Context: an optimization exercise on an open-source flow, tuned for small area and a short achievable clock period. The choices shown serve that exercise and are no tape-out recipe. RTL that was checked went through simulation tests only; none was proved equivalent to the original. Not every run is shown, and edits may drop behaviour that the tests do not exercise. The RTL of runs 6 and 7 was laid out without a check of its function. Power figures rest on the tool's default switching activity, not on a simulated workload. The clock port is modelled as an ideal driver; clocking choices that lean on that would not hold on a real chip.

Figure 1. Sequential cells coloured by netlist name (run 1).
Other sequential cells in the stronger grey, the rest of the logic in the fainter grey.
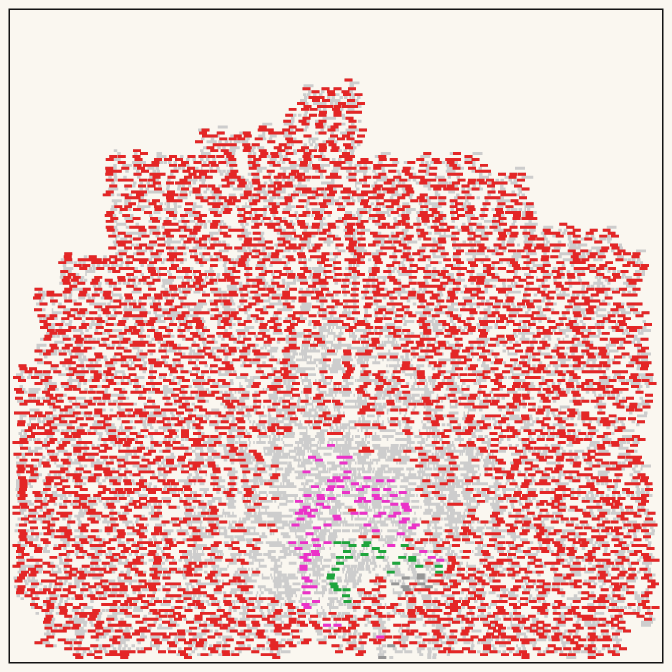
Figure 2. Wiring by layer (run 1).
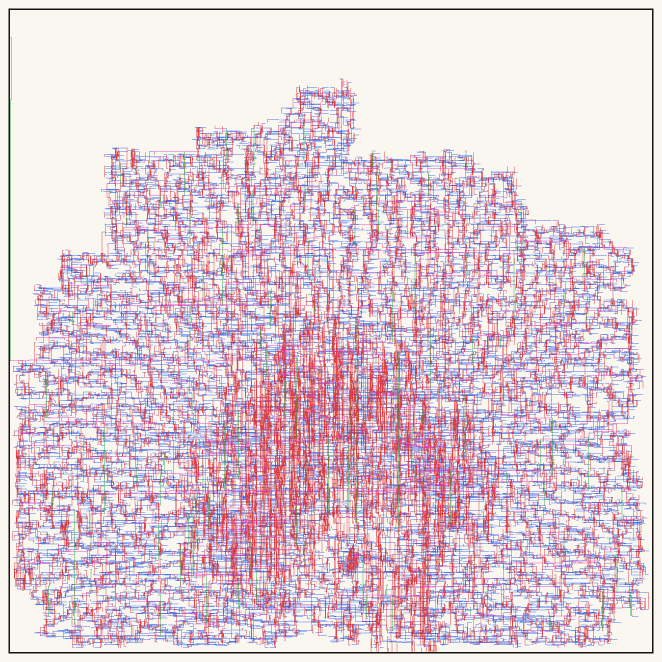
Figure 3. The metal 2 layer (run 1).
Bar = 200 um.
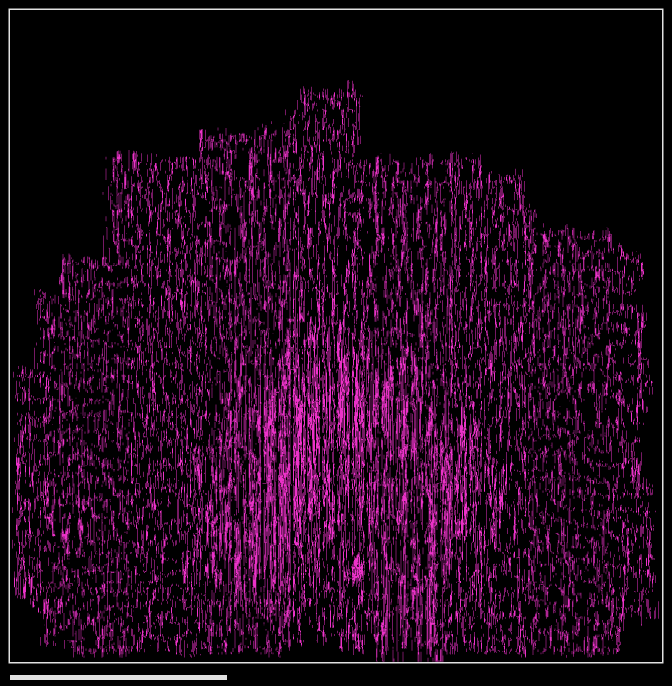
## flow/design.v in outline (module list and top-level ports)
// module jmb_fifo: 16 lines
// module jmb_9x9_window: 85 lines
// module jmb_9x9_filter: 4189 lines
module jmb_9x9_filter #(
  parameter integer pixel_width = 8,
  parameter integer image_width = 64
) (
  input  wire valid_in,
  input  wire ready_in,
  input  wire clock,
  input  wire reset_n,
  input  wire [pixel_width-1:0] data_in,
  output wire valid_out,
  output wire ready_out,
  output wire [pixel_width-1:0] data_out
);
  // ...
==> flow/run.sh <==
#!/bin/bash
# synth_recipe.tcl (not shown) runs the flow's synth.tcl, then flattens the netlist and writes it again
# the make line also repeats each setting of config.mk as NAME=value (left out here)
make -C /OpenROAD-flow-scripts/flow DESIGN_CONFIG=/design/flow/config.mk WORK_HOME=/design/flow/orfs CLKGATE_MAP_FILE= SYNTH_SCRIPT=/design/flow/synth_recipe.tcl finish
==> flow/config.mk <==
export PLATFORM = sky130hd
export DESIGN_NAME = jmb_9x9_filter
export DESIGN_NICKNAME = jmb_9x9_filter
export VERILOG_FILES = /design/flow/design.v
export SDC_FILE = /design/flow/constraint.sdc
export NUM_CORES = 4
export LEC_CHECK = 0
export CAP_MARGIN = 20
export CORE_MARGIN = 2
export CORE_UTILIZATION = 40
export SLEW_MARGIN = 20
==> flow/constraint.sdc <==
create_clock -name core_clock -period 12.5 [get_ports {clock}]
set_input_delay 2.5000 -clock core_clock [delete_from_list [all_inputs] [get_ports {clock}]]
set_output_delay 2.5000 -clock core_clock [all_outputs]
set_load 0.01 [all_outputs]
==> out/metrics.yaml, run 1 <==
leakage_nw: 60.5
grt_remaining_overflow: 0
wl_per_cell_um: 16.4
grt_first_pass_wirelength_um: 431000
avgSynthCellArea_um2: 12.9
seq_area_share_pct: 53.5
swShare_pct: 21.0
initial_core_util_pct: 40.2
grt_pass1_vias: 81100
crit_top_cell: "buf_4"
status: "no timing/DRC/antenna violations"
setup-tns-final_ns: 0
grt_max_degree: 261
num-multi-input-gates: 5267
taps: 4751
skew_ns: 0.0569
grt_use_total_pct: 13.8
crit_required_ns: 13.34
postSynthCellCount: 11100
vias: 82800
intPower_w: 0.0211
slew_viol_final: 0
synth_compound_area_share_pct: 25.9
period_minus_slack_ns: 5.72
worst_slew_pin_slew_ns: 1.17
synth_edf_count: 0
ys_seq_area_share_pct: 60.0
critPathMaxFanout: 250
post_cts_buffers: 0
drt-initial-drc-count: 6551
clk_pin_slew_ns: 0.06
synthFlopType: "dfxtp_1"
vias_per_cell: 5.28
drive_gt1_share_pct: 6.46
final_hold_viol_count: 0
layout_common_cells: "4283 x dfxtp_1, 4040 x a22o_1, 640 x fa_1, 557 x inv_1, 419 x clkbuf_16"
synth_top_family_by_area: "compound AO/OA/AOI/OAI gates"
About Figure 1:
Key: p2 = green [placed flops 31, where south]; window.line.r = red [placed flops 4144, where all over the die]; p1 = magenta [placed flops 98, where south]
Another 10 sequential cells are not coloured.

About Figure 2:
Key: metal 4 = green [wire length 6230 um]; metal 1 = blue [wire length 128 mm]; metal 2 = red [wire length 114 mm]; metal 3 = magenta [wire length 8500 um]

About Figure 3:
The wires run mostly vertical. The layer holds 44% of the routed length. The longest straight run is 103 um.

[run 1: worst max-delay path: cells and delay by family]
family,cells,cell delay (ns)
buf+inv,4,2.65
compound gates,1,0.27
simple gates,1,0.73
[run 1: stage by stage]
stage               hold WS (ns)  instances  worst slack [ns]  power, W  util (%)
floorplan                  0.425      11100              8.45    0.0144         -
global route               0.460      15700              6.58    0.0277      45.0
detailed placement         0.442      14900              5.97    0.0146      41.1
global placement           0.434      14900              6.09    0.0145      41.1
finish                     0.426      15700              6.78    0.0267      45.0
CTS                        0.424      15700              6.96    0.0271      45.0
[run 1: routing by layer]
metal | vias up | track usage (%) | wire, um
met3 | 410 | 2.08 | 8500
met2 | 1022 | 20.9 | 114000
met4 | 0 | 3.81 | 6230
li1 | 40000 | - | -
met5 | - | 0 | 0
met1 | 41400 | 20.2 | 128000
[run 1: power groups by stage]
stage	clock network (W)	logic [W]	registers, W
6_report	0.0125	0.000561	0.0137
5_1_grt	0.0134	0.000629	0.0137
4_1_cts	0.0128	0.000568	0.0137
3_5_place_dp	0	0.000567	0.0140
3_3_place_gp	0	0.000556	0.0140
2_1_floorplan	0	0.000443	0.0140
==> run 1 -> run 2 <==
==> flow/flow/run.sh (new file) <==
#!/bin/bash
# The standard layout, with timing repair aimed at a setup slack of 8.5 ns
# (a 4 ns period) instead of 0; the SDC and everything else stay as they are.
set -euo pipefail
bash standard.sh SETUP_SLACK_MARGIN=8.5 finish > make_finish.log 2>&1
==> flow/standard.sh (new file) <==
#!/bin/bash
# synth_recipe.tcl (not shown) runs the flow's synth.tcl, then flattens the netlist and writes it again
# the make line also repeats each setting of config.mk as NAME=value (left out here)
make -C /OpenROAD-flow-scripts/flow DESIGN_CONFIG=/design/flow/config.mk WORK_HOME=/design/flow/orfs CLKGATE_MAP_FILE= SYNTH_SCRIPT=/design/flow/synth_recipe.tcl "${@:-finish}"
removed: flow/run.sh
==> run 2 against run 1 <==
- still clean
- sequential share of layout area is 0.99 points lower
- clock skew is 0.014 ns higher
- die area stayed put
- cell count is 0.64% higher
- design area is 1.9% higher
- synthesized cell count stayed put
- first-iteration DRC count is 6.6% lower
- non-clock buffer count is 85 higher
- critical endpoint is now window.line.r[267]
- largest cell class unchanged
- highest routed layer unchanged
==> out/metrics.yaml, run 2 <==
status: "no timing/DRC/antenna violations"
grt_max_degree: 177  # -32%
vias_per_cell: 5.37  # +1.7%
p_seq_w: 0.0137  # about the same
cts-htree-levels: 5
placed_cell_area_um2: 146000
synth.most_common_cell: "dfxtp_1"
yosysTopAreaCellShare_pct: 60.0
drive_gt1_share_pct: 8.17  # +1.7 points
intPower_w: 0.0214  # +1.7%
drt-initial-drc-count: 6118  # -6.6%
final_hold_viol_count: 0  # unchanged
grt_remaining_overflow: 0  # unchanged
grt_pass1_vias: 85500  # +5.4%
area_delta_synth_final_pct: 14.2
wl_per_cell_um: 18.1  # +10%
largest_register_ffs: 4144
avgSynthCellArea_um2: 12.9  # unchanged
ys_seq_area_share_pct: 60.0  # unchanged
crit_required_ns: 13.34  # about the same
clock.fmax_mhz: 250
grt_first_pass_wirelength_um: 471000  # +9.2%
leakage_nw: 62.0  # +2.4%
layout_common_cells: "4265 x dfxtp_1, 4040 x a22o_1, 606 x fa_1, 553 x inv_1, 427 x clkbuf_16"
swShare_pct: 21.3  # +0.21 points
skew_ns: 0.0710  # +0.0141 ns
synth_cell_types: 47
synth_compound_area_share_pct: 25.9  # unchanged
initial_core_util_pct: 40.2  # unchanged
clk_pin_slew_ns: 0.06  # about the same
p_total_w: 0.0272  # +1.9%
postSynthCellCount: 11100  # unchanged
setup-tns-final_ns: 0  # unchanged
synth_top_family_by_area: "compound AO/OA/AOI/OAI gates"
vias: 84800  # +2.3%
synth_edf_count: 0  # unchanged
p_comb_w: 0.000708  # +26%
die_w_um: 602
period_minus_slack_ns: 4.00  # -1.73 ns
power.switching_w: 0.00579
cp.depth: 6  # unchanged
cp_num_buf_inv: 4  # unchanged
pg_clk_w: 0.0128  # about the same
critical-path-top-delay-family: "buffers and inverters"
worst_slew_pin_slew_ns: 0.982  # -0.189 ns
dp_hpwl_um: 153000
synthFlopType: "dfxtp_1"
slew_viol_final: 0  # unchanged
critPathMaxFanout: 108  # -57%
grt_use_total_pct: 15.3  # +1.6 points
[run 2: per-layer routing]
metal	up-vias	wire length (um)	global-route usage, %
met5	-	0	0
met4	0	7150	4.27
met3	455	9570	2.15
met2	1131	130000	24.2
met1	42900	139000	21.9
li1	40300	-	-
[run 2: repair_timing]
item                        CTS  global route
setup endpoints to repair  3730          1146
setup buffers                16             1
pin swaps                    10            26
resized for setup           191            64
gates cloned                 59             7
[run 2: area by class of cell]
class                      instances  area [um2]  share of cell area, %
antenna                            2        5.00                0.00307
clock buffer                     599       12200                   7.46
clock inverter                   157        2070                   1.27
inverter                         557        2100                   1.29
multi-input combinational       5271       51600                   31.6
sequential                      4283       85800                   52.5
tap                             4751        5940                   3.64
timing repair buffer             164        3550                   2.18
[run 2: through the flow]
step / setup slack (ns) / instances / hold WS (ns)
finish: 8.50 / 15800 / 0.414
global placement: 6.46 / 14900 / 0.432
floorplan: 8.45 / 11100 / 0.425
detailed placement: 6.37 / 14900 / 0.444
global route: 8.42 / 15800 / 0.433
CTS: 8.46 / 15800 / 0.403
Figure 4. Placement view (run 2).
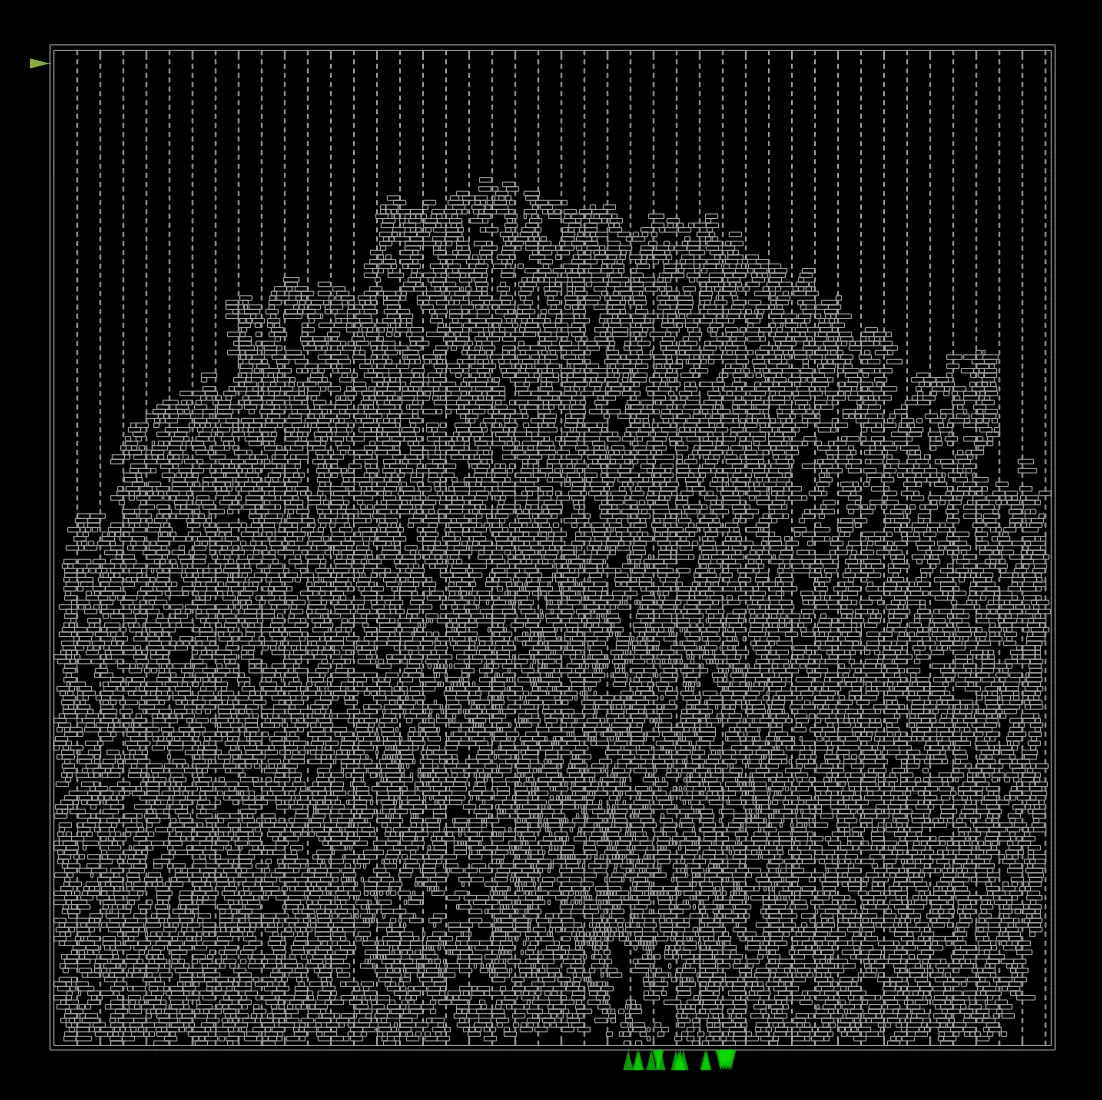
# rows: 219
proportion of cell area occupied by registers: 52.5%
final cell count without fillers: 15800

Figure 5. The metal 2 layer (run 2).
Bar = 200 um.
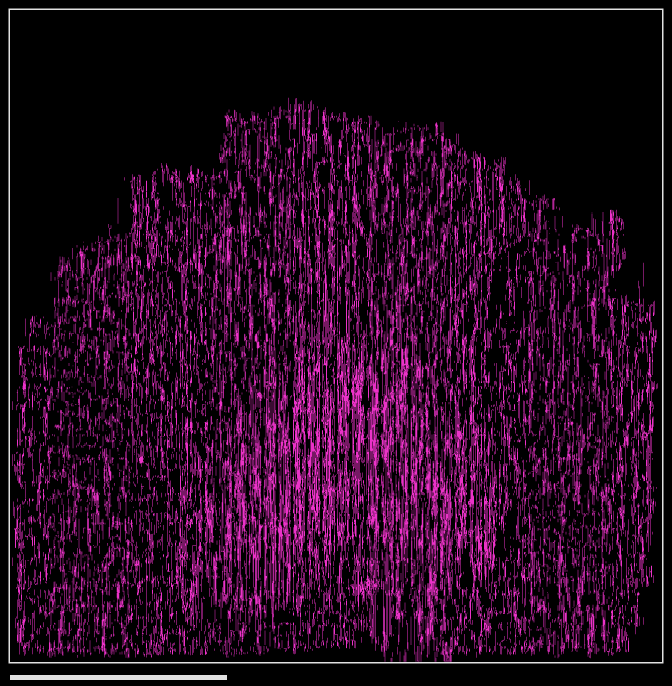
The longest straight run is 133 um. 10194 nets have wire on it. The layer carries 130 mm of wire.

==> run 2 -> run 3 <==
==> flow/flow/run.sh (replaced) <==
#!/bin/bash
# The standard layout (standard.sh: the standard flow's synthesis and ORFS flow, unchanged
# SDC and floorplan settings) with these make-variable overrides:
#  - timing repair aims at a setup slack of 8.7 ns instead of 0,
#  - port buffers are buf_4 (the default pick is a slow delay cell),
#  - CTS without dummy balancing loads, sinks clustered 30 per leaf buffer
#    within 60 um.
# make's full output goes to make_finish.log, each step's to orfs/logs/.
set -euo pipefail
bash standard.sh \
  SETUP_SLACK_MARGIN=8.7 \
  "BUFFER_PORTS_ARGS=-buffer_cell sky130_fd_sc_hd__buf_4" \
  "CTS_ARGS=-sink_clustering_enable -repair_clock_nets -dont_use_dummy_load -sink_clustering_size 30 -sink_clustering_max_diameter 60" \
  finish > make_finish.log 2>&1
==> run 3 against run 2 <==
- sequential power hardly changed
- hold slack worse by 0.011 ns
- wire length is 4.0% lower
- critical endpoint is now p1[36]
- highest routed layer unchanged
==> out/metrics.yaml, run 3 <==
crit_required_ns: 13.23  # -0.11 ns
drive_gt1_share_pct: 6.30  # -1.9 points
grt_remaining_overflow: 0  # unchanged
grt_max_degree: 232  # +31%
vias_per_cell: 5.41  # +0.78%
dp_hpwl_um: 156000  # +2.5%
post-place-ws_ns: 6.76  # +0.398 ns
whs_path_depth: 1
synth_cell_types: 47  # unchanged
fp-row-count: 219  # unchanged
leakage_nw: 57.5  # -7.2%
clk_pin_slew_ns: 0.10  # +0.04 ns
hold_slack_ns: 0.403  # -0.0114 ns
critPathMaxFanout: 4  # -96%
power.switching_w: 0.00469  # -19%
io_pins: 22
initial_core_util_pct: 40.2  # unchanged
postSynthCellCount: 11100  # unchanged
p_comb_w: 0.000645  # -8.9%
skew_ns: 0.110  # +0.0387 ns
post_cts_buffers: 22  # +6
area_delta_synth_final_pct: 8.05
grt_use_total_pct: 14.5  # -0.86 points
largest_register_ffs: 4144  # unchanged
p_total_w: 0.0219  # -20%
instances_no_fill: 15200  # -3.4%
grt_pass1_vias: 81000  # -5.3%
wl_per_cell_um: 18.0  # -0.54%
p_seq_w: 0.0137  # about the same
slew_viol_final: 0  # unchanged
avgSynthCellArea_um2: 12.9  # unchanged
die_w_um: 602  # unchanged
drt-initial-drc-count: 6525  # +6.7%
synth_edf_count: 0  # unchanged
peakVddDrop_v: 0.000126
synth.ff_latch_count: 4283
cts-root-buf: "clkbuf_16"
pg_clk_w: 0.00755  # -41%
clock.fmax_mhz: 254  # +1.3%
yosysTopAreaCellShare_pct: 60.0  # unchanged
swShare_pct: 21.5  # +0.21 points
pwr-share-seq_pct: 62.5
setup-tns-final_ns: 0  # unchanged
ys_seq_area_share_pct: 60.0  # unchanged
die_h_um: 602
syn_area_um2: 143000
period_minus_slack_ns: 3.94  # -0.0519 ns
vias: 82500  # -2.7%
status: "no timing/DRC/antenna violations"
placed_cell_area_um2: 146000  # about the same
synth.most_common_cell: "dfxtp_1"
cts-htree-levels: 4  # -1
worst_slew_pin_slew_ns: 1.05  # +0.0639 ns
worst_slack_ns: 8.56  # +0.0519 ns
ctsResizeCount: 235  # +23%
grt_first_pass_wirelength_um: 446000  # -5.3%
==> run 3: area by class of cell <==
class | instances | area (um2)
diodes | 1 | 2.50
fillers | 32100 | 201000
flip-flops and latches | 4283 | 85900
inverters | 557 | 2100
well taps | 4751 | 5940
clock buffers | 239 | 5980
multi-input cells | 5271 | 52000
repair buffers | 140 | 2540
==> run 3: logic make-up after synthesis <==
group	Yosys count	share of synthesized area [%]
DFF	4283	60.0
muxes	3	0.0219
AOI/OAI and AO/OA	4325	25.9
buffers and inverters	1507	3.97
and+or+nand+nor	233	0.648
adders and majority gates	683	9.34
xor gates and xnor gates	23	0.146
==> run 3: critical path: stages (launching register included) <==
cell        delay, ns
dfxtp_2          0.35
clkinvlp_4       0.17
fa_1             0.54
inv_2            0.05
fa_2             0.55
fa_2             0.45
fa_2             0.60
fa_2             0.46
fa_1             0.53
o22ai_1          0.08
==> run 3: layer usage <==
metal / GRT usage, % / wire length (um) / share of wire, % / vias to the layer above
met5: 0 / 0 / 0 / -
met4: 3.22 / 5780 / 2.1 / 0
met3: 2.20 / 11000 / 4.0 / 322
met2: 21.7 / 118000 / 43 / 1105
met1: 21.9 / 140000 / 51 / 41600
li1: - / - / - / 39500
Figure 6. The metal 2 layer (run 3).
Bar = 200 um.
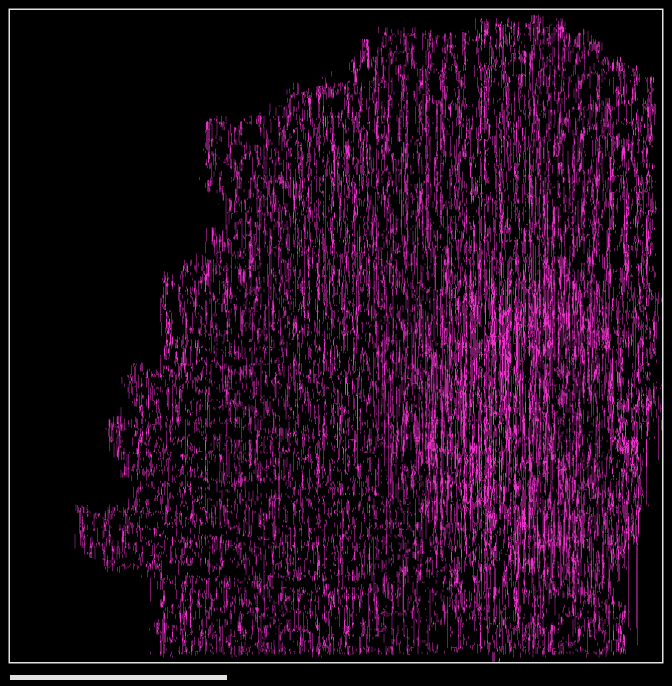
9818 nets have wire on it. The layer carries 118 mm of wire. The layer holds 43% of the routed length.

Figure 7. Placement view (run 3).
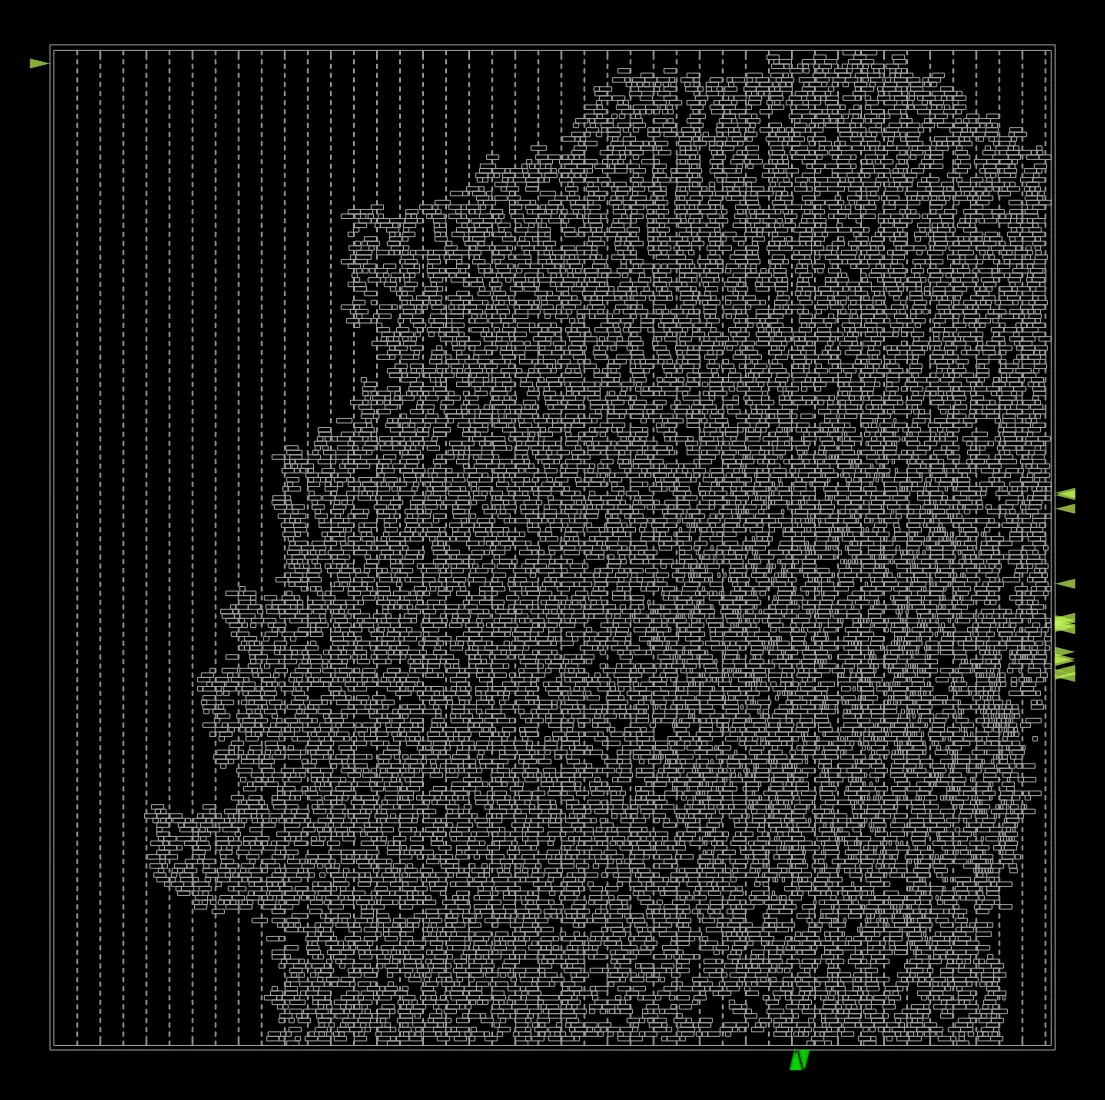
num sequential: 4283
fill count: 32100
Finished Core Util: 43.4%

==> run 3 -> run 4 <==
--- a/flow/flow/run.sh
+++ b/flow/flow/run.sh
@@ -2,4 +2,6 @@
 # The standard layout (standard.sh: the standard flow's synthesis and ORFS flow, unchanged
-# SDC and floorplan settings) with these make-variable overrides:
-#  - timing repair aims at a setup slack of 8.7 ns instead of 0,
+# SDC) with these make-variable overrides:
+#  - timing repair aims at a setup slack of 8.8 ns instead of 0,
+#  - the buffers ABC put in are removed at floorplan (REMOVE_ABC_BUFFERS)
+#    instead of running the pre-placement timing repair,
 #  - port buffers are buf_4 (the default pick is a slow delay cell),
@@ -10,3 +12,4 @@
 bash standard.sh \
-  SETUP_SLACK_MARGIN=8.7 \
+  SETUP_SLACK_MARGIN=8.8 \
+  REMOVE_ABC_BUFFERS=1 \
   "BUFFER_PORTS_ARGS=-buffer_cell sky130_fd_sc_hd__buf_4" \
--- a/flow/config.mk
+++ b/flow/config.mk
@@ -9,3 +9,3 @@
 export CORE_MARGIN = 2
-export CORE_UTILIZATION = 40
+export CORE_UTILIZATION = 55
 export SLEW_MARGIN = 20
==> run 4 against run 3 <==
- still clean on timing, DRC and antenna
- via count increased by 1.3%
- clock power about the same
- register-to-register slack got worse by 0.07 ns
- sequential share of layout area about the same
==> out/metrics.yaml, run 4 <==
synth_compound_area_share_pct: 25.9  # unchanged
ys_seq_area_share_pct: 60.0  # unchanged
pwr-share-seq_pct: 62.3  # -0.2 points
drive_gt1_share_pct: 8.08  # +1.8 points
cp_num_buf_inv: 2  # unchanged
grt_use_total_pct: 20.7  # +6.2 points
peakVddDrop_v: 0.000116  # -8.0%
grt_first_pass_wirelength_um: 455000  # +2.0%
drt-initial-drc-count: 6417  # -1.7%
vias: 83600  # +1.3%
skew_ns: 0.0697  # -0.0399 ns
grt_pass1_vias: 82100  # +1.3%
power.switching_w: 0.00474  # +1.0%
slew_viol_final: 0  # unchanged
avgSynthCellArea_um2: 12.9  # unchanged
largest_register_ffs: 4144  # unchanged
hold_slack_ns: 0.426  # +0.0227 ns
vias_per_cell: 5.98  # +10%
instances_no_fill: 14000  # -8.3%
clock.fmax_mhz: 249  # -1.7%
critical-path-top-delay-family: "adder cells"
slowest_stage: "fa_2"
p_total_w: 0.0219  # +0.41%
cts-htree-levels: 4  # unchanged
post-route-util_pct: 59.7  # +16 points
status: "no timing/DRC/antenna violations"
cts-root-buf: "clkbuf_16"
whs_path_depth: 2  # +1
die_w_um: 514  # -15%
dp_hpwl_um: 160000  # +2.2%
yosysTopAreaCellShare_pct: 60.0  # unchanged
period_minus_slack_ns: 4.01  # +0.0682 ns
run 4: power groups by stage:
| stage | sequential [W] | combinational [W] | clock, W |
|---|---|---|---|
| 2_1_floorplan | 0.0140 | 0.000493 | 0 |
| 3_3_place_gp | 0.0140 | 0.000563 | 0 |
| 3_5_place_dp | 0.0140 | 0.000572 | 0 |
| 4_1_cts | 0.0137 | 0.000662 | 0.00780 |
| 5_1_grt | 0.0137 | 0.000795 | 0.00826 |
| 6_report | 0.0137 | 0.000727 | 0.00755 |
run 4: layout make-up:
type	count	area [um2]	area share, %
clock buffers	239	5980	3.87
flip-flops and latches	4283	86000	55.6
multi-input cells	5272	52100	33.7
well taps	3402	4260	2.75
diodes	5	12.5	0.00809
repair buffers	222	4210	2.72
inverters	557	2110	1.36
run 4: layer usage:
metal | routed length, um | track usage [%] | vias to the layer above
met5 | 0 | 0 | -
met3 | 8470 | 2.13 | 359
met1 | 140000 | 29.8 | 42500
li1 | - | - | 39700
met2 | 139000 | 33.5 | 1051
met4 | 6550 | 4.85 | 0
run 4: repair_timing:
item                       4_1_cts  5_1_grt
hold endpoints to repair         0        0
setup endpoints to repair     3445     2882
buffers inserted                43       16
pin swaps                      194      148
gates resized for setup        430      180
gates cloned                    34       49
Figure 8. The metal 2 layer (run 4).
Bar = 200 um.
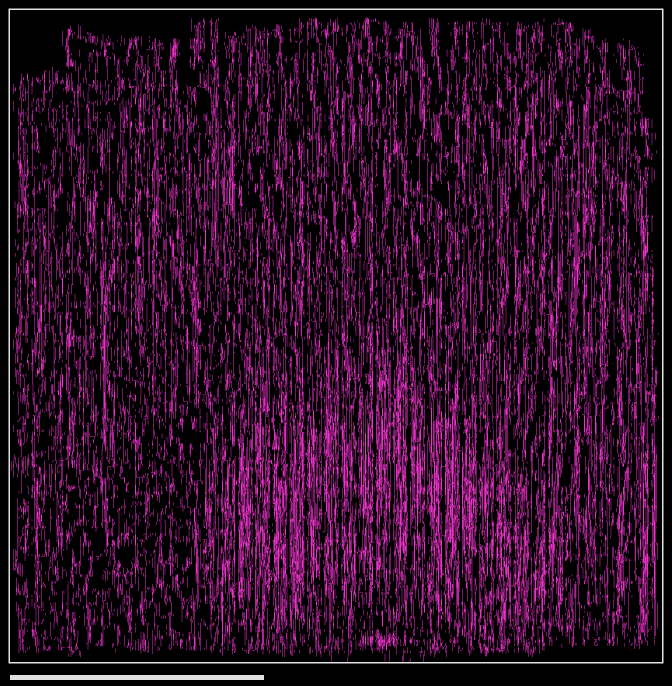
The layer carries 139 mm of wire. The wires run mostly vertical. The longest straight run is 152 um. The layer holds 47% of the routed length.

Figure 9. Selected gate families (run 4).
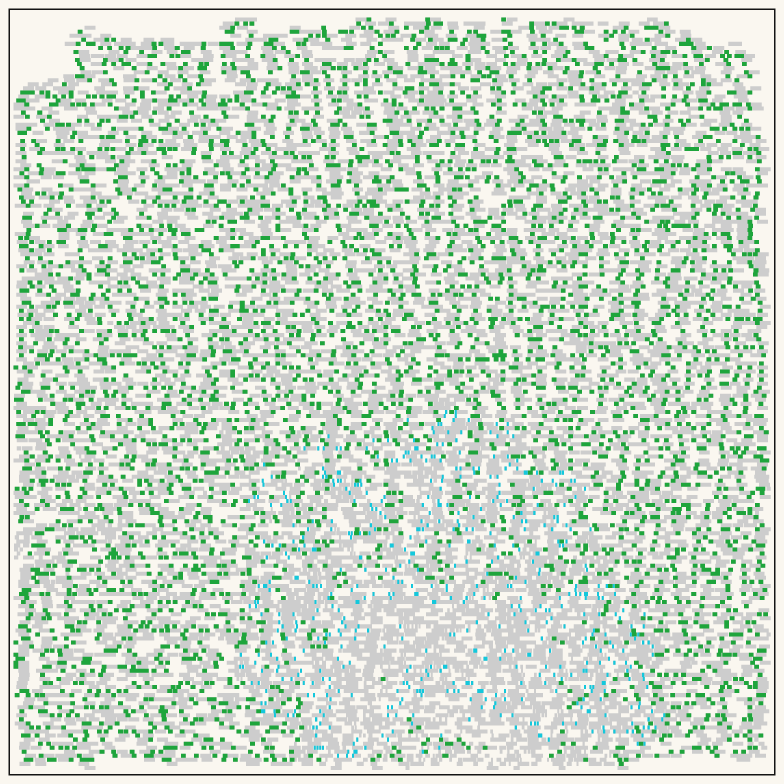
Key: inv cells = cyan [cells 557, most used inv_1]; non-inverting ao/oa cells = green [cells 4052, most used a22o_1, where all over the die]

==> run 4 -> run 5 <==
--- a/flow/design.v
+++ b/flow/design.v
@@ -13,3 +13,3 @@
   always @(posedge clock)
-    r <= ({pixel_width*depth{ld}} & d) | ({pixel_width*depth{hd}} & r);
+    r <= ({pixel_width*depth{~ld}} | d) & ({pixel_width*depth{~hd}} | r);
   assign taps = r;
@@ -126,75 +126,75 @@
   jmb_9x9_window #(.pixel_width(pixel_width)) window (
-    .ld(ld), .hd(hd), .clock(clock), .data(data_in), .taps(taps));
-  wire [7:0] q0 = taps[0*8 +: 8];
-  wire [7:0] q1 = taps[1*8 +: 8];
-  wire [7:0] q2 = taps[2*8 +: 8];
-  wire [7:0] q3 = taps[3*8 +: 8];
-  wire [7:0] q4 = taps[4*8 +: 8];
-  wire [7:0] q5 = taps[5*8 +: 8];
-  wire [7:0] q62 = taps[6*8 +: 8];
-  wire [7:0] q63 = taps[7*8 +: 8];
-  wire [7:0] q64 = taps[8*8 +: 8];
-  wire [7:0] q65 = taps[9*8 +: 8];
-  wire [7:0] q66 = taps[10*8 +: 8];
-  wire [7:0] q67 = taps[11*8 +: 8];
-  wire [7:0] q68 = taps[12*8 +: 8];
-  wire [7:0] q69 = taps[13*8 +: 8];
-  wire [7:0] q70 = taps[14*8 +: 8];
-  wire [7:0] q126 = taps[15*8 +: 8];
-  wire [7:0] q127 = taps[16*8 +: 8];
-  wire [7:0] q128 = taps[17*8 +: 8];
-  wire [7:0] q129 = taps[18*8 +: 8];
-  wire [7:0] q131 = taps[19*8 +: 8];
-  wire [7:0] q132 = taps[20*8 +: 8];
-  wire [7:0] q133 = taps[21*8 +: 8];
-  wire [7:0] q134 = taps[22*8 +: 8];
-  wire [7:0] q190 = taps[23*8 +: 8];
-  wire [7:0] q191 = taps[24*8 +: 8];
-  wire [7:0] q192 = taps[25*8 +: 8];
-  wire [7:0] q193 = taps[26*8 +: 8];
-  wire [7:0] q194 = taps[27*8 +: 8];
-  wire [7:0] q195 = taps[28*8 +: 8];
-  wire [7:0] q196 = taps[29*8 +: 8];
-  wire [7:0] q197 = taps[30*8 +: 8];
-  wire [7:0] q198 = taps[31*8 +: 8];
-  wire [7:0] q254 = taps[32*8 +: 8];
-  wire [7:0] q255 = taps[33*8 +: 8];
-  wire [7:0] q257 = taps[34*8 +: 8];
-  wire [7:0] q258 = taps[35*8 +: 8];
-  wire [7:0] q259 = taps[36*8 +: 8];
-  wire [7:0] q261 = taps[37*8 +: 8];
-  wire [7:0] q262 = taps[38*8 +: 8];
-  wire [7:0] q318 = taps[39*8 +: 8];
-  wire [7:0] q319 = taps[40*8 +: 8];
-  wire [7:0] q320 = taps[41*8 +: 8];
-  wire [7:0] q321 = taps[42*8 +: 8];
-  wire [7:0] q322 = taps[43*8 +: 8];
-  wire [7:0] q323 = taps[44*8 +: 8];
-  wire [7:0] q324 = taps[45*8 +: 8];
-  wire [7:0] q325 = taps[46*8 +: 8];
-  wire [7:0] q326 = taps[47*8 +: 8];
-  wire [7:0] q382 = taps[48*8 +: 8];
-  wire [7:0] q383 = taps[49*8 +: 8];
-  wire [7:0] q384 = taps[50*8 +: 8];
-  wire [7:0] q385 = taps[51*8 +: 8];
-  wire [7:0] q387 = taps[52*8 +: 8];
-  wire [7:0] q388 = taps[53*8 +: 8];
-  wire [7:0] q389 = taps[54*8 +: 8];
-  wire [7:0] q390 = taps[55*8 +: 8];
-  wire [7:0] q446 = taps[56*8 +: 8];
-  wire [7:0] q447 = taps[57*8 +: 8];
-  wire [7:0] q448 = taps[58*8 +: 8];
-  wire [7:0] q449 = taps[59*8 +: 8];
-  wire [7:0] q450 = taps[60*8 +: 8];
-  wire [7:0] q451 = taps[61*8 +: 8];
-  wire [7:0] q452 = taps[62*8 +: 8];
-  wire [7:0] q453 = taps[63*8 +: 8];
-  wire [7:0] q454 = taps[64*8 +: 8];
-  wire [7:0] q511 = taps[65*8 +: 8];
-  wire [7:0] q512 = taps[66*8 +: 8];
-  wire [7:0] q513 = taps[67*8 +: 8];
-  wire [7:0] q514 = taps[68*8 +: 8];
-  wire [7:0] q515 = taps[69*8 +: 8];
-  wire [7:0] q516 = taps[70*8 +: 8];
-  wire [7:0] q517 = taps[71*8 +: 8];
+    .ld(ld), .hd(hd), .clock(clock), .data(~data_in), .taps(taps));
+  wire [7:0] q0 = ~taps[0*8 +: 8];
+  wire [7:0] q1 = ~taps[1*8 +: 8];
+  wire [7:0] q2 = ~taps[2*8 +: 8];
+  wire [7:0] q3 = ~taps[3*8 +: 8];
+  wire [7:0] q4 = ~taps[4*8 +: 8];
+  wire [7:0] q5 = ~taps[5*8 +: 8];
+  wire [7:0] q62 = ~taps[6*8 +: 8];
+  wire [7:0] q63 = ~taps[7*8 +: 8];
+  wire [7:0] q64 = ~taps[8*8 +: 8];
+  wire [7:0] q65 = ~taps[9*8 +: 8];
+  wire [7:0] q66 = ~taps[10*8 +: 8];
+  wire [7:0] q67 = ~taps[11*8 +: 8];
+  wire [7:0] q68 = ~taps[12*8 +: 8];
+  wire [7:0] q69 = ~taps[13*8 +: 8];
+  wire [7:0] q70 = ~taps[14*8 +: 8];
+  wire [7:0] q126 = ~taps[15*8 +: 8];
+  wire [7:0] q127 = ~taps[16*8 +: 8];
+  wire [7:0] q128 = ~taps[17*8 +: 8];
+  wire [7:0] q129 = ~taps[18*8 +: 8];
+  wire [7:0] q131 = ~taps[19*8 +: 8];
+  wire [7:0] q132 = ~taps[20*8 +: 8];
+  wire [7:0] q133 = ~taps[21*8 +: 8];
+  wire [7:0] q134 = ~taps[22*8 +: 8];
+  wire [7:0] q190 = ~taps[23*8 +: 8];
+  wire [7:0] q191 = ~taps[24*8 +: 8];
+  wire [7:0] q192 = ~taps[25*8 +: 8];
+  wire [7:0] q193 = ~taps[26*8 +: 8];
+  wire [7:0] q194 = ~taps[27*8 +: 8];
+  wire [7:0] q195 = ~taps[28*8 +: 8];
+  wire [7:0] q196 = ~taps[29*8 +: 8];
+  wire [7:0] q197 = ~taps[30*8 +: 8];
+  wire [7:0] q198 = ~taps[31*8 +: 8];
+  wire [7:0] q254 = ~taps[32*8 +: 8];
+  wire [7:0] q255 = ~taps[33*8 +: 8];
+  wire [7:0] q257 = ~taps[34*8 +: 8];
+  wire [7:0] q258 = ~taps[35*8 +: 8];
+  wire [7:0] q259 = ~taps[36*8 +: 8];
+  wire [7:0] q261 = ~taps[37*8 +: 8];
+  wire [7:0] q262 = ~taps[38*8 +: 8];
+  wire [7:0] q318 = ~taps[39*8 +: 8];
+  wire [7:0] q319 = ~taps[40*8 +: 8];
+  wire [7:0] q320 = ~taps[41*8 +: 8];
+  wire [7:0] q321 = ~taps[42*8 +: 8];
+  wire [7:0] q322 = ~taps[43*8 +: 8];
+  wire [7:0] q323 = ~taps[44*8 +: 8];
+  wire [7:0] q324 = ~taps[45*8 +: 8];
+  wire [7:0] q325 = ~taps[46*8 +: 8];
+  wire [7:0] q326 = ~taps[47*8 +: 8];
+  wire [7:0] q382 = ~taps[48*8 +: 8];
+  wire [7:0] q383 = ~taps[49*8 +: 8];
+  wire [7:0] q384 = ~taps[50*8 +: 8];
+  wire [7:0] q385 = ~taps[51*8 +: 8];
+  wire [7:0] q387 = ~taps[52*8 +: 8];
+  wire [7:0] q388 = ~taps[53*8 +: 8];
+  wire [7:0] q389 = ~taps[54*8 +: 8];
+  wire [7:0] q390 = ~taps[55*8 +: 8];
+  wire [7:0] q446 = ~taps[56*8 +: 8];
+  wire [7:0] q447 = ~taps[57*8 +: 8];
+  wire [7:0] q448 = ~taps[58*8 +: 8];
+  wire [7:0] q449 = ~taps[59*8 +: 8];
+  wire [7:0] q450 = ~taps[60*8 +: 8];
+  wire [7:0] q451 = ~taps[61*8 +: 8];
+  wire [7:0] q452 = ~taps[62*8 +: 8];
+  wire [7:0] q453 = ~taps[63*8 +: 8];
+  wire [7:0] q454 = ~taps[64*8 +: 8];
+  wire [7:0] q511 = ~taps[65*8 +: 8];
+  wire [7:0] q512 = ~taps[66*8 +: 8];
+  wire [7:0] q513 = ~taps[67*8 +: 8];
+  wire [7:0] q514 = ~taps[68*8 +: 8];
+  wire [7:0] q515 = ~taps[69*8 +: 8];
+  wire [7:0] q516 = ~taps[70*8 +: 8];
+  wire [7:0] q517 = ~taps[71*8 +: 8];
   reg [97:0] p1;
==> flow/flow/run.sh (replaced) <==
#!/bin/bash
# The standard layout (standard.sh: the standard flow's synthesis and ORFS flow, unchanged
# SDC and floorplan settings) with these make-variable overrides:
#  - timing repair aims at a setup slack of 8.7 ns instead of 0,
#  - port buffers are buf_4 (the default pick is a slow delay cell),
#  - CTS without dummy balancing loads, sinks clustered 30 per leaf buffer
#    within 60 um.
# make's full output goes to make_finish.log, each step's to orfs/logs/.
set -euo pipefail
bash standard.sh \
  SETUP_SLACK_MARGIN=8.7 \
  "BUFFER_PORTS_ARGS=-buffer_cell sky130_fd_sc_hd__buf_4" \
  "CTS_ARGS=-sink_clustering_enable -repair_clock_nets -dont_use_dummy_load -sink_clustering_size 30 -sink_clustering_max_diameter 60" \
  finish > make_finish.log 2>&1
--- a/flow/config.mk
+++ b/flow/config.mk
@@ -9,3 +9,3 @@
 export CORE_MARGIN = 2
-export CORE_UTILIZATION = 55
+export CORE_UTILIZATION = 40
 export SLEW_MARGIN = 20
==> run 5 against run 4 <==
- sequential power about the same
- clock power about the same
- total power up 0.25%
- clock skew up 0.039 ns
- hold slack worse by 0.024 ns
- critical path depth unchanged
- worst setup slack better by 0.058 ns
- global-route usage down 6.1 points
- critical path type unchanged
- critical endpoint unchanged
- largest cell class unchanged
- highest routed layer unchanged
==> out/metrics.yaml, run 5 <==
status: "no timing/DRC/antenna violations"
min_path_type: "reg2reg"
cp_num_buf_inv: 2  # unchanged
grt_first_pass_wirelength_um: 438000  # -3.7%
synth_cell_types: 45
drt-initial-drc-count: 5307  # -17%
clock.fmax_mhz: 253  # +1.5%
critPathMaxFanout: 3
vias: 81100  # -3.0%
synth_top_family_by_area: "compound AO/OA/AOI/OAI gates"
period_minus_slack_ns: 3.95  # -0.0581 ns
ctsResizeCount: 275  # -36%
final_hold_viol_count: 0
largest_register_ffs: 4144  # unchanged
antenna_found_initial: 3
first_pass_iters: 5
yosys.area_share.adder_pct: 9.42
avgSynthCellArea_um2: 13.3  # +2.7%
post_cts_buffers: 23  # -47%
gp_congestion: 0.843
yosysWarnings: 2
vias_per_cell: 5.45  # -8.8%
syn_area_um2: 142000
critPathMaxStageDelay_ns: 0.59
rsz0062_at_grt: "yes"
dp_hpwl_um: 160000  # about the same
yosysTopAreaCellShare_pct: 60.5  # +0.51 points
cp-start-kind: "register"
synth_compound_area_share_pct: 26.3  # +0.39 points
ys_async_sr_fraction_pct: 0
cts-root-buf: "clkbuf_16"
peakVddDrop_v: 0.000128  # +11%
grt_use_total_pct: 14.6  # -6.1 points
synth.mux.area_fraction_pct: 0.0212
grt_pass1_vias: 80500  # -1.9%
seq_area_um2: 85900  # about the same
slew_viol_final: 0  # unchanged
relSlewSlack_pct: 35.2
p_total_w: 0.0220  # +0.25%
critical-path-top-delay-family: "adder cells"
whs_path_depth: 1  # -1
die_w_um: 599  # +17%
port_buffers: 21
wl_per_cell_um: 18.4
skew_ns: 0.109  # +0.0389 ns
wl_um: 273000
synthXorXnorAreaFrac_pct: 0.142
cts-htree-levels: 4  # unchanged
hold_slack_ns: 0.402  # -0.0238 ns
ys_seq_area_share_pct: 60.5  # +0.51 points
setup-tns-final_ns: 0
multi_input_area_um2: 52000  # about the same
drive_gt1_share_pct: 6.62  # -1.5 points
finalSetupViolations: 0
crit_path_cell_trace: "clkinvlp_4 -> buf_4 -> fa_1 -> fa_2 -> fa_1 -> fa_2 -> fa_1 -> fa_2 -> o21ai_0"
slowest_stage: "fa_2"
-- run 5: metrics by stage --
stage                     setup WS, ns  area (um2)  instances  utilization [%]
after floorplan                   8.63      142000      10700                -
after detailed placement          6.48      145000      14500             41.1
final                             8.55      154000      14900             43.7
after CTS                         8.49      153000      14800             43.4
after global routing              8.51      154000      14900             43.7
after global placement            6.56      145000      14500             41.1
-- run 5: power by group --
| part | internal (W) | switching [W] | leakage (nW) |
|---|---|---|---|
| logic | 0.000222 | 0.000532 | 9.77 |
| clock network | 0.00343 | 0.00416 | 2.99 |
| registers | 0.0137 | 0.0000157 | 34.6 |
| total | 0.0173 | 0.00470 | 47.4 |
-- run 5: metal layers --
layer / track usage [%] / vias up / wire (um)
met5: 0 / - / 0
met2: 23.4 / 869 / 124000
li1: - / 39200 / -
met4: 3.66 / 0 / 6520
met1: 20.5 / 40700 / 133000
met3: 2.26 / 361 / 9700
-- run 5: cell type report --
type,count,area share [%]
antenna,1,0.00162
clock buffer,243,3.95
inverter,207,0.514
multi-input combinational,5238,33.8
sequential,4283,55.8
tap,4730,3.84
timing repair buffer,171,2.13
Figure 10. Sequential cells coloured by netlist name (run 5).
Other sequential cells in the stronger grey, the rest of the logic in the fainter grey.
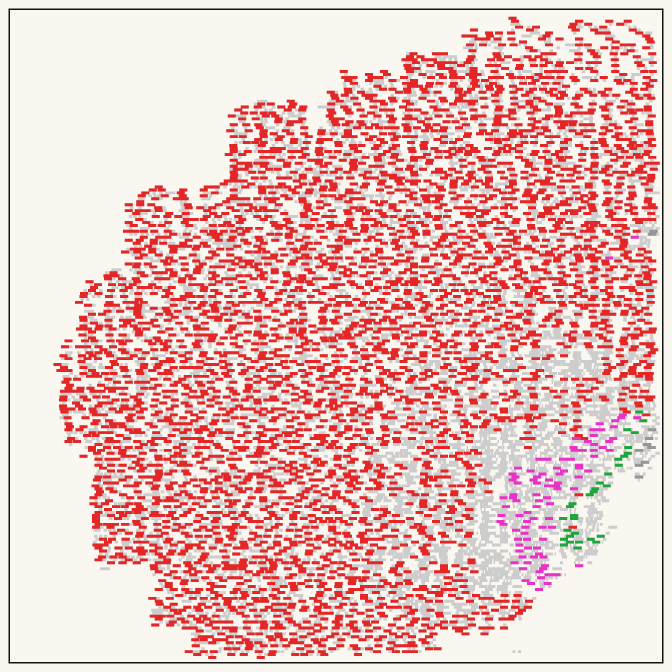
Key: p1 = magenta [placed flops 98, where south-east]; window.line.r = red [placed flops 4144, where all over the die]; p2 = green [placed flops 31, where south-east]
Another 10 sequential cells are not coloured.

Figure 11. Placement view (run 5).
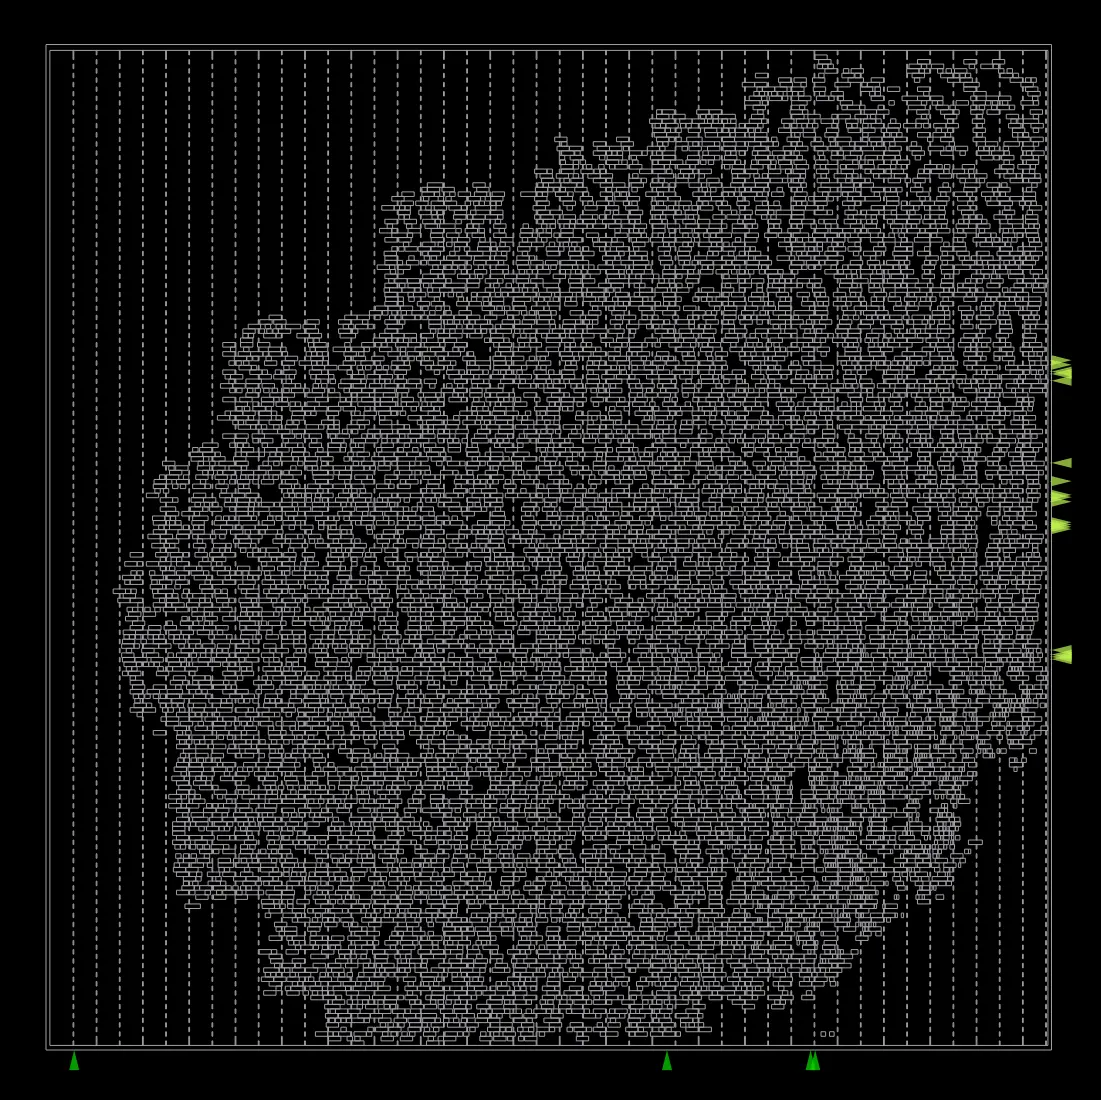
Finished Core Util: 43.7%
# rows: 218
Well Taps: 4730

--- run 6: outline of the changes from run 5 ---
flow/design.v: 4290 -> 4244 lines; modules unchanged: 1
  jmb_fifo: edited, 16 -> 16 lines
  jmb_9x9_filter: edited, 4189 -> 4143 lines
==> module jmb_fifo as of run 6 <==
module jmb_fifo #(
  parameter integer pixel_width = 8,
  parameter integer depth = 55
) (
  input  wire ld,
  input  wire hd,
  input  wire clock,
  input  wire [pixel_width-1:0] in,
  output wire [pixel_width*depth-1:0] taps
);
  reg [pixel_width*depth-1:0] r;
  wire [pixel_width*depth-1:0] d = {r[pixel_width*(depth-1)-1:0], in};
  always @(posedge clock)
    r <= ({pixel_width*depth{ld}} & d) | ({pixel_width*depth{hd}} & r);
  assign taps = r;
endmodule
==> run 6 against run 5 <==
- critical path type is now in2reg
- total power up 4.2%
- design area up 1.8%
- die area grew 1.9%
- via count increased by 3.2%
- non-clock buffer count down 26
- sequential share of layout area down 0.49 points
- highest routed layer unchanged
==> out/metrics.yaml, run 6 <==
dp.cells: 15100  # +3.8%
placed_cell_area_um2: 148000  # +1.9%
instances_no_fill: 15400  # +3.8%
syn_area_um2: 144000  # +1.9%
pwr-share-seq_pct: 60.3  # -1.8 points
grt_use_total_pct: 15.2  # +0.62 points
finalSetupViolations: 0  # unchanged
synth_cell_types: 54  # +20%
p_seq_w: 0.0138  # about the same
pg_clk_w: 0.00838  # +11%
post-place-ws_ns: 6.61  # +0.131 ns
top_layer: "met4"
wl_met3_um: 10400  # +7.2%
slew_viol_final: 0  # unchanged
final_hold_viol_count: 0  # unchanged
grt_first_pass_wirelength_um: 464000  # +6.1%
wl_um: 288000  # +5.2%
dp_hpwl_um: 164000  # +2.8%
p_comb_w: 0.000738  # -2%
whs_path_depth: 1  # unchanged
peakVddDrop_v: 0.0000898  # -30%
largest_register_ffs: 4144  # unchanged
drive_gt1_share_pct: 4.29  # -2.3 points
skew_ns: 0.104  # -0.00475 ns
gp_congestion: 0.846  # +0.34%
post-route-util_pct: 43.6  # about the same
yosysWarnings: 2  # unchanged
die_w_um: 605  # +0.94%
rsz0062_at_grt: "yes"
status: "no timing/DRC/antenna violations"
intPower_w: 0.0180  # +4.0%
hold_slack_ns: 0.374  # -0.0280 ns
cts-htree-levels: 5  # +1
setup-tns-final_ns: 0  # unchanged
route.layer.met1.wl_um: 144000  # +8.2%
ys_seq_area_share_pct: 60.0  # -0.49 points
first_pass_iters: 8  # +3
min_path_type: "reg2reg"
swShare_pct: 21.5  # +0.16 points
port_buffers: 21  # unchanged
critPathMaxFanout: 237  # +234
vias: 83700  # +3.2%
worst_slack_ns: 8.60  # +0.0559 ns
fp-row-count: 220  # +0.92%
clock.fmax_mhz: 257  # +1.4%
power.group.top: "registers"
vias_per_cell: 5.42  # -0.52%
avgSynthCellArea_um2: 12.9  # -2.8%
wl_per_cell_um: 18.6  # +1.3%
period_minus_slack_ns: 3.90  # -0.0559 ns
## run 6: final cells by class
cell class	count	area [um2]	area share, %
Antenna cell	1	2.50	0.00160
Clock buffer	283	7080	4.52
Inverter	554	2080	1.33
Multi-Input combinational cell	5350	52100	33.2
Sequential cell	4329	86700	55.3
Tap cell	4773	5970	3.81
Timing Repair Buffer	145	2920	1.86
## run 6: worst max-delay path, cell delays in order
cell and delay, ns:
buf_4 0.23, and3_4 0.24, buf_12 0.21, buf_16 0.32
buf_16 0.62, a22o_1 0.25
## run 6: logic make-up after synthesis
group | count (synthesis) | share of synthesized area (%)
adder cells (fa/ha/maj) | 694 | 9.40
flip-flops | 4329 | 60.0
AND/OR/NAND/NOR | 273 | 0.776
XOR/XNOR | 11 | 0.0667
AO/OA/AOI/OAI | 4368 | 25.8
buffers and inverters | 1516 | 3.97
multiplexers | 1 | 0.00693
## run 6: timing repair
item | 4_1_cts | 5_1_grt
pin swaps | 3 | 1
endpoints found under the setup margin | 3909 | 2664
cloned | 33 | 11
setup buffers | 14 | 5
gates resized for setup | 108 | 33
## run 6: layer usage
layer	vias up	GRT usage [%]
li1	40000	-
met1	42300	22.5
met2	1044	23.2
met3	379	2.03
met4	0	4.05
met5	-	0
Figure 12. The metal 2 layer (run 6).
Bar = 200 um.
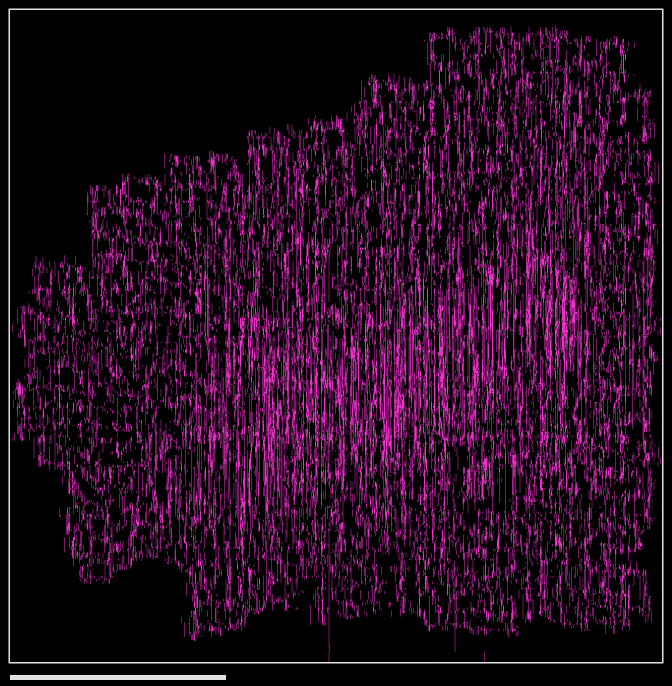
The layer holds 44% of the routed length. The longest straight run is 116 um. The wires run mostly vertical.

Figure 13. Wiring by layer (run 6).
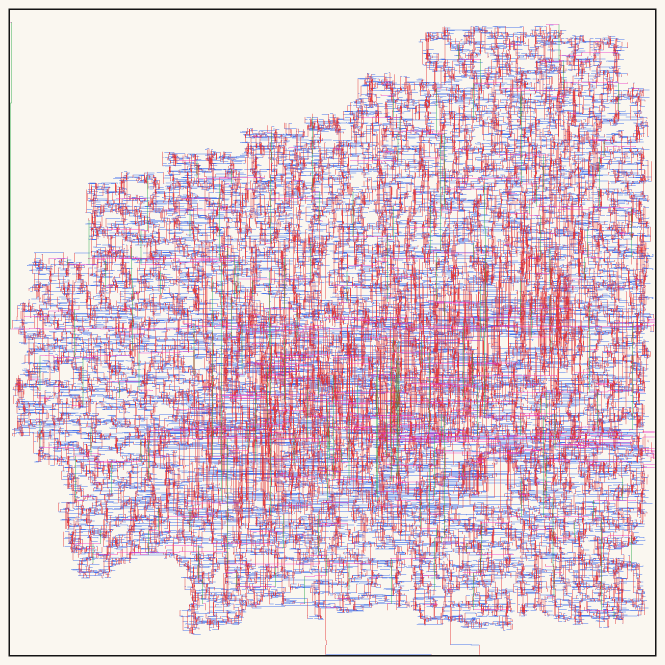
Key: metal 1 = blue [wire length 144 mm]; metal 4 = green [wire length 6950 um]; metal 2 = red [wire length 126 mm]; metal 3 = magenta [wire length 10400 um]

==> run 6 -> run 7 <==
--- a/flow/flow/run.sh
+++ b/flow/flow/run.sh
@@ -2,4 +2,6 @@
 # The standard layout (standard.sh: the standard flow's synthesis and ORFS flow, unchanged
-# SDC and floorplan settings) with these make-variable overrides:
-#  - timing repair aims at a setup slack of 8.7 ns instead of 0,
+# SDC) with these make-variable overrides:
+#  - timing repair aims at a setup slack of 8.8 ns instead of 0,
+#  - the buffers ABC put in are removed at floorplan (REMOVE_ABC_BUFFERS)
+#    instead of running the pre-placement timing repair,
 #  - port buffers are buf_4 (the default pick is a slow delay cell),
@@ -10,3 +12,4 @@
 bash standard.sh \
-  SETUP_SLACK_MARGIN=8.7 \
+  SETUP_SLACK_MARGIN=8.8 \
+  REMOVE_ABC_BUFFERS=1 \
   "BUFFER_PORTS_ARGS=-buffer_cell sky130_fd_sc_hd__buf_4" \
--- a/flow/config.mk
+++ b/flow/config.mk
@@ -9,3 +9,3 @@
 export CORE_MARGIN = 2
-export CORE_UTILIZATION = 40
+export CORE_UTILIZATION = 55
 export SLEW_MARGIN = 20
==> run 7 against run 6 <==
- still clean on timing, DRC and antenna
- clock power is 11% lower
- critical path depth fell by 5
- first-iteration DRC count shrank 5.9%
- combinational power decreased by 0.5%
- global-route usage increased by 5.3 points
- design area is 1.8% lower
- utilization rose by 15 points
- register-to-register slack about the same
- largest cell class unchanged
- largest power group unchanged
==> out/metrics.yaml, run 7 <==
status: "no timing/DRC/antenna violations"
instances_no_fill: 14100  # -8.5%
peakVddDrop_v: 0.000118  # +31%
p_comb_w: 0.000734  # -0.5%
fp-row-count: 188  # -15%
final_hold_viol_count: 0  # unchanged
critPathMaxFanout: 2  # -99%
hold_slack_ns: 0.381  # +0.00759 ns
rsz0062_at_grt: "yes"
clock.fmax_mhz: 258  # +0.70%
critical-path-top-delay-family: "flip-flops"
intPower_w: 0.0173  # -4.1%
skew_ns: 0.104  # +0.000238 ns
vias_per_cell: 5.91  # +9.0%
die_w_um: 516  # -15%
grt_use_total_pct: 20.5  # +5.3 points
vias: 83500  # -0.23%
placed_cell_area_um2: 146000  # -1.1%
slowest_stage: "dfxtp_4"
post-route-util_pct: 58.8  # +15 points
yosysWarnings: 2  # unchanged
crit_path_cell_trace: "buf_6"
pwr-share-seq_pct: 62.8  # +2.5 points
power.group.top: "registers"
synth_cell_types: 54  # unchanged
period_minus_slack_ns: 3.87  # -0.0272 ns
ys_seq_area_share_pct: 60.0  # unchanged
syn_area_um2: 144000  # unchanged
==> run 7: cell counts after synthesis <==
No cell type changed its count.
==> run 7: area by class of cell <==
| cell class | count | area [um2] |
|---|---|---|
| Timing Repair Buffer | 146 | 2940 |
| Clock buffer | 231 | 5780 |
| Antenna cell | 2 | 5.00 |
| Sequential cell | 4329 | 86700 |
| Multi-Input combinational cell | 5352 | 52100 |
| Tap cell | 3515 | 4400 |
| Inverter | 554 | 2080 |
| Fill cell | 21000 | 108000 |
==> run 7: routing by layer <==
metal | track usage (%) | part of all wire [%]
met3 | 2.52 | 3.2
met4 | 5.45 | 2.5
met5 | 0 | 0
met1 | 29.6 | 48
met2 | 32.7 | 46
==> run 7: logic make-up after synthesis <==
family	count (synthesis)	synth area share, %
buf+inv	1516	3.97
fa+ha+maj	694	9.40
simple gates	273	0.776
mux	1	0.00693
flops	4329	60.0
xor+xnor	11	0.0667
compound gates	4368	25.8
==> run 7: timing repair <==
item                       4_1_cts  5_1_grt
hold buffers                     0        0
pin swaps                        3        0
cloned                          28       19
setup endpoints to repair     3932     2169
resized for setup               94       65
buffers inserted                18        1
Figure 14. Sequential cells coloured by netlist name (run 7).
Other sequential cells in the stronger grey, the rest of the logic in the fainter grey.
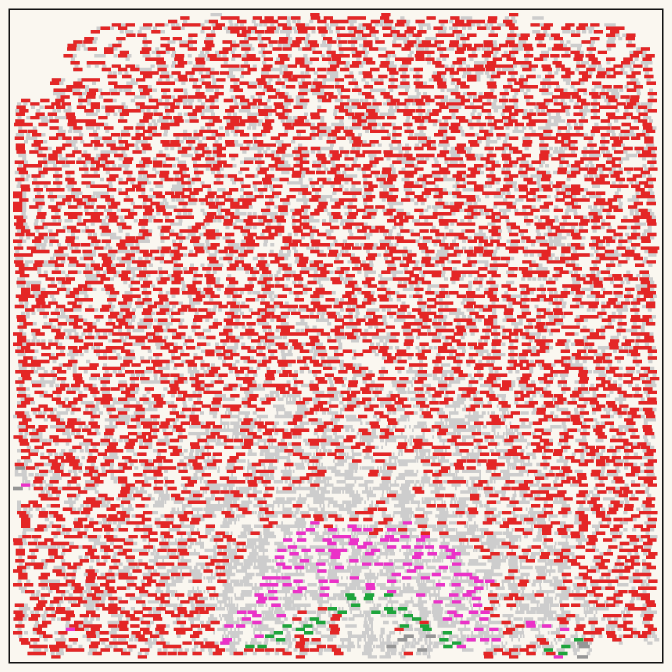
Key: p1 = magenta [placed flops 139, where south]; window.line.r = red [placed flops 4144, where all over the die]; p2 = green [placed flops 36, where south]
Another 10 sequential cells are not coloured.

Figure 15. Wiring by layer (run 7).
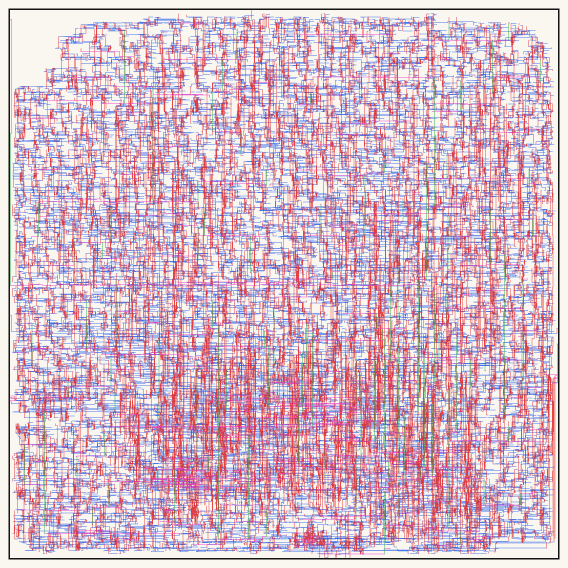
Key: metal 4 = green [wire length 7090 um]; metal 1 = blue [wire length 136 mm]; metal 2 = red [wire length 132 mm]; metal 3 = magenta [wire length 9250 um]

==> run 7 -> run 8 <==
--- a/flow/design.v
+++ b/flow/design.v
@@ -13,3 +13,3 @@
   always @(posedge clock)
-    r <= ({pixel_width*depth{ld}} & d) | ({pixel_width*depth{hd}} & r);
+    r <= ({pixel_width*depth{~ld}} | d) & ({pixel_width*depth{~hd}} | r);
   assign taps = r;
@@ -126,75 +126,75 @@
   jmb_9x9_window #(.pixel_width(pixel_width)) window (
-    .ld(ld), .hd(hd), .clock(clock), .data(data_in), .taps(taps));
-  wire [7:0] q0 = taps[0*8 +: 8];
-  wire [7:0] q1 = taps[1*8 +: 8];
-  wire [7:0] q2 = taps[2*8 +: 8];
-  wire [7:0] q3 = taps[3*8 +: 8];
-  wire [7:0] q4 = taps[4*8 +: 8];
-  wire [7:0] q5 = taps[5*8 +: 8];
-  wire [7:0] q62 = taps[6*8 +: 8];
-  wire [7:0] q63 = taps[7*8 +: 8];
-  wire [7:0] q64 = taps[8*8 +: 8];
-  wire [7:0] q65 = taps[9*8 +: 8];
-  wire [7:0] q66 = taps[10*8 +: 8];
-  wire [7:0] q67 = taps[11*8 +: 8];
-  wire [7:0] q68 = taps[12*8 +: 8];
-  wire [7:0] q69 = taps[13*8 +: 8];
-  wire [7:0] q70 = taps[14*8 +: 8];
-  wire [7:0] q126 = taps[15*8 +: 8];
-  wire [7:0] q127 = taps[16*8 +: 8];
-  wire [7:0] q128 = taps[17*8 +: 8];
-  wire [7:0] q129 = taps[18*8 +: 8];
-  wire [7:0] q131 = taps[19*8 +: 8];
-  wire [7:0] q132 = taps[20*8 +: 8];
-  wire [7:0] q133 = taps[21*8 +: 8];
-  wire [7:0] q134 = taps[22*8 +: 8];
-  wire [7:0] q190 = taps[23*8 +: 8];
-  wire [7:0] q191 = taps[24*8 +: 8];
-  wire [7:0] q192 = taps[25*8 +: 8];
-  wire [7:0] q193 = taps[26*8 +: 8];
-  wire [7:0] q194 = taps[27*8 +: 8];
-  wire [7:0] q195 = taps[28*8 +: 8];
-  wire [7:0] q196 = taps[29*8 +: 8];
-  wire [7:0] q197 = taps[30*8 +: 8];
-  wire [7:0] q198 = taps[31*8 +: 8];
-  wire [7:0] q254 = taps[32*8 +: 8];
-  wire [7:0] q255 = taps[33*8 +: 8];
-  wire [7:0] q257 = taps[34*8 +: 8];
-  wire [7:0] q258 = taps[35*8 +: 8];
-  wire [7:0] q259 = taps[36*8 +: 8];
-  wire [7:0] q261 = taps[37*8 +: 8];
-  wire [7:0] q262 = taps[38*8 +: 8];
-  wire [7:0] q318 = taps[39*8 +: 8];
-  wire [7:0] q319 = taps[40*8 +: 8];
-  wire [7:0] q320 = taps[41*8 +: 8];
-  wire [7:0] q321 = taps[42*8 +: 8];
-  wire [7:0] q322 = taps[43*8 +: 8];
-  wire [7:0] q323 = taps[44*8 +: 8];
-  wire [7:0] q324 = taps[45*8 +: 8];
-  wire [7:0] q325 = taps[46*8 +: 8];
-  wire [7:0] q326 = taps[47*8 +: 8];
-  wire [7:0] q382 = taps[48*8 +: 8];
-  wire [7:0] q383 = taps[49*8 +: 8];
-  wire [7:0] q384 = taps[50*8 +: 8];
-  wire [7:0] q385 = taps[51*8 +: 8];
-  wire [7:0] q387 = taps[52*8 +: 8];
-  wire [7:0] q388 = taps[53*8 +: 8];
-  wire [7:0] q389 = taps[54*8 +: 8];
-  wire [7:0] q390 = taps[55*8 +: 8];
-  wire [7:0] q446 = taps[56*8 +: 8];
-  wire [7:0] q447 = taps[57*8 +: 8];
-  wire [7:0] q448 = taps[58*8 +: 8];
-  wire [7:0] q449 = taps[59*8 +: 8];
-  wire [7:0] q450 = taps[60*8 +: 8];
-  wire [7:0] q451 = taps[61*8 +: 8];
-  wire [7:0] q452 = taps[62*8 +: 8];
-  wire [7:0] q453 = taps[63*8 +: 8];
-  wire [7:0] q454 = taps[64*8 +: 8];
-  wire [7:0] q511 = taps[65*8 +: 8];
-  wire [7:0] q512 = taps[66*8 +: 8];
-  wire [7:0] q513 = taps[67*8 +: 8];
-  wire [7:0] q514 = taps[68*8 +: 8];
-  wire [7:0] q515 = taps[69*8 +: 8];
-  wire [7:0] q516 = taps[70*8 +: 8];
-  wire [7:0] q517 = taps[71*8 +: 8];
+    .ld(ld), .hd(hd), .clock(clock), .data(~data_in), .taps(taps));
+  wire [7:0] q0 = ~taps[0*8 +: 8];
+  wire [7:0] q1 = ~taps[1*8 +: 8];
+  wire [7:0] q2 = ~taps[2*8 +: 8];
+  wire [7:0] q3 = ~taps[3*8 +: 8];
+  wire [7:0] q4 = ~taps[4*8 +: 8];
+  wire [7:0] q5 = ~taps[5*8 +: 8];
+  wire [7:0] q62 = ~taps[6*8 +: 8];
+  wire [7:0] q63 = ~taps[7*8 +: 8];
+  wire [7:0] q64 = ~taps[8*8 +: 8];
+  wire [7:0] q65 = ~taps[9*8 +: 8];
+  wire [7:0] q66 = ~taps[10*8 +: 8];
+  wire [7:0] q67 = ~taps[11*8 +: 8];
+  wire [7:0] q68 = ~taps[12*8 +: 8];
+  wire [7:0] q69 = ~taps[13*8 +: 8];
+  wire [7:0] q70 = ~taps[14*8 +: 8];
+  wire [7:0] q126 = ~taps[15*8 +: 8];
+  wire [7:0] q127 = ~taps[16*8 +: 8];
+  wire [7:0] q128 = ~taps[17*8 +: 8];
+  wire [7:0] q129 = ~taps[18*8 +: 8];
+  wire [7:0] q131 = ~taps[19*8 +: 8];
+  wire [7:0] q132 = ~taps[20*8 +: 8];
+  wire [7:0] q133 = ~taps[21*8 +: 8];
+  wire [7:0] q134 = ~taps[22*8 +: 8];
+  wire [7:0] q190 = ~taps[23*8 +: 8];
+  wire [7:0] q191 = ~taps[24*8 +: 8];
+  wire [7:0] q192 = ~taps[25*8 +: 8];
+  wire [7:0] q193 = ~taps[26*8 +: 8];
+  wire [7:0] q194 = ~taps[27*8 +: 8];
+  wire [7:0] q195 = ~taps[28*8 +: 8];
+  wire [7:0] q196 = ~taps[29*8 +: 8];
+  wire [7:0] q197 = ~taps[30*8 +: 8];
+  wire [7:0] q198 = ~taps[31*8 +: 8];
+  wire [7:0] q254 = ~taps[32*8 +: 8];
+  wire [7:0] q255 = ~taps[33*8 +: 8];
+  wire [7:0] q257 = ~taps[34*8 +: 8];
+  wire [7:0] q258 = ~taps[35*8 +: 8];
+  wire [7:0] q259 = ~taps[36*8 +: 8];
+  wire [7:0] q261 = ~taps[37*8 +: 8];
+  wire [7:0] q262 = ~taps[38*8 +: 8];
+  wire [7:0] q318 = ~taps[39*8 +: 8];
+  wire [7:0] q319 = ~taps[40*8 +: 8];
+  wire [7:0] q320 = ~taps[41*8 +: 8];
+  wire [7:0] q321 = ~taps[42*8 +: 8];
+  wire [7:0] q322 = ~taps[43*8 +: 8];
+  wire [7:0] q323 = ~taps[44*8 +: 8];
+  wire [7:0] q324 = ~taps[45*8 +: 8];
+  wire [7:0] q325 = ~taps[46*8 +: 8];
+  wire [7:0] q326 = ~taps[47*8 +: 8];
+  wire [7:0] q382 = ~taps[48*8 +: 8];
+  wire [7:0] q383 = ~taps[49*8 +: 8];
+  wire [7:0] q384 = ~taps[50*8 +: 8];
+  wire [7:0] q385 = ~taps[51*8 +: 8];
+  wire [7:0] q387 = ~taps[52*8 +: 8];
+  wire [7:0] q388 = ~taps[53*8 +: 8];
+  wire [7:0] q389 = ~taps[54*8 +: 8];
+  wire [7:0] q390 = ~taps[55*8 +: 8];
+  wire [7:0] q446 = ~taps[56*8 +: 8];
+  wire [7:0] q447 = ~taps[57*8 +: 8];
+  wire [7:0] q448 = ~taps[58*8 +: 8];
+  wire [7:0] q449 = ~taps[59*8 +: 8];
+  wire [7:0] q450 = ~taps[60*8 +: 8];
+  wire [7:0] q451 = ~taps[61*8 +: 8];
+  wire [7:0] q452 = ~taps[62*8 +: 8];
+  wire [7:0] q453 = ~taps[63*8 +: 8];
+  wire [7:0] q454 = ~taps[64*8 +: 8];
+  wire [7:0] q511 = ~taps[65*8 +: 8];
+  wire [7:0] q512 = ~taps[66*8 +: 8];
+  wire [7:0] q513 = ~taps[67*8 +: 8];
+  wire [7:0] q514 = ~taps[68*8 +: 8];
+  wire [7:0] q515 = ~taps[69*8 +: 8];
+  wire [7:0] q516 = ~taps[70*8 +: 8];
+  wire [7:0] q517 = ~taps[71*8 +: 8];
   reg [138:0] p1;
==> run 8 against run 7 <==
- still clean on timing, DRC and antenna
- critical path depth unchanged
- cell count down 3.6%
- hold slack improved by 0.049 ns
- clock power fell by 2%
- wire length is 3.3% lower
- fmax rose by 0.42%
==> out/metrics.yaml, run 8 <==
grt_util_met2_pct: 33.7  # +1.1 points
grtUsageMet1_pct: 28.1  # -1.5 points
critical-path-top-delay-family: "flip-flops"
post_cts_buffers: 6  # -12
grt_use_total_pct: 20.1  # -0.42 points
critPathMaxFanout: 2  # unchanged
fp-row-count: 187  # -0.53%
status: "no timing/DRC/antenna violations"
route.layer.met1.wl_um: 132000  # -3.5%
cts_buffer_depth: 3
grt_use_met3_pct: 2.33  # -0.19 points
top_layer: "met4"
relSlewSlack_pct: 36.7
ctsHoldBuffers: 0  # unchanged
vias: 81700  # -2.2%
placed_cell_area_um2: 145000  # -0.96%
busiest_layer: "met2"
wl_met3_um: 6930  # -25%
syn_area_um2: 143000  # -0.83%
dr_wl_met2_um: 132000  # -0.31%
clock.fmax_mhz: 259  # +0.42%
cp.depth: 1
period_minus_slack_ns: 3.85  # -0.0164 ns
skew_ns: 0.0701  # -0.0339 ns
slowest_stage: "dfxtp_2"
yosysWarnings: 2  # unchanged
rsz0062_at_grt: "yes"
nFillCells: 20800  # -0.75%
peakVddDrop_v: 0.000155  # +32%
vias_per_cell: 6.00  # +1.4%
yosysTopAreaCellShare_pct: 60.5
final_hold_viol_count: 0  # unchanged
ctsResizeCount: 113  # +20%
synth_cell_types: 46  # -15%
## run 8: layout make-up
| cell class | instances | area (um2) | area share (%) |
|---|---|---|---|
| Tap cell | 3402 | 4260 | 2.79 |
| Multi-Input combinational cell | 5313 | 52100 | 34.2 |
| Timing Repair Buffer | 140 | 3020 | 1.98 |
| Sequential cell | 4329 | 86700 | 56.8 |
| Antenna cell | 3 | 7.51 | 0.00492 |
| Clock buffer | 227 | 5680 | 3.72 |
| Inverter | 204 | 766 | 0.502 |
## run 8: through the flow
step                      total power (W)  hold slack, ns  std cells  utilization [%]
after floorplan                    0.0151           0.430       9840                -
after global placement             0.0148           0.443      13300             55.8
after detailed placement           0.0148           0.450      13300             55.8
after CTS                          0.0222           0.428      13600             58.7
after global routing               0.0228           0.427      13600             58.8
final                              0.0219           0.431      13600             58.8
## run 8: cells by family after synthesis
kind of cell,Yosys count,synth area share (%)
xor+xnor,9,0.0551
flops,4329,60.5
buf+inv,1165,3.13
mux,1,0.00786
simple gates,245,0.696
compound gates,4358,26.1
fa+ha+maj,694,9.48
## run 8: report_power, final
part           switching [W]  total (W)  internal, W
logic               0.000565   0.000799     0.000235
registers          0.0000201     0.0138       0.0138
clock network        0.00411    0.00732      0.00321
Figure 16. The metal 2 layer (run 8).
Bar = 200 um.
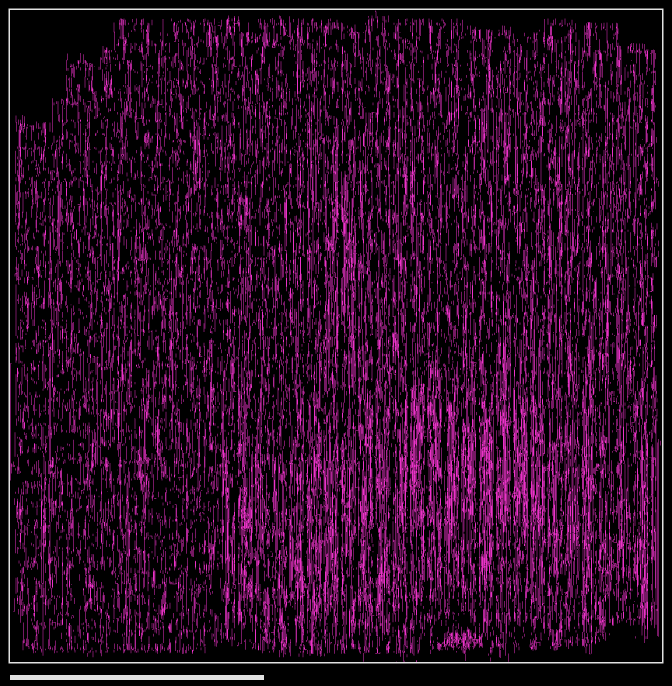
The layer carries 132 mm of wire. The wires run mostly vertical.

Figure 17. Selected gate families (run 8).
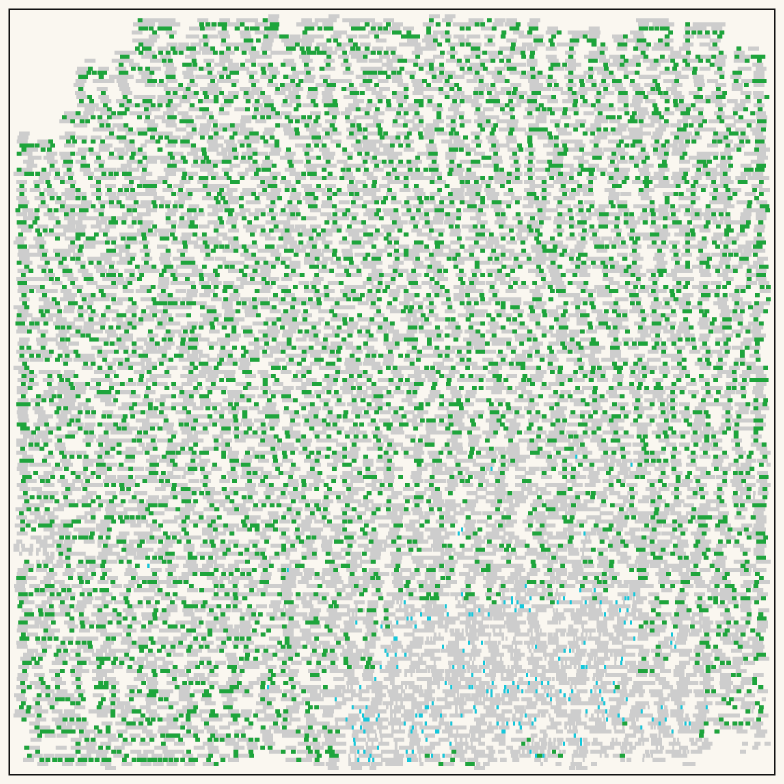
Key: non-inverting ao/oa cells = green [cells 4121, most used o22a_1, where all over the die]; inv cells = cyan [cells 204, most used inv_1]

==> run 8 -> run 9 <==
--- a/flow/config.mk
+++ b/flow/config.mk
@@ -9,3 +9,3 @@
 export CORE_MARGIN = 2
-export CORE_UTILIZATION = 55
+export CORE_UTILIZATION = 65
 export SLEW_MARGIN = 20
==> run 9 against run 8 <==
- hold slack improved by 0.027 ns
- worst setup slack worse by 0.033 ns
- cell count fell by 4.0%
- critical path depth did not move
- critical path type unchanged
- largest power group unchanged
==> out/metrics.yaml, run 9 <==
syn_area_um2: 143000  # unchanged
clock.fmax_mhz: 257  # -0.85%
synth.ff_latch_count: 4329
power.group.top: "registers"
grtUsageMet1_pct: 31.7  # +3.5 points
drt-initial-drc-count: 4997
vias: 81900  # +0.27%
grt_use_total_pct: 23.1  # +2.9 points
slowest_stage: "dfxtp_4"
vias_per_cell: 6.26  # +4.4%
peakVddDrop_v: 0.000144  # -7.0%
relSlewSlack_pct: 39.2  # +2.5 points
period_minus_slack_ns: 3.89  # +0.0332 ns
power.switching_w: 0.00458  # -2.4%
mostFrequentLayoutCell: "dfxtp_1"
pg_clk_w: 0.00693  # -5.3%
route.layer.met1.wl_um: 123000  # -6.4%
rsz0062_at_grt: "yes"
critical-path-top-delay-family: "flip-flops"
grt_first_pass_wirelength_um: 426000
grt_util_met2_pct: 38.3  # +4.6 points
min_path_type: "reg2reg"
placed_cell_area_um2: 144000  # -0.46%
grt_use_met3_pct: 2.91  # +0.58 points
skew_ns: 0.0616  # -0.00856 ns
initial_core_util_pct: 65.3
busiest_layer: "met2"
cts_buffer_depth: 3  # unchanged
p_clk_share_pct: 32.1  # -1.3 points
grt_max_degree: 228
dr_wl_met2_um: 128000  # -3.0%
pwr-share-seq_pct: 64.1  # +1.1 points
yosysWarnings: 2  # unchanged
critPathMaxFanout: 2  # unchanged
final_hold_viol_count: 0  # unchanged
p_comb_w: 0.000810  # +1%
cp.depth: 1  # unchanged
synth_cell_types: 46  # unchanged
wl_met3_um: 7730  # +11%
status: "no timing/DRC/antenna violations"
intPower_w: 0.0170  # -1.5%
yosysTopAreaCellShare_pct: 60.5  # unchanged
## run 9: final cells by class
type | instances | area (um2)
Sequential cell | 4329 | 86700
Fill cell | 15600 | 67500
Multi-Input combinational cell | 5312 | 52100
Clock buffer | 206 | 5150
Tap cell | 2871 | 3590
Timing Repair Buffer | 154 | 3480
Inverter | 204 | 766
Antenna cell | 3 | 7.51
## run 9: cells by family after synthesis
logic type | share of synthesized area [%]
AO/OA/AOI/OAI | 26.1
AND/OR/NAND/NOR | 0.696
adder cells (fa/ha/maj) | 9.48
buffers and inverters | 3.13
multiplexers | 0.00786
flip-flops | 60.5
XOR/XNOR | 0.0551
## run 9: through the flow
step	power [W]	instances	hold WS, ns	utilization, %
2_1_floorplan	0.0151	9840	0.430	-
3_3_place_gp	0.0148	12800	0.438	65.7
3_5_place_dp	0.0148	12800	0.451	65.7
4_1_cts	0.0217	13100	0.453	69.0
5_1_grt	0.0223	13100	0.461	69.2
6_report	0.0216	13100	0.458	69.2
## run 9: what timing repair did
action / in CTS / in global routing
pin swaps: 3 / 0
resized for setup: 125 / 21
buffers inserted: 5 / 0
hold buffers: 0 / 0
gates cloned: 53 / 18
endpoints found under the setup margin: 4205 / 994
Figure 18. Sequential cells coloured by netlist name (run 9).
Other sequential cells in the stronger grey, the rest of the logic in the fainter grey.
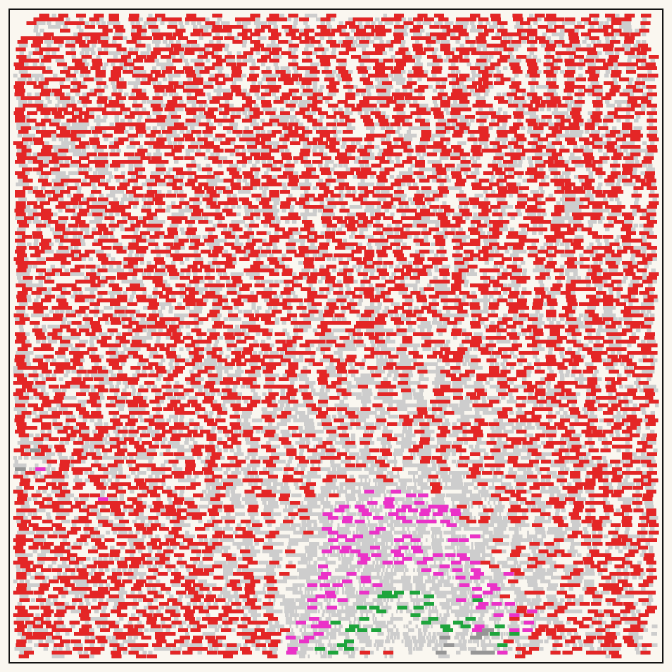
Key: window.line.r = red [placed flops 4144, where all over the die]; p1 = magenta [placed flops 139, where south]; p2 = green [placed flops 36, where south]
Another 10 sequential cells are not coloured.

Figure 19. Placement view (run 9).
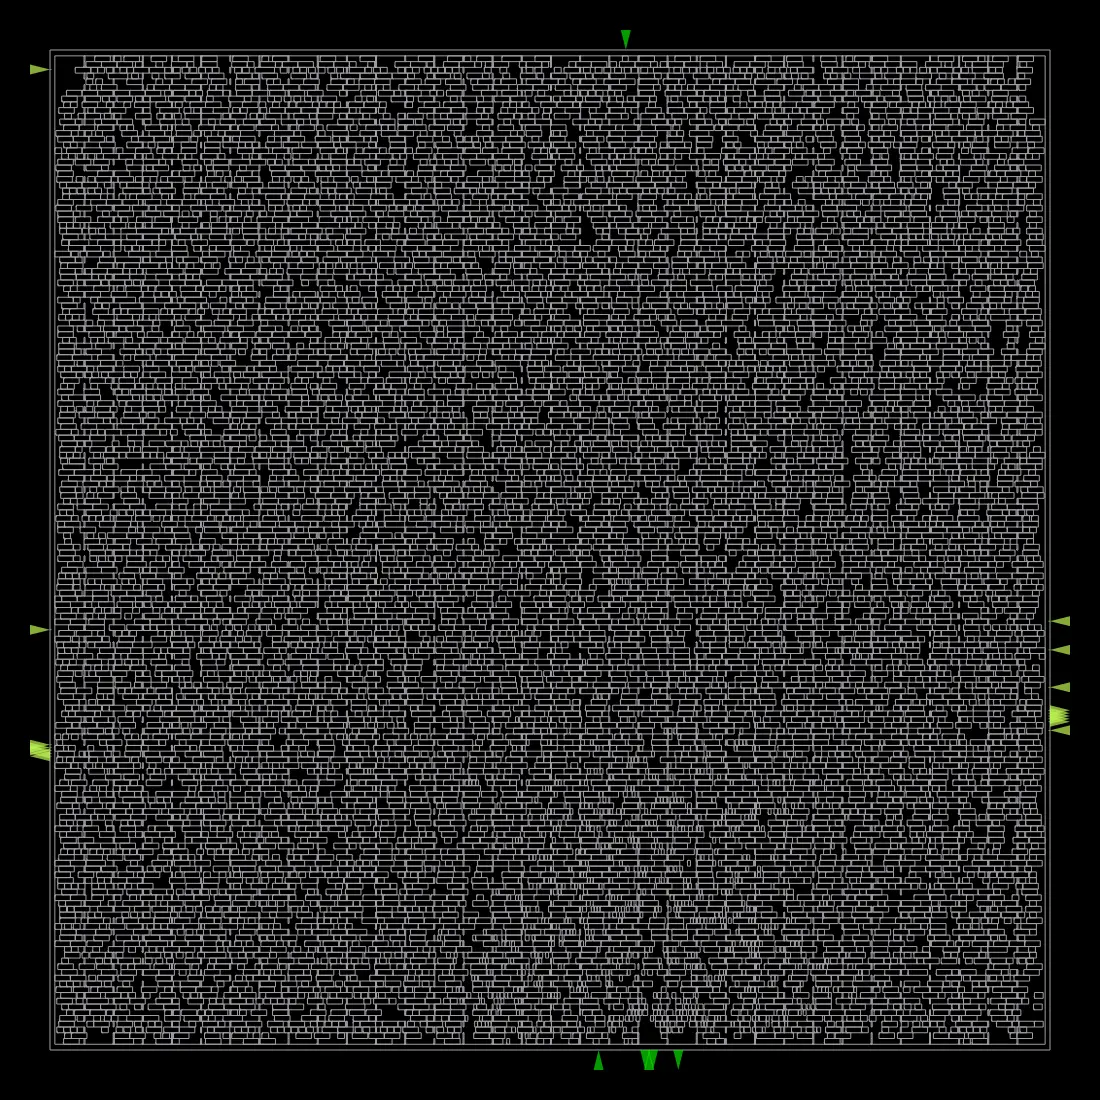
fill count: 15600
proportion of cell area occupied by registers: 57.1%
# rows: 172

==> run 9 -> run 10 <==
--- a/flow/flow/run.sh
+++ b/flow/flow/run.sh
@@ -3,3 +3,3 @@
 # SDC) with these make-variable overrides:
-#  - timing repair aims at a setup slack of 8.8 ns instead of 0,
+#  - timing repair aims at a setup slack of 9.0 ns instead of 0,
 #  - the buffers ABC put in are removed at floorplan (REMOVE_ABC_BUFFERS)
@@ -12,3 +12,3 @@
 bash standard.sh \
-  SETUP_SLACK_MARGIN=8.8 \
+  SETUP_SLACK_MARGIN=9.0 \
   REMOVE_ABC_BUFFERS=1 \
==> run 10 against run 9 <==
- wire length grew 2.6%
- first-iteration DRC count is 6.1% higher
- register-to-register slack improved by 0.07 ns
- sequential share of layout area shrank 0.37 points
- area after synthesis unchanged
- worst setup slack better by 0.0028 ns
- flip-flop and latch count unchanged
- fmax is essentially flat
- cell count rose by 0.28%
- die area stayed put
- design area increased by 0.66%
- critical endpoint is now data_out[0]
==> out/metrics.yaml, run 10 <==
cp.depth: 1  # unchanged
grt_use_met3_pct: 2.86  # -0.049 points
synth_cell_types: 46  # unchanged
route.layer.met1.wl_um: 126000  # +2.2%
p_clk_share_pct: 32.1  # about the same
yosysTopAreaCellShare_pct: 60.5  # unchanged
instances_no_fill: 13100  # +0.28%
fp-row-count: 172  # unchanged
pwr-share-seq_pct: 64.0  # about the same
peakVddDrop_v: 0.000143  # -0.91%
grt_first_pass_wirelength_um: 436000  # +2.5%
slowest_stage: "dfxtp_4"
multi_input_area_share_pct: 34.1  # -0.20 points
min_path_type: "reg2reg"
critPathMaxFanout: 2  # unchanged
yosysWarnings: 2  # unchanged
synth.ff_latch_count: 4329  # unchanged
seq_cells: 4329  # unchanged
taps: 2871  # unchanged
status: "no timing/DRC/antenna violations"
dr_wl_met2_um: 132000  # +3.3%
pg_clk_w: 0.00694  # about the same
period_minus_slack_ns: 3.88  # -0.00277 ns
grt_use_total_pct: 23.8  # +0.71 points
largest_cell_class: "flip-flops and latches"
inv_count: 204  # unchanged
mostFrequentLayoutCell: "dfxtp_1"
cts_buffer_depth: 3  # unchanged
ctsHoldBuffers: 0  # unchanged
grt_max_degree: 195  # -14%
num-multi-input-gates: 5313  # +0.019%
relSlewSlack_pct: 38.5  # -0.66 points
seq_area_um2: 86700  # about the same
grt_util_met2_pct: 39.6  # +1.3 points
==> run 10: cell counts after synthesis <==
No cell type changed its count.
==> run 10: cell families (layout without fill, tap and decap cells) <==
family,after synthesis,in the layout,share of synthesized area (%)
xor+xnor,9,9,0.0551
other cells,0,1,0
mux,1,1,0.00786
buf+inv,1165,601,3.13
simple gates,245,251,0.696
fa+ha+maj,694,694,9.48
compound gates,4358,4358,26.1
flops,4329,4329,60.5
==> run 10: metrics by stage <==
step                util (%)  setup slack (ns)  power (W)  hold slack [ns]
floorplan                  -            -61.94     0.0151            0.430
global placement        65.7              6.57     0.0148            0.438
detailed placement      65.7              6.49     0.0148            0.451
CTS                     69.4              8.56     0.0218            0.453
global route            69.7              8.56     0.0224            0.461
finish                  69.7              8.62     0.0216            0.458
==> run 10: worst reg2reg max path, cell delays in order (launching register included) <==
cell	delay [ns]
dfxtp_1	0.47
fa_1	0.51
fa_1	0.69
fa_1	0.48
fa_1	0.56
fa_1	0.55
o21ai_1	0.07
==> run 10: what timing repair did <==
| action | CTS | global route |
|---|---|---|
| setup endpoints to repair | 4262 | 2620 |
| gates cloned | 80 | 20 |
| setup buffers | 5 | 9 |
| pin swaps | 3 | 5 |
| gates resized for setup | 162 | 20 |
Figure 20. Wiring by layer (run 10).
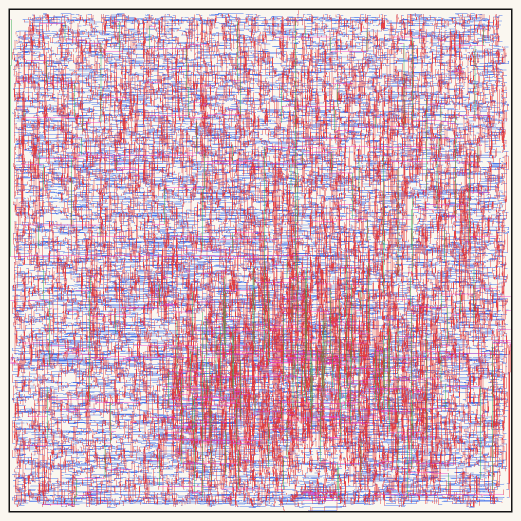
Key: metal 3 = magenta [wire length 8110 um]; metal 1 = blue [wire length 126 mm]; metal 2 = red [wire length 132 mm]; metal 4 = green [wire length 7950 um]

Figure 21. The metal 2 layer (run 10).
Bar = 100 um.
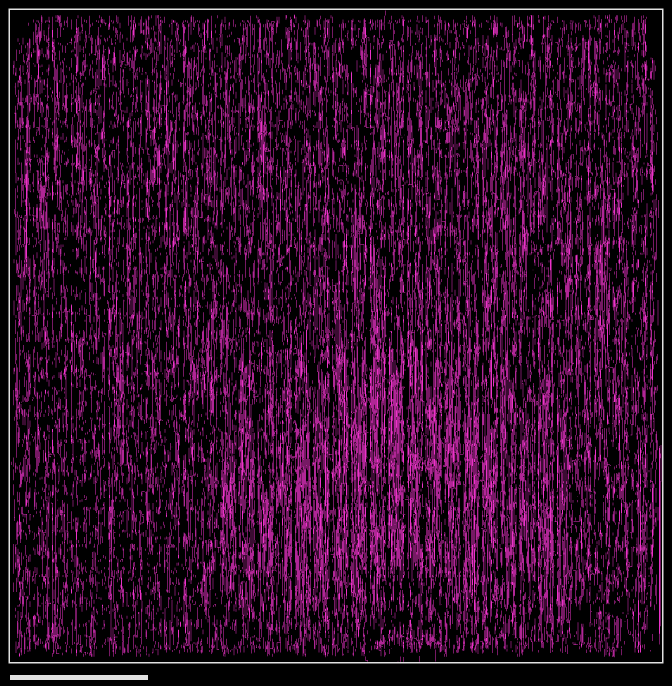
10213 nets have wire on it. The layer carries 132 mm of wire. The layer holds 48% of the routed length. The wires run mostly vertical.

==> run 10 -> run 11 <==
==> flow/flow/run.sh (replaced) <==
#!/bin/bash
# The standard layout (standard.sh: the standard flow's synthesis and ORFS flow, unchanged
# SDC) with these make-variable overrides:
#  - timing repair aims at a setup slack of 8.8 ns instead of 0,
#  - the buffers ABC put in are removed at floorplan (REMOVE_ABC_BUFFERS)
#    instead of running the pre-placement timing repair,
#  - port buffers are buf_4 (the default pick is a slow delay cell),
#  - CTS without dummy balancing loads, sinks clustered 30 per leaf buffer
#    within 80 um.
# make's full output goes to make_finish.log, each step's to orfs/logs/.
set -euo pipefail
bash standard.sh \
  SETUP_SLACK_MARGIN=8.8 \
  REMOVE_ABC_BUFFERS=1 \
  "BUFFER_PORTS_ARGS=-buffer_cell sky130_fd_sc_hd__buf_4" \
  "CTS_ARGS=-sink_clustering_enable -repair_clock_nets -dont_use_dummy_load -sink_clustering_size 30 -sink_clustering_max_diameter 80" \
  finish > make_finish.log 2>&1
==> run 11 against run 10 <==
- still clean
- flip-flop and latch count unchanged
- total power is 2.8% lower
- cell count is 0.53% lower
- hold slack improved by 0.0012 ns
- critical path depth stayed put
- clock power fell by 8.4%
- area after synthesis is the same
- synthesized cell count unchanged
- critical endpoint unchanged
- largest power group unchanged
==> out/metrics.yaml, run 11 <==
pwr-share-seq_pct: 65.8  # +1.8 points
critPathMaxStageDelay_ns: 0.40
slowest_stage: "dfxtp_4"
ant_nets: 0
grt_max_degree: 228  # +17%
ctsResizeCount: 125  # -23%
cts-htree-levels: 4
cp.depth: 1  # unchanged
rsz0062_at_grt: "yes"
worstSkewPairLatency_ns: 0.85
worst_slack_ns: 8.64  # +0.0218 ns
synth_edf_count: 0
min_path_type: "reg2reg"
p_clk_share_pct: 30.3  # -1.8 points
slew_viol_final: 0
grt_first_pass_wirelength_um: 426000  # -2.3%
gp_congestion: 0.873
relSlewSlack_pct: 40.4  # +1.9 points
grt_use_total_pct: 23.0  # -0.74 points
post-place-ws_ns: 6.49  # unchanged
placed_cell_area_um2: 144000
synth.ff_latch_count: 4329  # unchanged
postSynthCellCount: 10800
worstPathArrival_ns: 1.36
pg_clk_w: 0.00636  # -8.4%
yosysTopAreaCellShare_pct: 60.5  # unchanged
dp.cells: 12800
fp-row-count: 172  # unchanged
layout_common_cells: "4318 x dfxtp_1, 4106 x o22a_1, 652 x fa_1, 204 x inv_1, 189 x clkbuf_16"
swShare_pct: 21.3
stdcell_area_um2: 151000
mostFrequentLayoutCell: "dfxtp_1"
critPathMaxFanout: 2  # unchanged
vias: 81800
worst_slew_pin_slew_ns: 0.893
synth_cell_types: 46  # unchanged
status: "no timing/DRC/antenna violations"
cts_buffer_depth: 3  # unchanged
cts-root-buf: "clkbuf_16"
ctsHoldBuffers: 0  # unchanged
post_cts_buffers: 5  # unchanged
yosysWarnings: 2  # unchanged
period_minus_slack_ns: 3.86  # -0.0218 ns
clock.fmax_mhz: 259
==> run 11: cell type report <==
cell class	instances	area, um2
timing repair buffer	158	3610
antenna	1	2.50
inverter	204	766
clock buffer	171	4280
multi-input combinational	5312	52100
fill	15700	68200
tap	2871	3590
sequential	4329	86700
==> run 11: cell families after synthesis <==
logic type | share of synthesized area, %
AOI/OAI and AO/OA | 26.1
and+or+nand+nor | 0.696
muxes | 0.00786
adders and majority gates | 9.48
xor gates and xnor gates | 0.0551
buffers and inverters | 3.13
DFF | 60.5
==> run 11: metrics by stage <==
step	util (%)	power [W]	hold WS (ns)
4_1_cts	68.7	0.0212	0.465
3_5_place_dp	65.7	0.0148	0.451
2_1_floorplan	-	0.0151	0.430
5_1_grt	68.9	0.0218	0.481
6_report	68.9	0.0210	0.459
3_3_place_gp	65.7	0.0148	0.438
==> run 11: metal layers <==
metal	routed length [um]	global-route usage, %	part of all wire (%)	up-vias
met4	5990	5.53	2.2	0
li1	-	-	-	39300
met2	129000	38.9	49	774
met5	0	0	0	-
met1	124000	31.9	46	41400
met3	7190	2.53	2.7	293
Figure 22. Placement view (run 11).
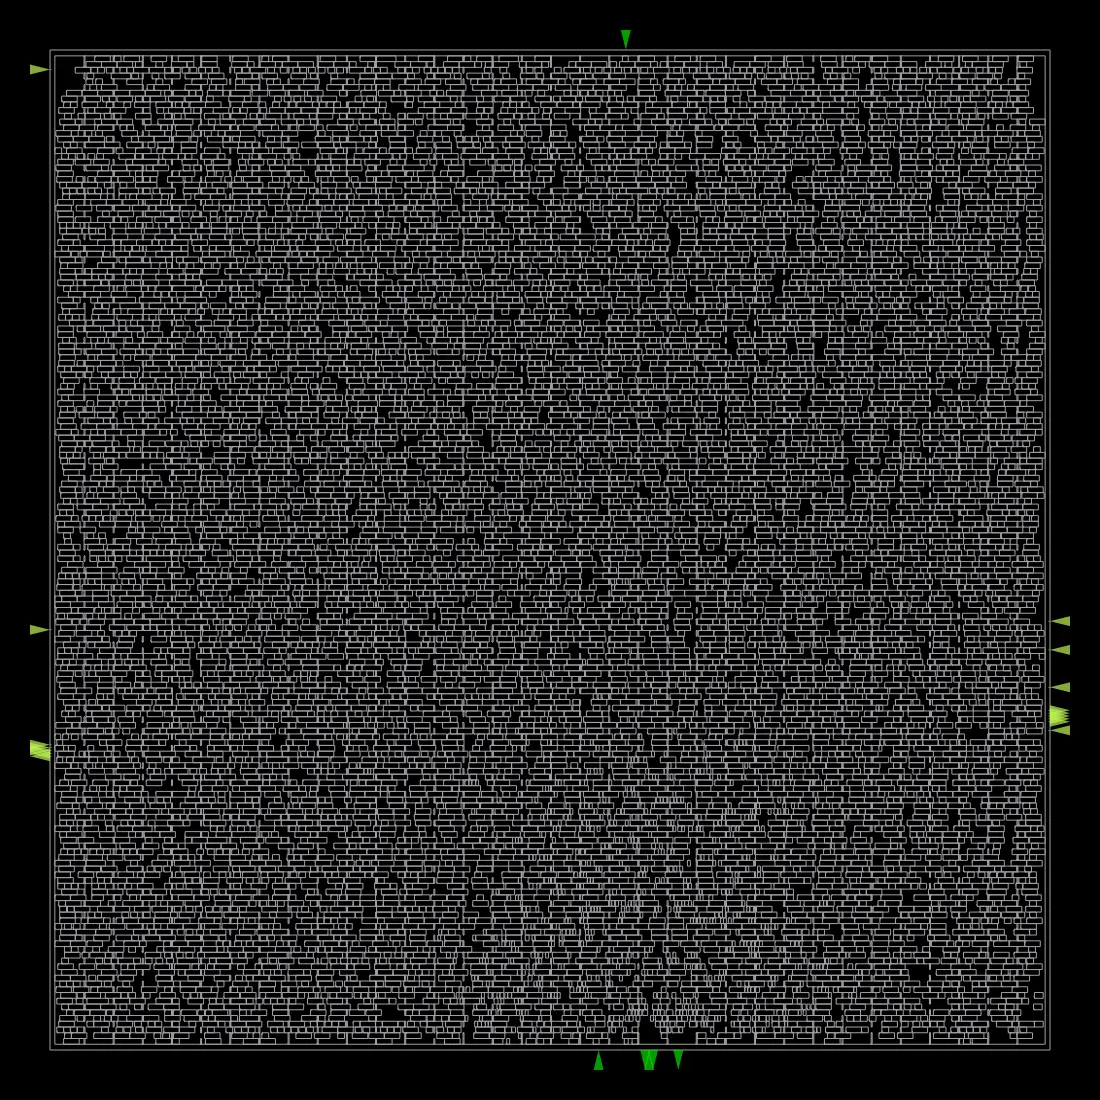
core area: 219000 um2
num sequential: 4329
final cell count without fillers: 13000
proportion of cell area occupied by registers: 57.4%
Finished Core Util: 68.9%

Figure 23. Selected gate families (run 11).
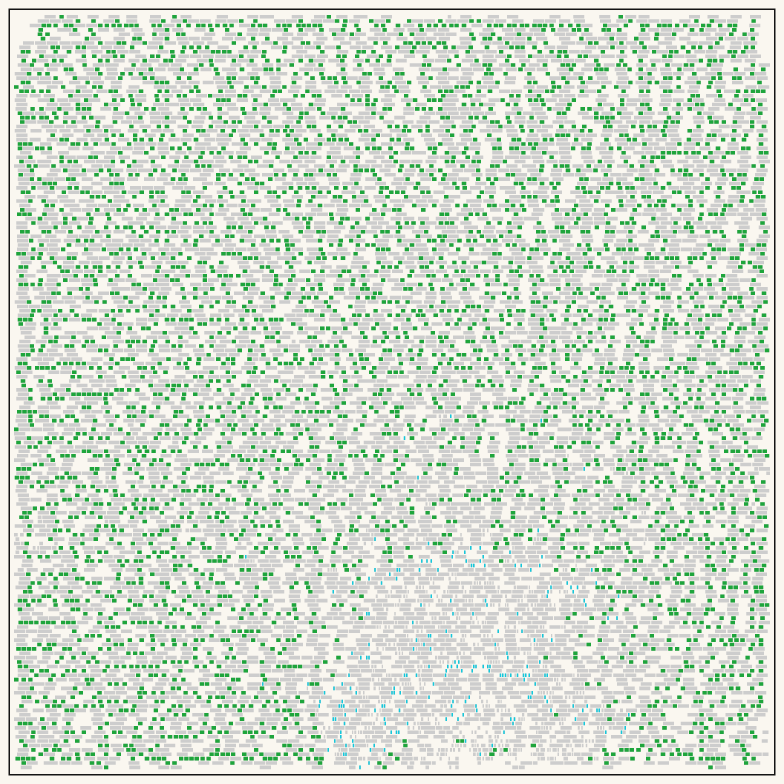
Key: non-inverting ao/oa cells = green [cells 4121, most used o22a_1, where all over the die]; inv cells = cyan [cells 204, most used inv_1, where south]

==> run 11 -> run 12 <==
--- a/flow/config.mk
+++ b/flow/config.mk
@@ -9,3 +9,3 @@
 export CORE_MARGIN = 2
-export CORE_UTILIZATION = 65
+export CORE_UTILIZATION = 75
 export SLEW_MARGIN = 20
==> run 12 against run 11 <==
- combinational power shrank 2%
- sequential power is essentially flat
- critical path depth is the same
- via count grew 0.98%
- clock power shrank 1%
- critical endpoint is now data_out[4]
- largest power group unchanged
==> out/metrics.yaml, run 12 <==
taps: 2511  # -13%
grt_first_pass_wirelength_um: 428000  # +0.45%
wl_met3_um: 9830  # +37%
num-multi-input-gates: 5314  # +0.038%
clkbuf_count: 168  # -1.8%
grt_use_met3_pct: 3.02  # +0.48 points
synth_cell_types: 46  # unchanged
dp.cells: 12400  # -2.9%
status: "no timing/DRC/antenna violations"
p_total_w: 0.0209  # -0.48%
mostFrequentLayoutCell: "dfxtp_1"
grtUsageMet1_pct: 36.3  # +4.4 points
top_layer: "met5"
period_minus_slack_ns: 3.91  # +0.0440 ns
largest_cell_class: "flip-flops and latches"
grt_max_degree: 134  # -41%
multi_input_area_share_pct: 34.7  # +0.22 points
clk_share_pct: 2.80  # -0.033 points
fp-row-count: 160  # -7.0%
ant_nets: 0  # unchanged
yosysTopAreaCellShare_pct: 60.5  # unchanged
ctsHoldBuffers: 0  # unchanged
yosysWarnings: 2  # unchanged
rsz0062_at_grt: "yes"
slew_viol_final: 0  # unchanged
instances_no_fill: 12700  # -2.9%
inv_count: 204  # unchanged
dr_wl_met2_um: 136000  # +5.4%
buffer_area_share_pct: 2.13  # -0.26 points
synth_edf_count: 0  # unchanged
worstSkewPairLatency_ns: 0.85  # about the same
cts-htree-levels: 4  # unchanged
postSynthCellCount: 10800  # unchanged
relSlewSlack_pct: 36.5  # -3.9 points
busiest_layer: "met2"
cts_buffer_depth: 3  # unchanged
cp.depth: 1  # unchanged
run 12: per-stage QoR:
stage | cell area, um2 | worst slack (ns) | util [%]
floorplan | 139000 | -61.94 | -
global placement | 144000 | 6.52 | 75.6
detailed placement | 144000 | 6.45 | 75.6
CTS | 149000 | 8.51 | 78.7
global route | 150000 | 8.54 | 79.0
finish | 150000 | 8.59 | 79.0
run 12: kinds of logic after synthesis:
logic type                 share of synthesized area, %
DFF                                                60.5
buffers and inverters                              3.13
muxes                                           0.00786
and+or+nand+nor                                   0.696
xor gates and xnor gates                         0.0551
AOI/OAI and AO/OA                                  26.1
adders and majority gates                          9.48
run 12: worst min-delay path, stage by stage, from the launching register on:
cell,delay [ns]
dfxtp_1,0.33
nand2_1,0.05
o21ai_1,0.05
run 12: what timing repair did:
item	4_1_cts	5_1_grt
pin swaps	2	4
setup endpoints to repair	4028	2839
resized for setup	122	23
buffers inserted	1	9
cloned	42	24
run 12: power breakdown:
part	total, W	switching (W)	internal (W)
sequential	0.0138	0.0000237	0.0138
clock	0.00628	0.00385	0.00242
combinational	0.000794	0.000555	0.000239
total	0.0209	0.00443	0.0165
Figure 24. The metal 2 layer (run 12).
Bar = 100 um.
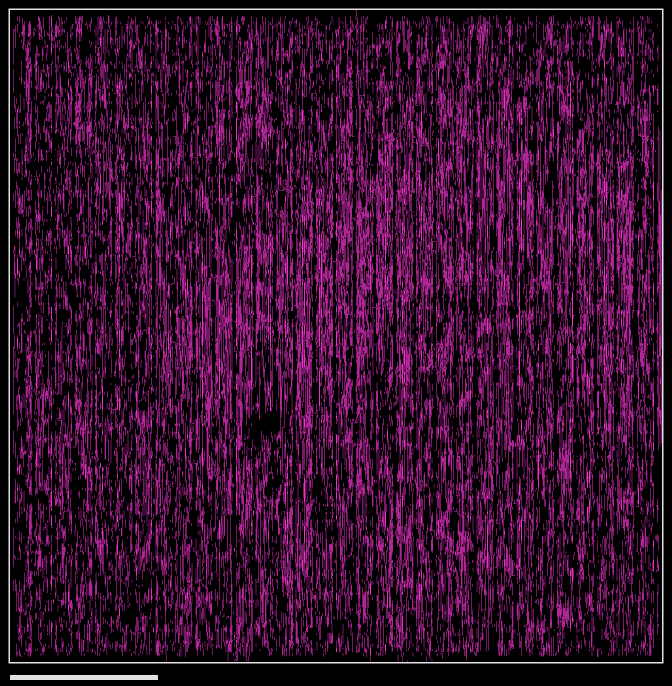
10195 nets have wire on it. The wires run mostly vertical.

Figure 25. Wiring by layer (run 12).
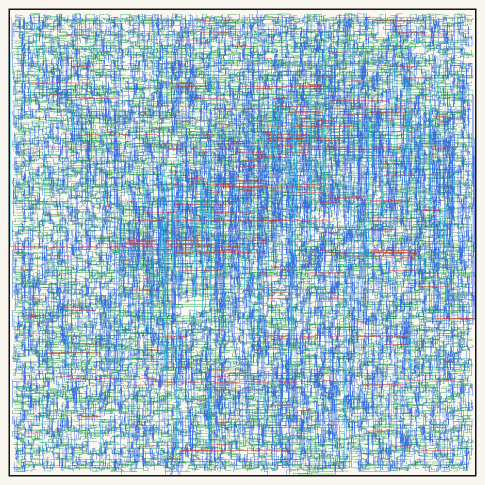
Key: metal 1 = green [wire length 120 mm]; metal 2 = blue [wire length 136 mm]; metal 3 = red [wire length 9830 um]; metal 4 = cyan [wire length 8060 um]; metal 5 = purple [wire length 7.40 um]

==> run 12 -> run 13 <==
--- a/flow/config.mk
+++ b/flow/config.mk
@@ -9,3 +9,3 @@
 export CORE_MARGIN = 2
-export CORE_UTILIZATION = 75
+export CORE_UTILIZATION = 70
 export SLEW_MARGIN = 20
==> run 13 against run 12 <==
- still clean
- synthesized cell count stayed put
- critical path depth stayed put
- sequential power hardly changed
- flip-flop and latch count stayed put
- hold slack better by 0.0039 ns
- die area is 7.1% higher
- utilization is 5.4 points lower
- critical path type unchanged
==> out/metrics.yaml, run 13 <==
status: "no timing/DRC/antenna violations"
critical-path-top-delay-family: "flip-flops"
clk_pin_slew_ns: 0.08
synth_compound_area_share_pct: 26.1  # unchanged
relSlewSlack_pct: 19.0  # -18 points
period_minus_slack_ns: 3.81  # -0.0958 ns
synth_area_leaders: "dfxtp_1 61%, o22a_1 25%, fa_1 9.1%, clkbuf_1 1.9%, inv_1 0.53%"
setup-tns-final_ns: 0
pwr-share-seq_pct: 66.1  # about the same
peakVddDrop_v: 0.000157
cts_buffer_depth: 3  # unchanged
intPower_w: 0.0165  # about the same
synthSimpleGateAreaFrac_pct: 0.696  # unchanged
rsz0062_at_grt: "yes"
p_comb_w: 0.000782  # -2%
synth.ff_latch_count: 4329
busiest_layer: "met2"
cp.depth: 1  # unchanged
grt_pass1_vias: 81100
max_cap_violations: 0
grt_use_met3_pct: 2.75  # -0.26 points
comb_power_share_pct: 3.7  # about the same
pg_clk_w: 0.00631  # about the same
wl_um: 265000
yosysWarnings: 2  # unchanged
port_buffers: 21
p_seq_w: 0.0138  # about the same
p_total_w: 0.0209  # about the same
synthTopCellsByCount: "4329 x dfxtp_1, 4106 x o22a_1, 722 x clkbuf_1"
fp-row-count: 166  # +3.8%
yosys.area_share.adder_pct: 9.48  # unchanged
grt_max_degree: 246  # +84%
power.group.top: "registers"
synth_cell_types: 46  # unchanged
synth_edf_count: 0  # unchanged
mostFrequentLayoutCell: "dfxtp_1"
grt_first_pass_wirelength_um: 430000  # +0.47%
drc_errors: 0
p_clk_share_pct: 30.2  # +0.2 points
slew_viol_final: 0  # unchanged
power.switching_w: 0.00444  # about the same
yosysTopAreaCellShare_pct: 60.5  # unchanged
grtUsageMet1_pct: 33.7  # -2.6 points
nFillCells: 13800
synth_top_family_by_area: "compound AO/OA/AOI/OAI gates"
ctsHoldBuffers: 0  # unchanged
worstSkewPairLatency_ns: 0.83  # -0.02 ns
synth.mux.area_fraction_pct: 0.00786  # unchanged
swShare_pct: 21.2  # about the same
worstPathArrival_ns: 1.31
synthXorXnorAreaFrac_pct: 0.0551  # unchanged
ant_nets: 0  # unchanged
worst_slew_pin_slew_ns: 1.22
cts-htree-levels: 4  # unchanged
==> run 13: layer usage <==
layer,wire (um),share of wire [%]
met1,120000,45
met2,131000,50
met5,0,0
met3,7030,2.7
met4,6610,2.5
==> run 13: per-stage QoR <==
step,cells,instance area [um2],utilization (%),worst slack (ns)
6_report,12800,150000,73.7,8.69
5_1_grt,12800,150000,73.7,8.62
4_1_cts,12800,150000,73.6,8.63
3_5_place_dp,12600,144000,70.5,6.66
3_3_place_gp,12600,144000,70.5,6.71
2_1_floorplan,9840,139000,-,-61.94
==> run 13: cell type report <==
cell class / count / area, um2 / share of cell area (%)
clock buffer: 169 / 4230 / 2.81
inverter: 204 / 766 / 0.510
sequential: 4329 / 86700 / 57.7
antenna: 3 / 7.51 / 0.00500
multi-input combinational: 5312 / 52100 / 34.7
tap: 2688 / 3360 / 2.24
timing repair buffer: 141 / 3090 / 2.06
==> run 13: repair_timing <==
action / in CTS / in global routing
gates resized for setup: 138 / 4
setup buffers: 5 / 1
pin swaps: 3 / 1
gates cloned: 49 / 7
endpoints found under the setup margin: 4139 / 62
Figure 26. The metal 2 layer (run 13).
Bar = 100 um.
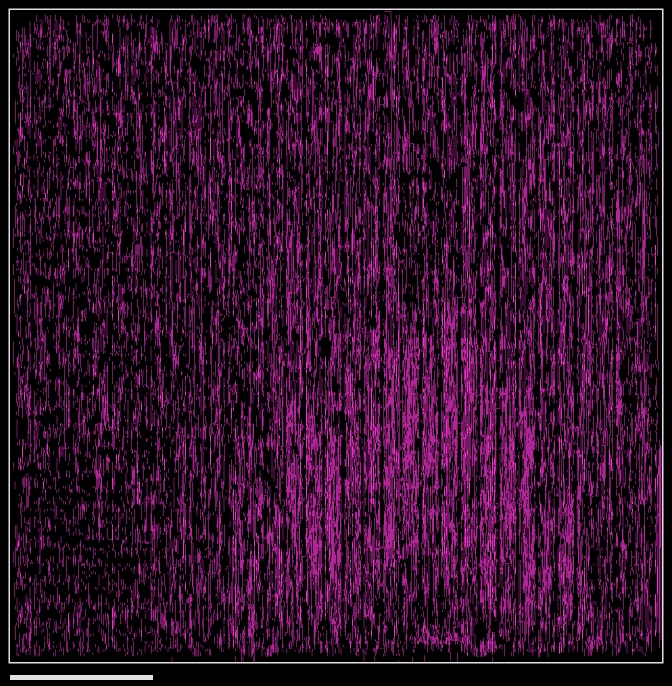
10182 nets have wire on it. The layer carries 131 mm of wire. The wires run mostly vertical.

Figure 27. Sequential cells coloured by netlist name (run 13).
Other sequential cells in the stronger grey, the rest of the logic in the fainter grey.
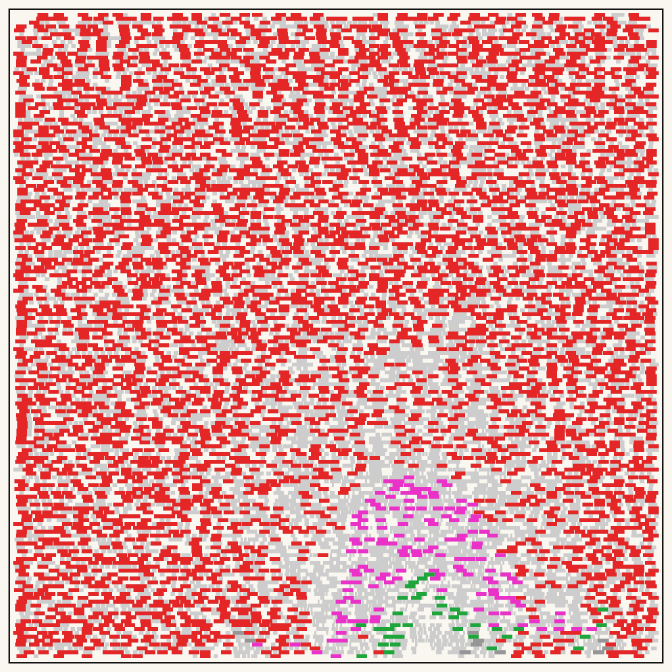
Key: p2 = green [placed flops 36]; window.line.r = red [placed flops 4144, where all over the die]; p1 = magenta [placed flops 139]
Another 10 sequential cells are not coloured.


==> layout pictures side by side <==
Placement view.
shot_01.png
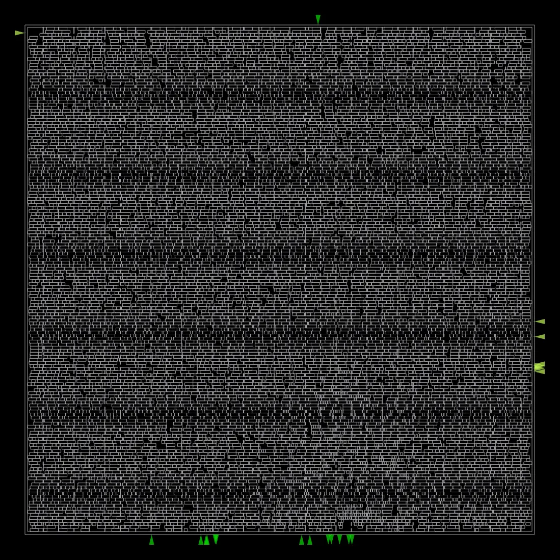
shot_02.png
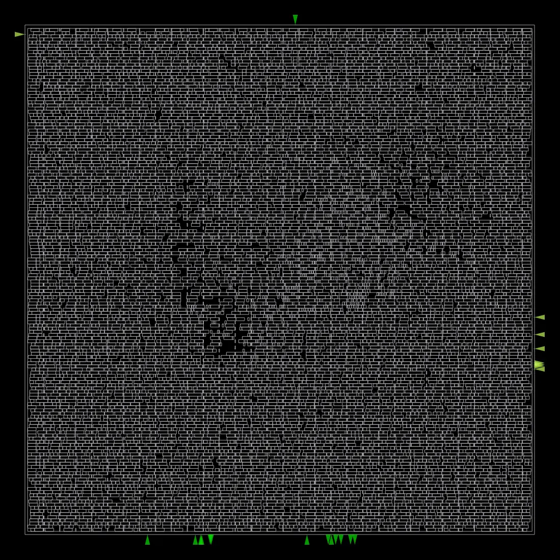
shot_03.png
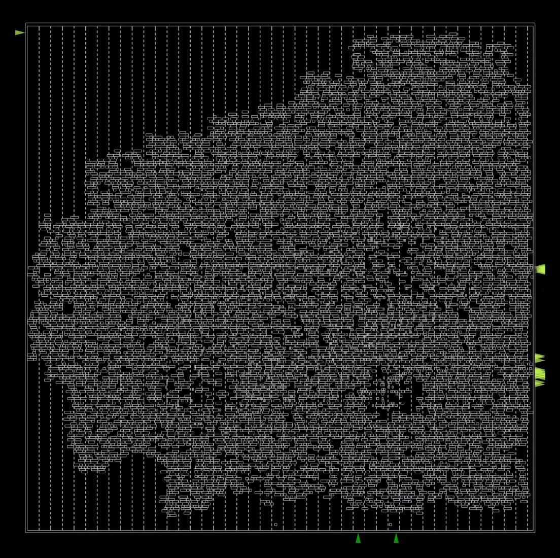
shot_04.png
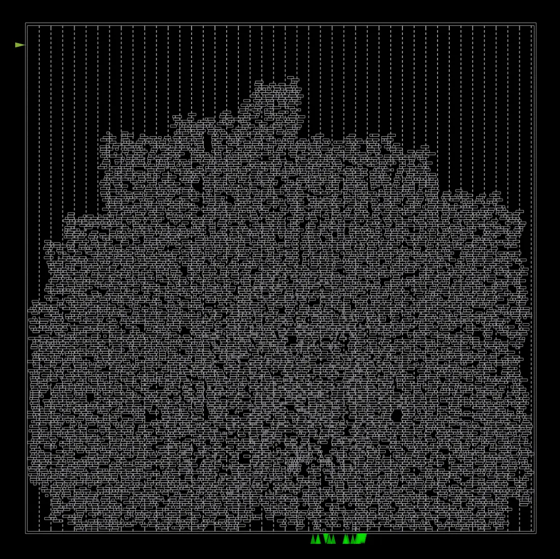
shot_05.png
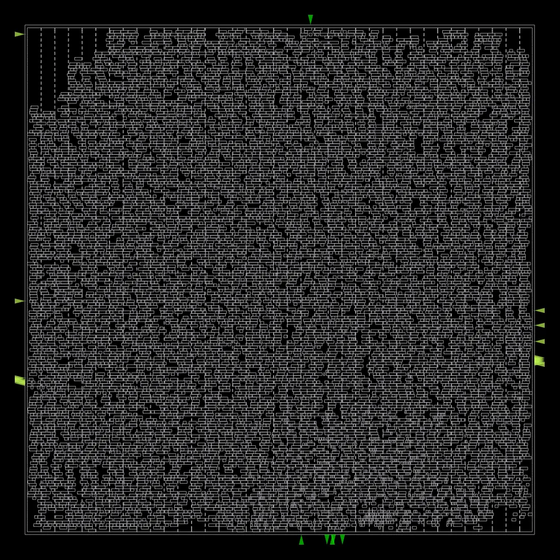
- shot_01.png = run 13
- shot_04.png = run 1
- shot_02.png = run 12
- shot_05.png = run 8
- shot_03.png = run 6


## Gallery

Selected gate families.
image #1
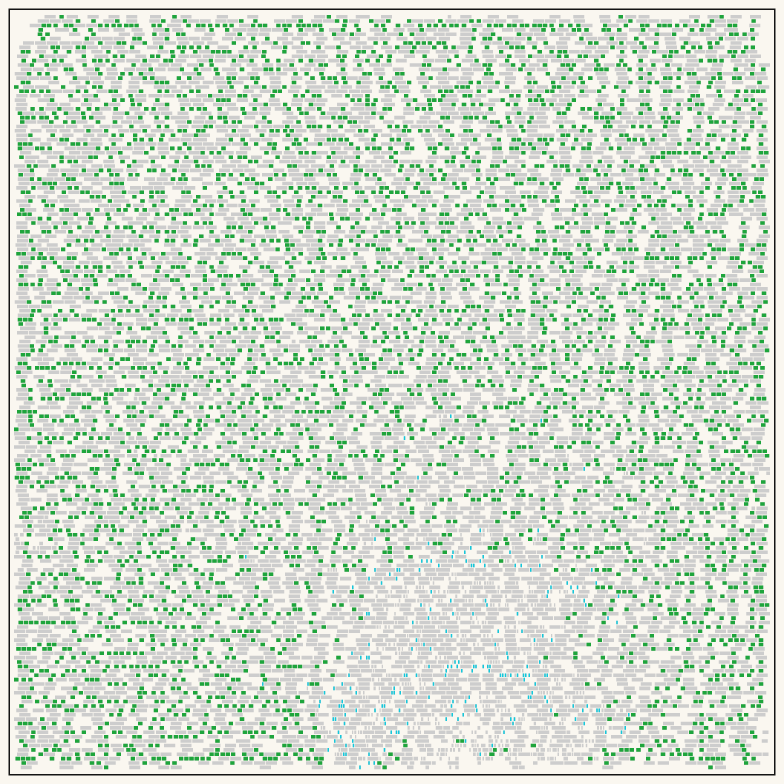
image #2
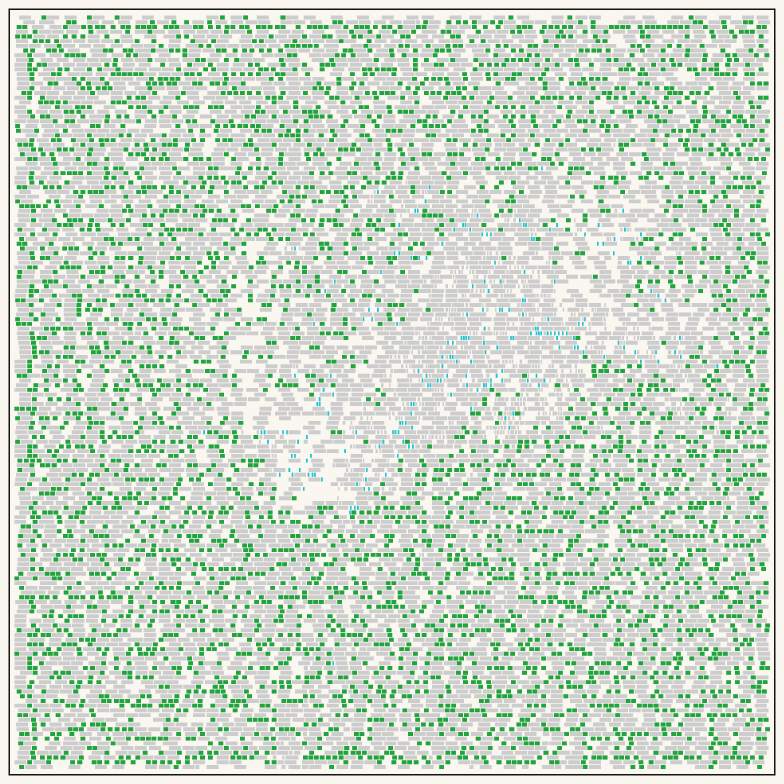
image #3
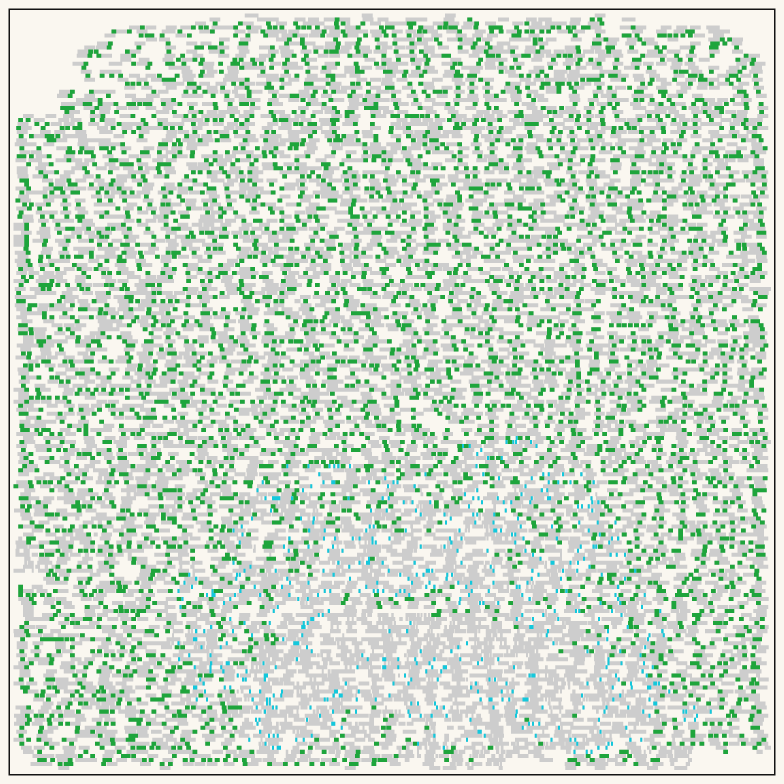
image #2 -> run 12
image #3 -> run 7
image #1 -> run 9

Key to image #1:
Key: non-inverting ao/oa cells = green [cells 4121, most used o22a_1, where all over the die]; inv cells = cyan [cells 204, most used inv_1, where south]

[port drivers added, routing unchanged]
In the flow no input, the clock included, has a driving cell. The finished layouts below were timed again as built, in two steps. Step 1 assumes that a clkbuf_16 drives the clock port and a buf_2 every other input. Step 2 times the ports against the registers' clock, not the clock port: input delays grow and output delays shrink by t, the midpoint of the rising clock arrivals with the driver on. Slacks: ideal ports / drivers / drivers and shift; pairs: ideal ports / drivers.
run	t, ns	setup slack, ns	slew at the worst register clock pin (ns)	worst data-port slew with drivers (ns)
run 1	1.024	6.780 / 6.853 / 5.828	0.07 / 0.07	0.04
run 2	1.035	8.505 / 8.453 / 7.546	0.07 / 0.07	0.04
run 3	0.966	8.557 / 8.557 / 7.727	0.11 / 0.11	0.05
run 4	0.976	8.489 / 8.466 / 7.909	0.11 / 0.11	0.12
run 5	0.965	8.547 / 8.539 / 7.769	0.11 / 0.11	0.04
run 6	0.977	8.603 / 8.512 / 7.695	0.11 / 0.11	0.07
run 7	0.966	8.630 / 8.539 / 7.742	0.11 / 0.11	0.10
run 8	0.940	8.646 / 8.554 / 7.817	0.11 / 0.11	0.11
run 9	0.928	8.613 / 8.526 / 7.877	0.11 / 0.11	0.05
run 10	0.925	8.616 / 8.529 / 8.139	0.11 / 0.11	0.06
run 11	0.910	8.637 / 8.550 / 7.936	0.11 / 0.11	0.05
run 12	0.906	8.593 / 8.503 / 7.799	0.11 / 0.11	0.07
run 13	0.905	8.689 / 8.601 / 7.868	0.11 / 0.11	0.15
After both steps every run listed still meets setup and hold. The setup slack of run 2, which loses most, moves by -0.052 ns with the drivers and by -0.959 ns with both steps.
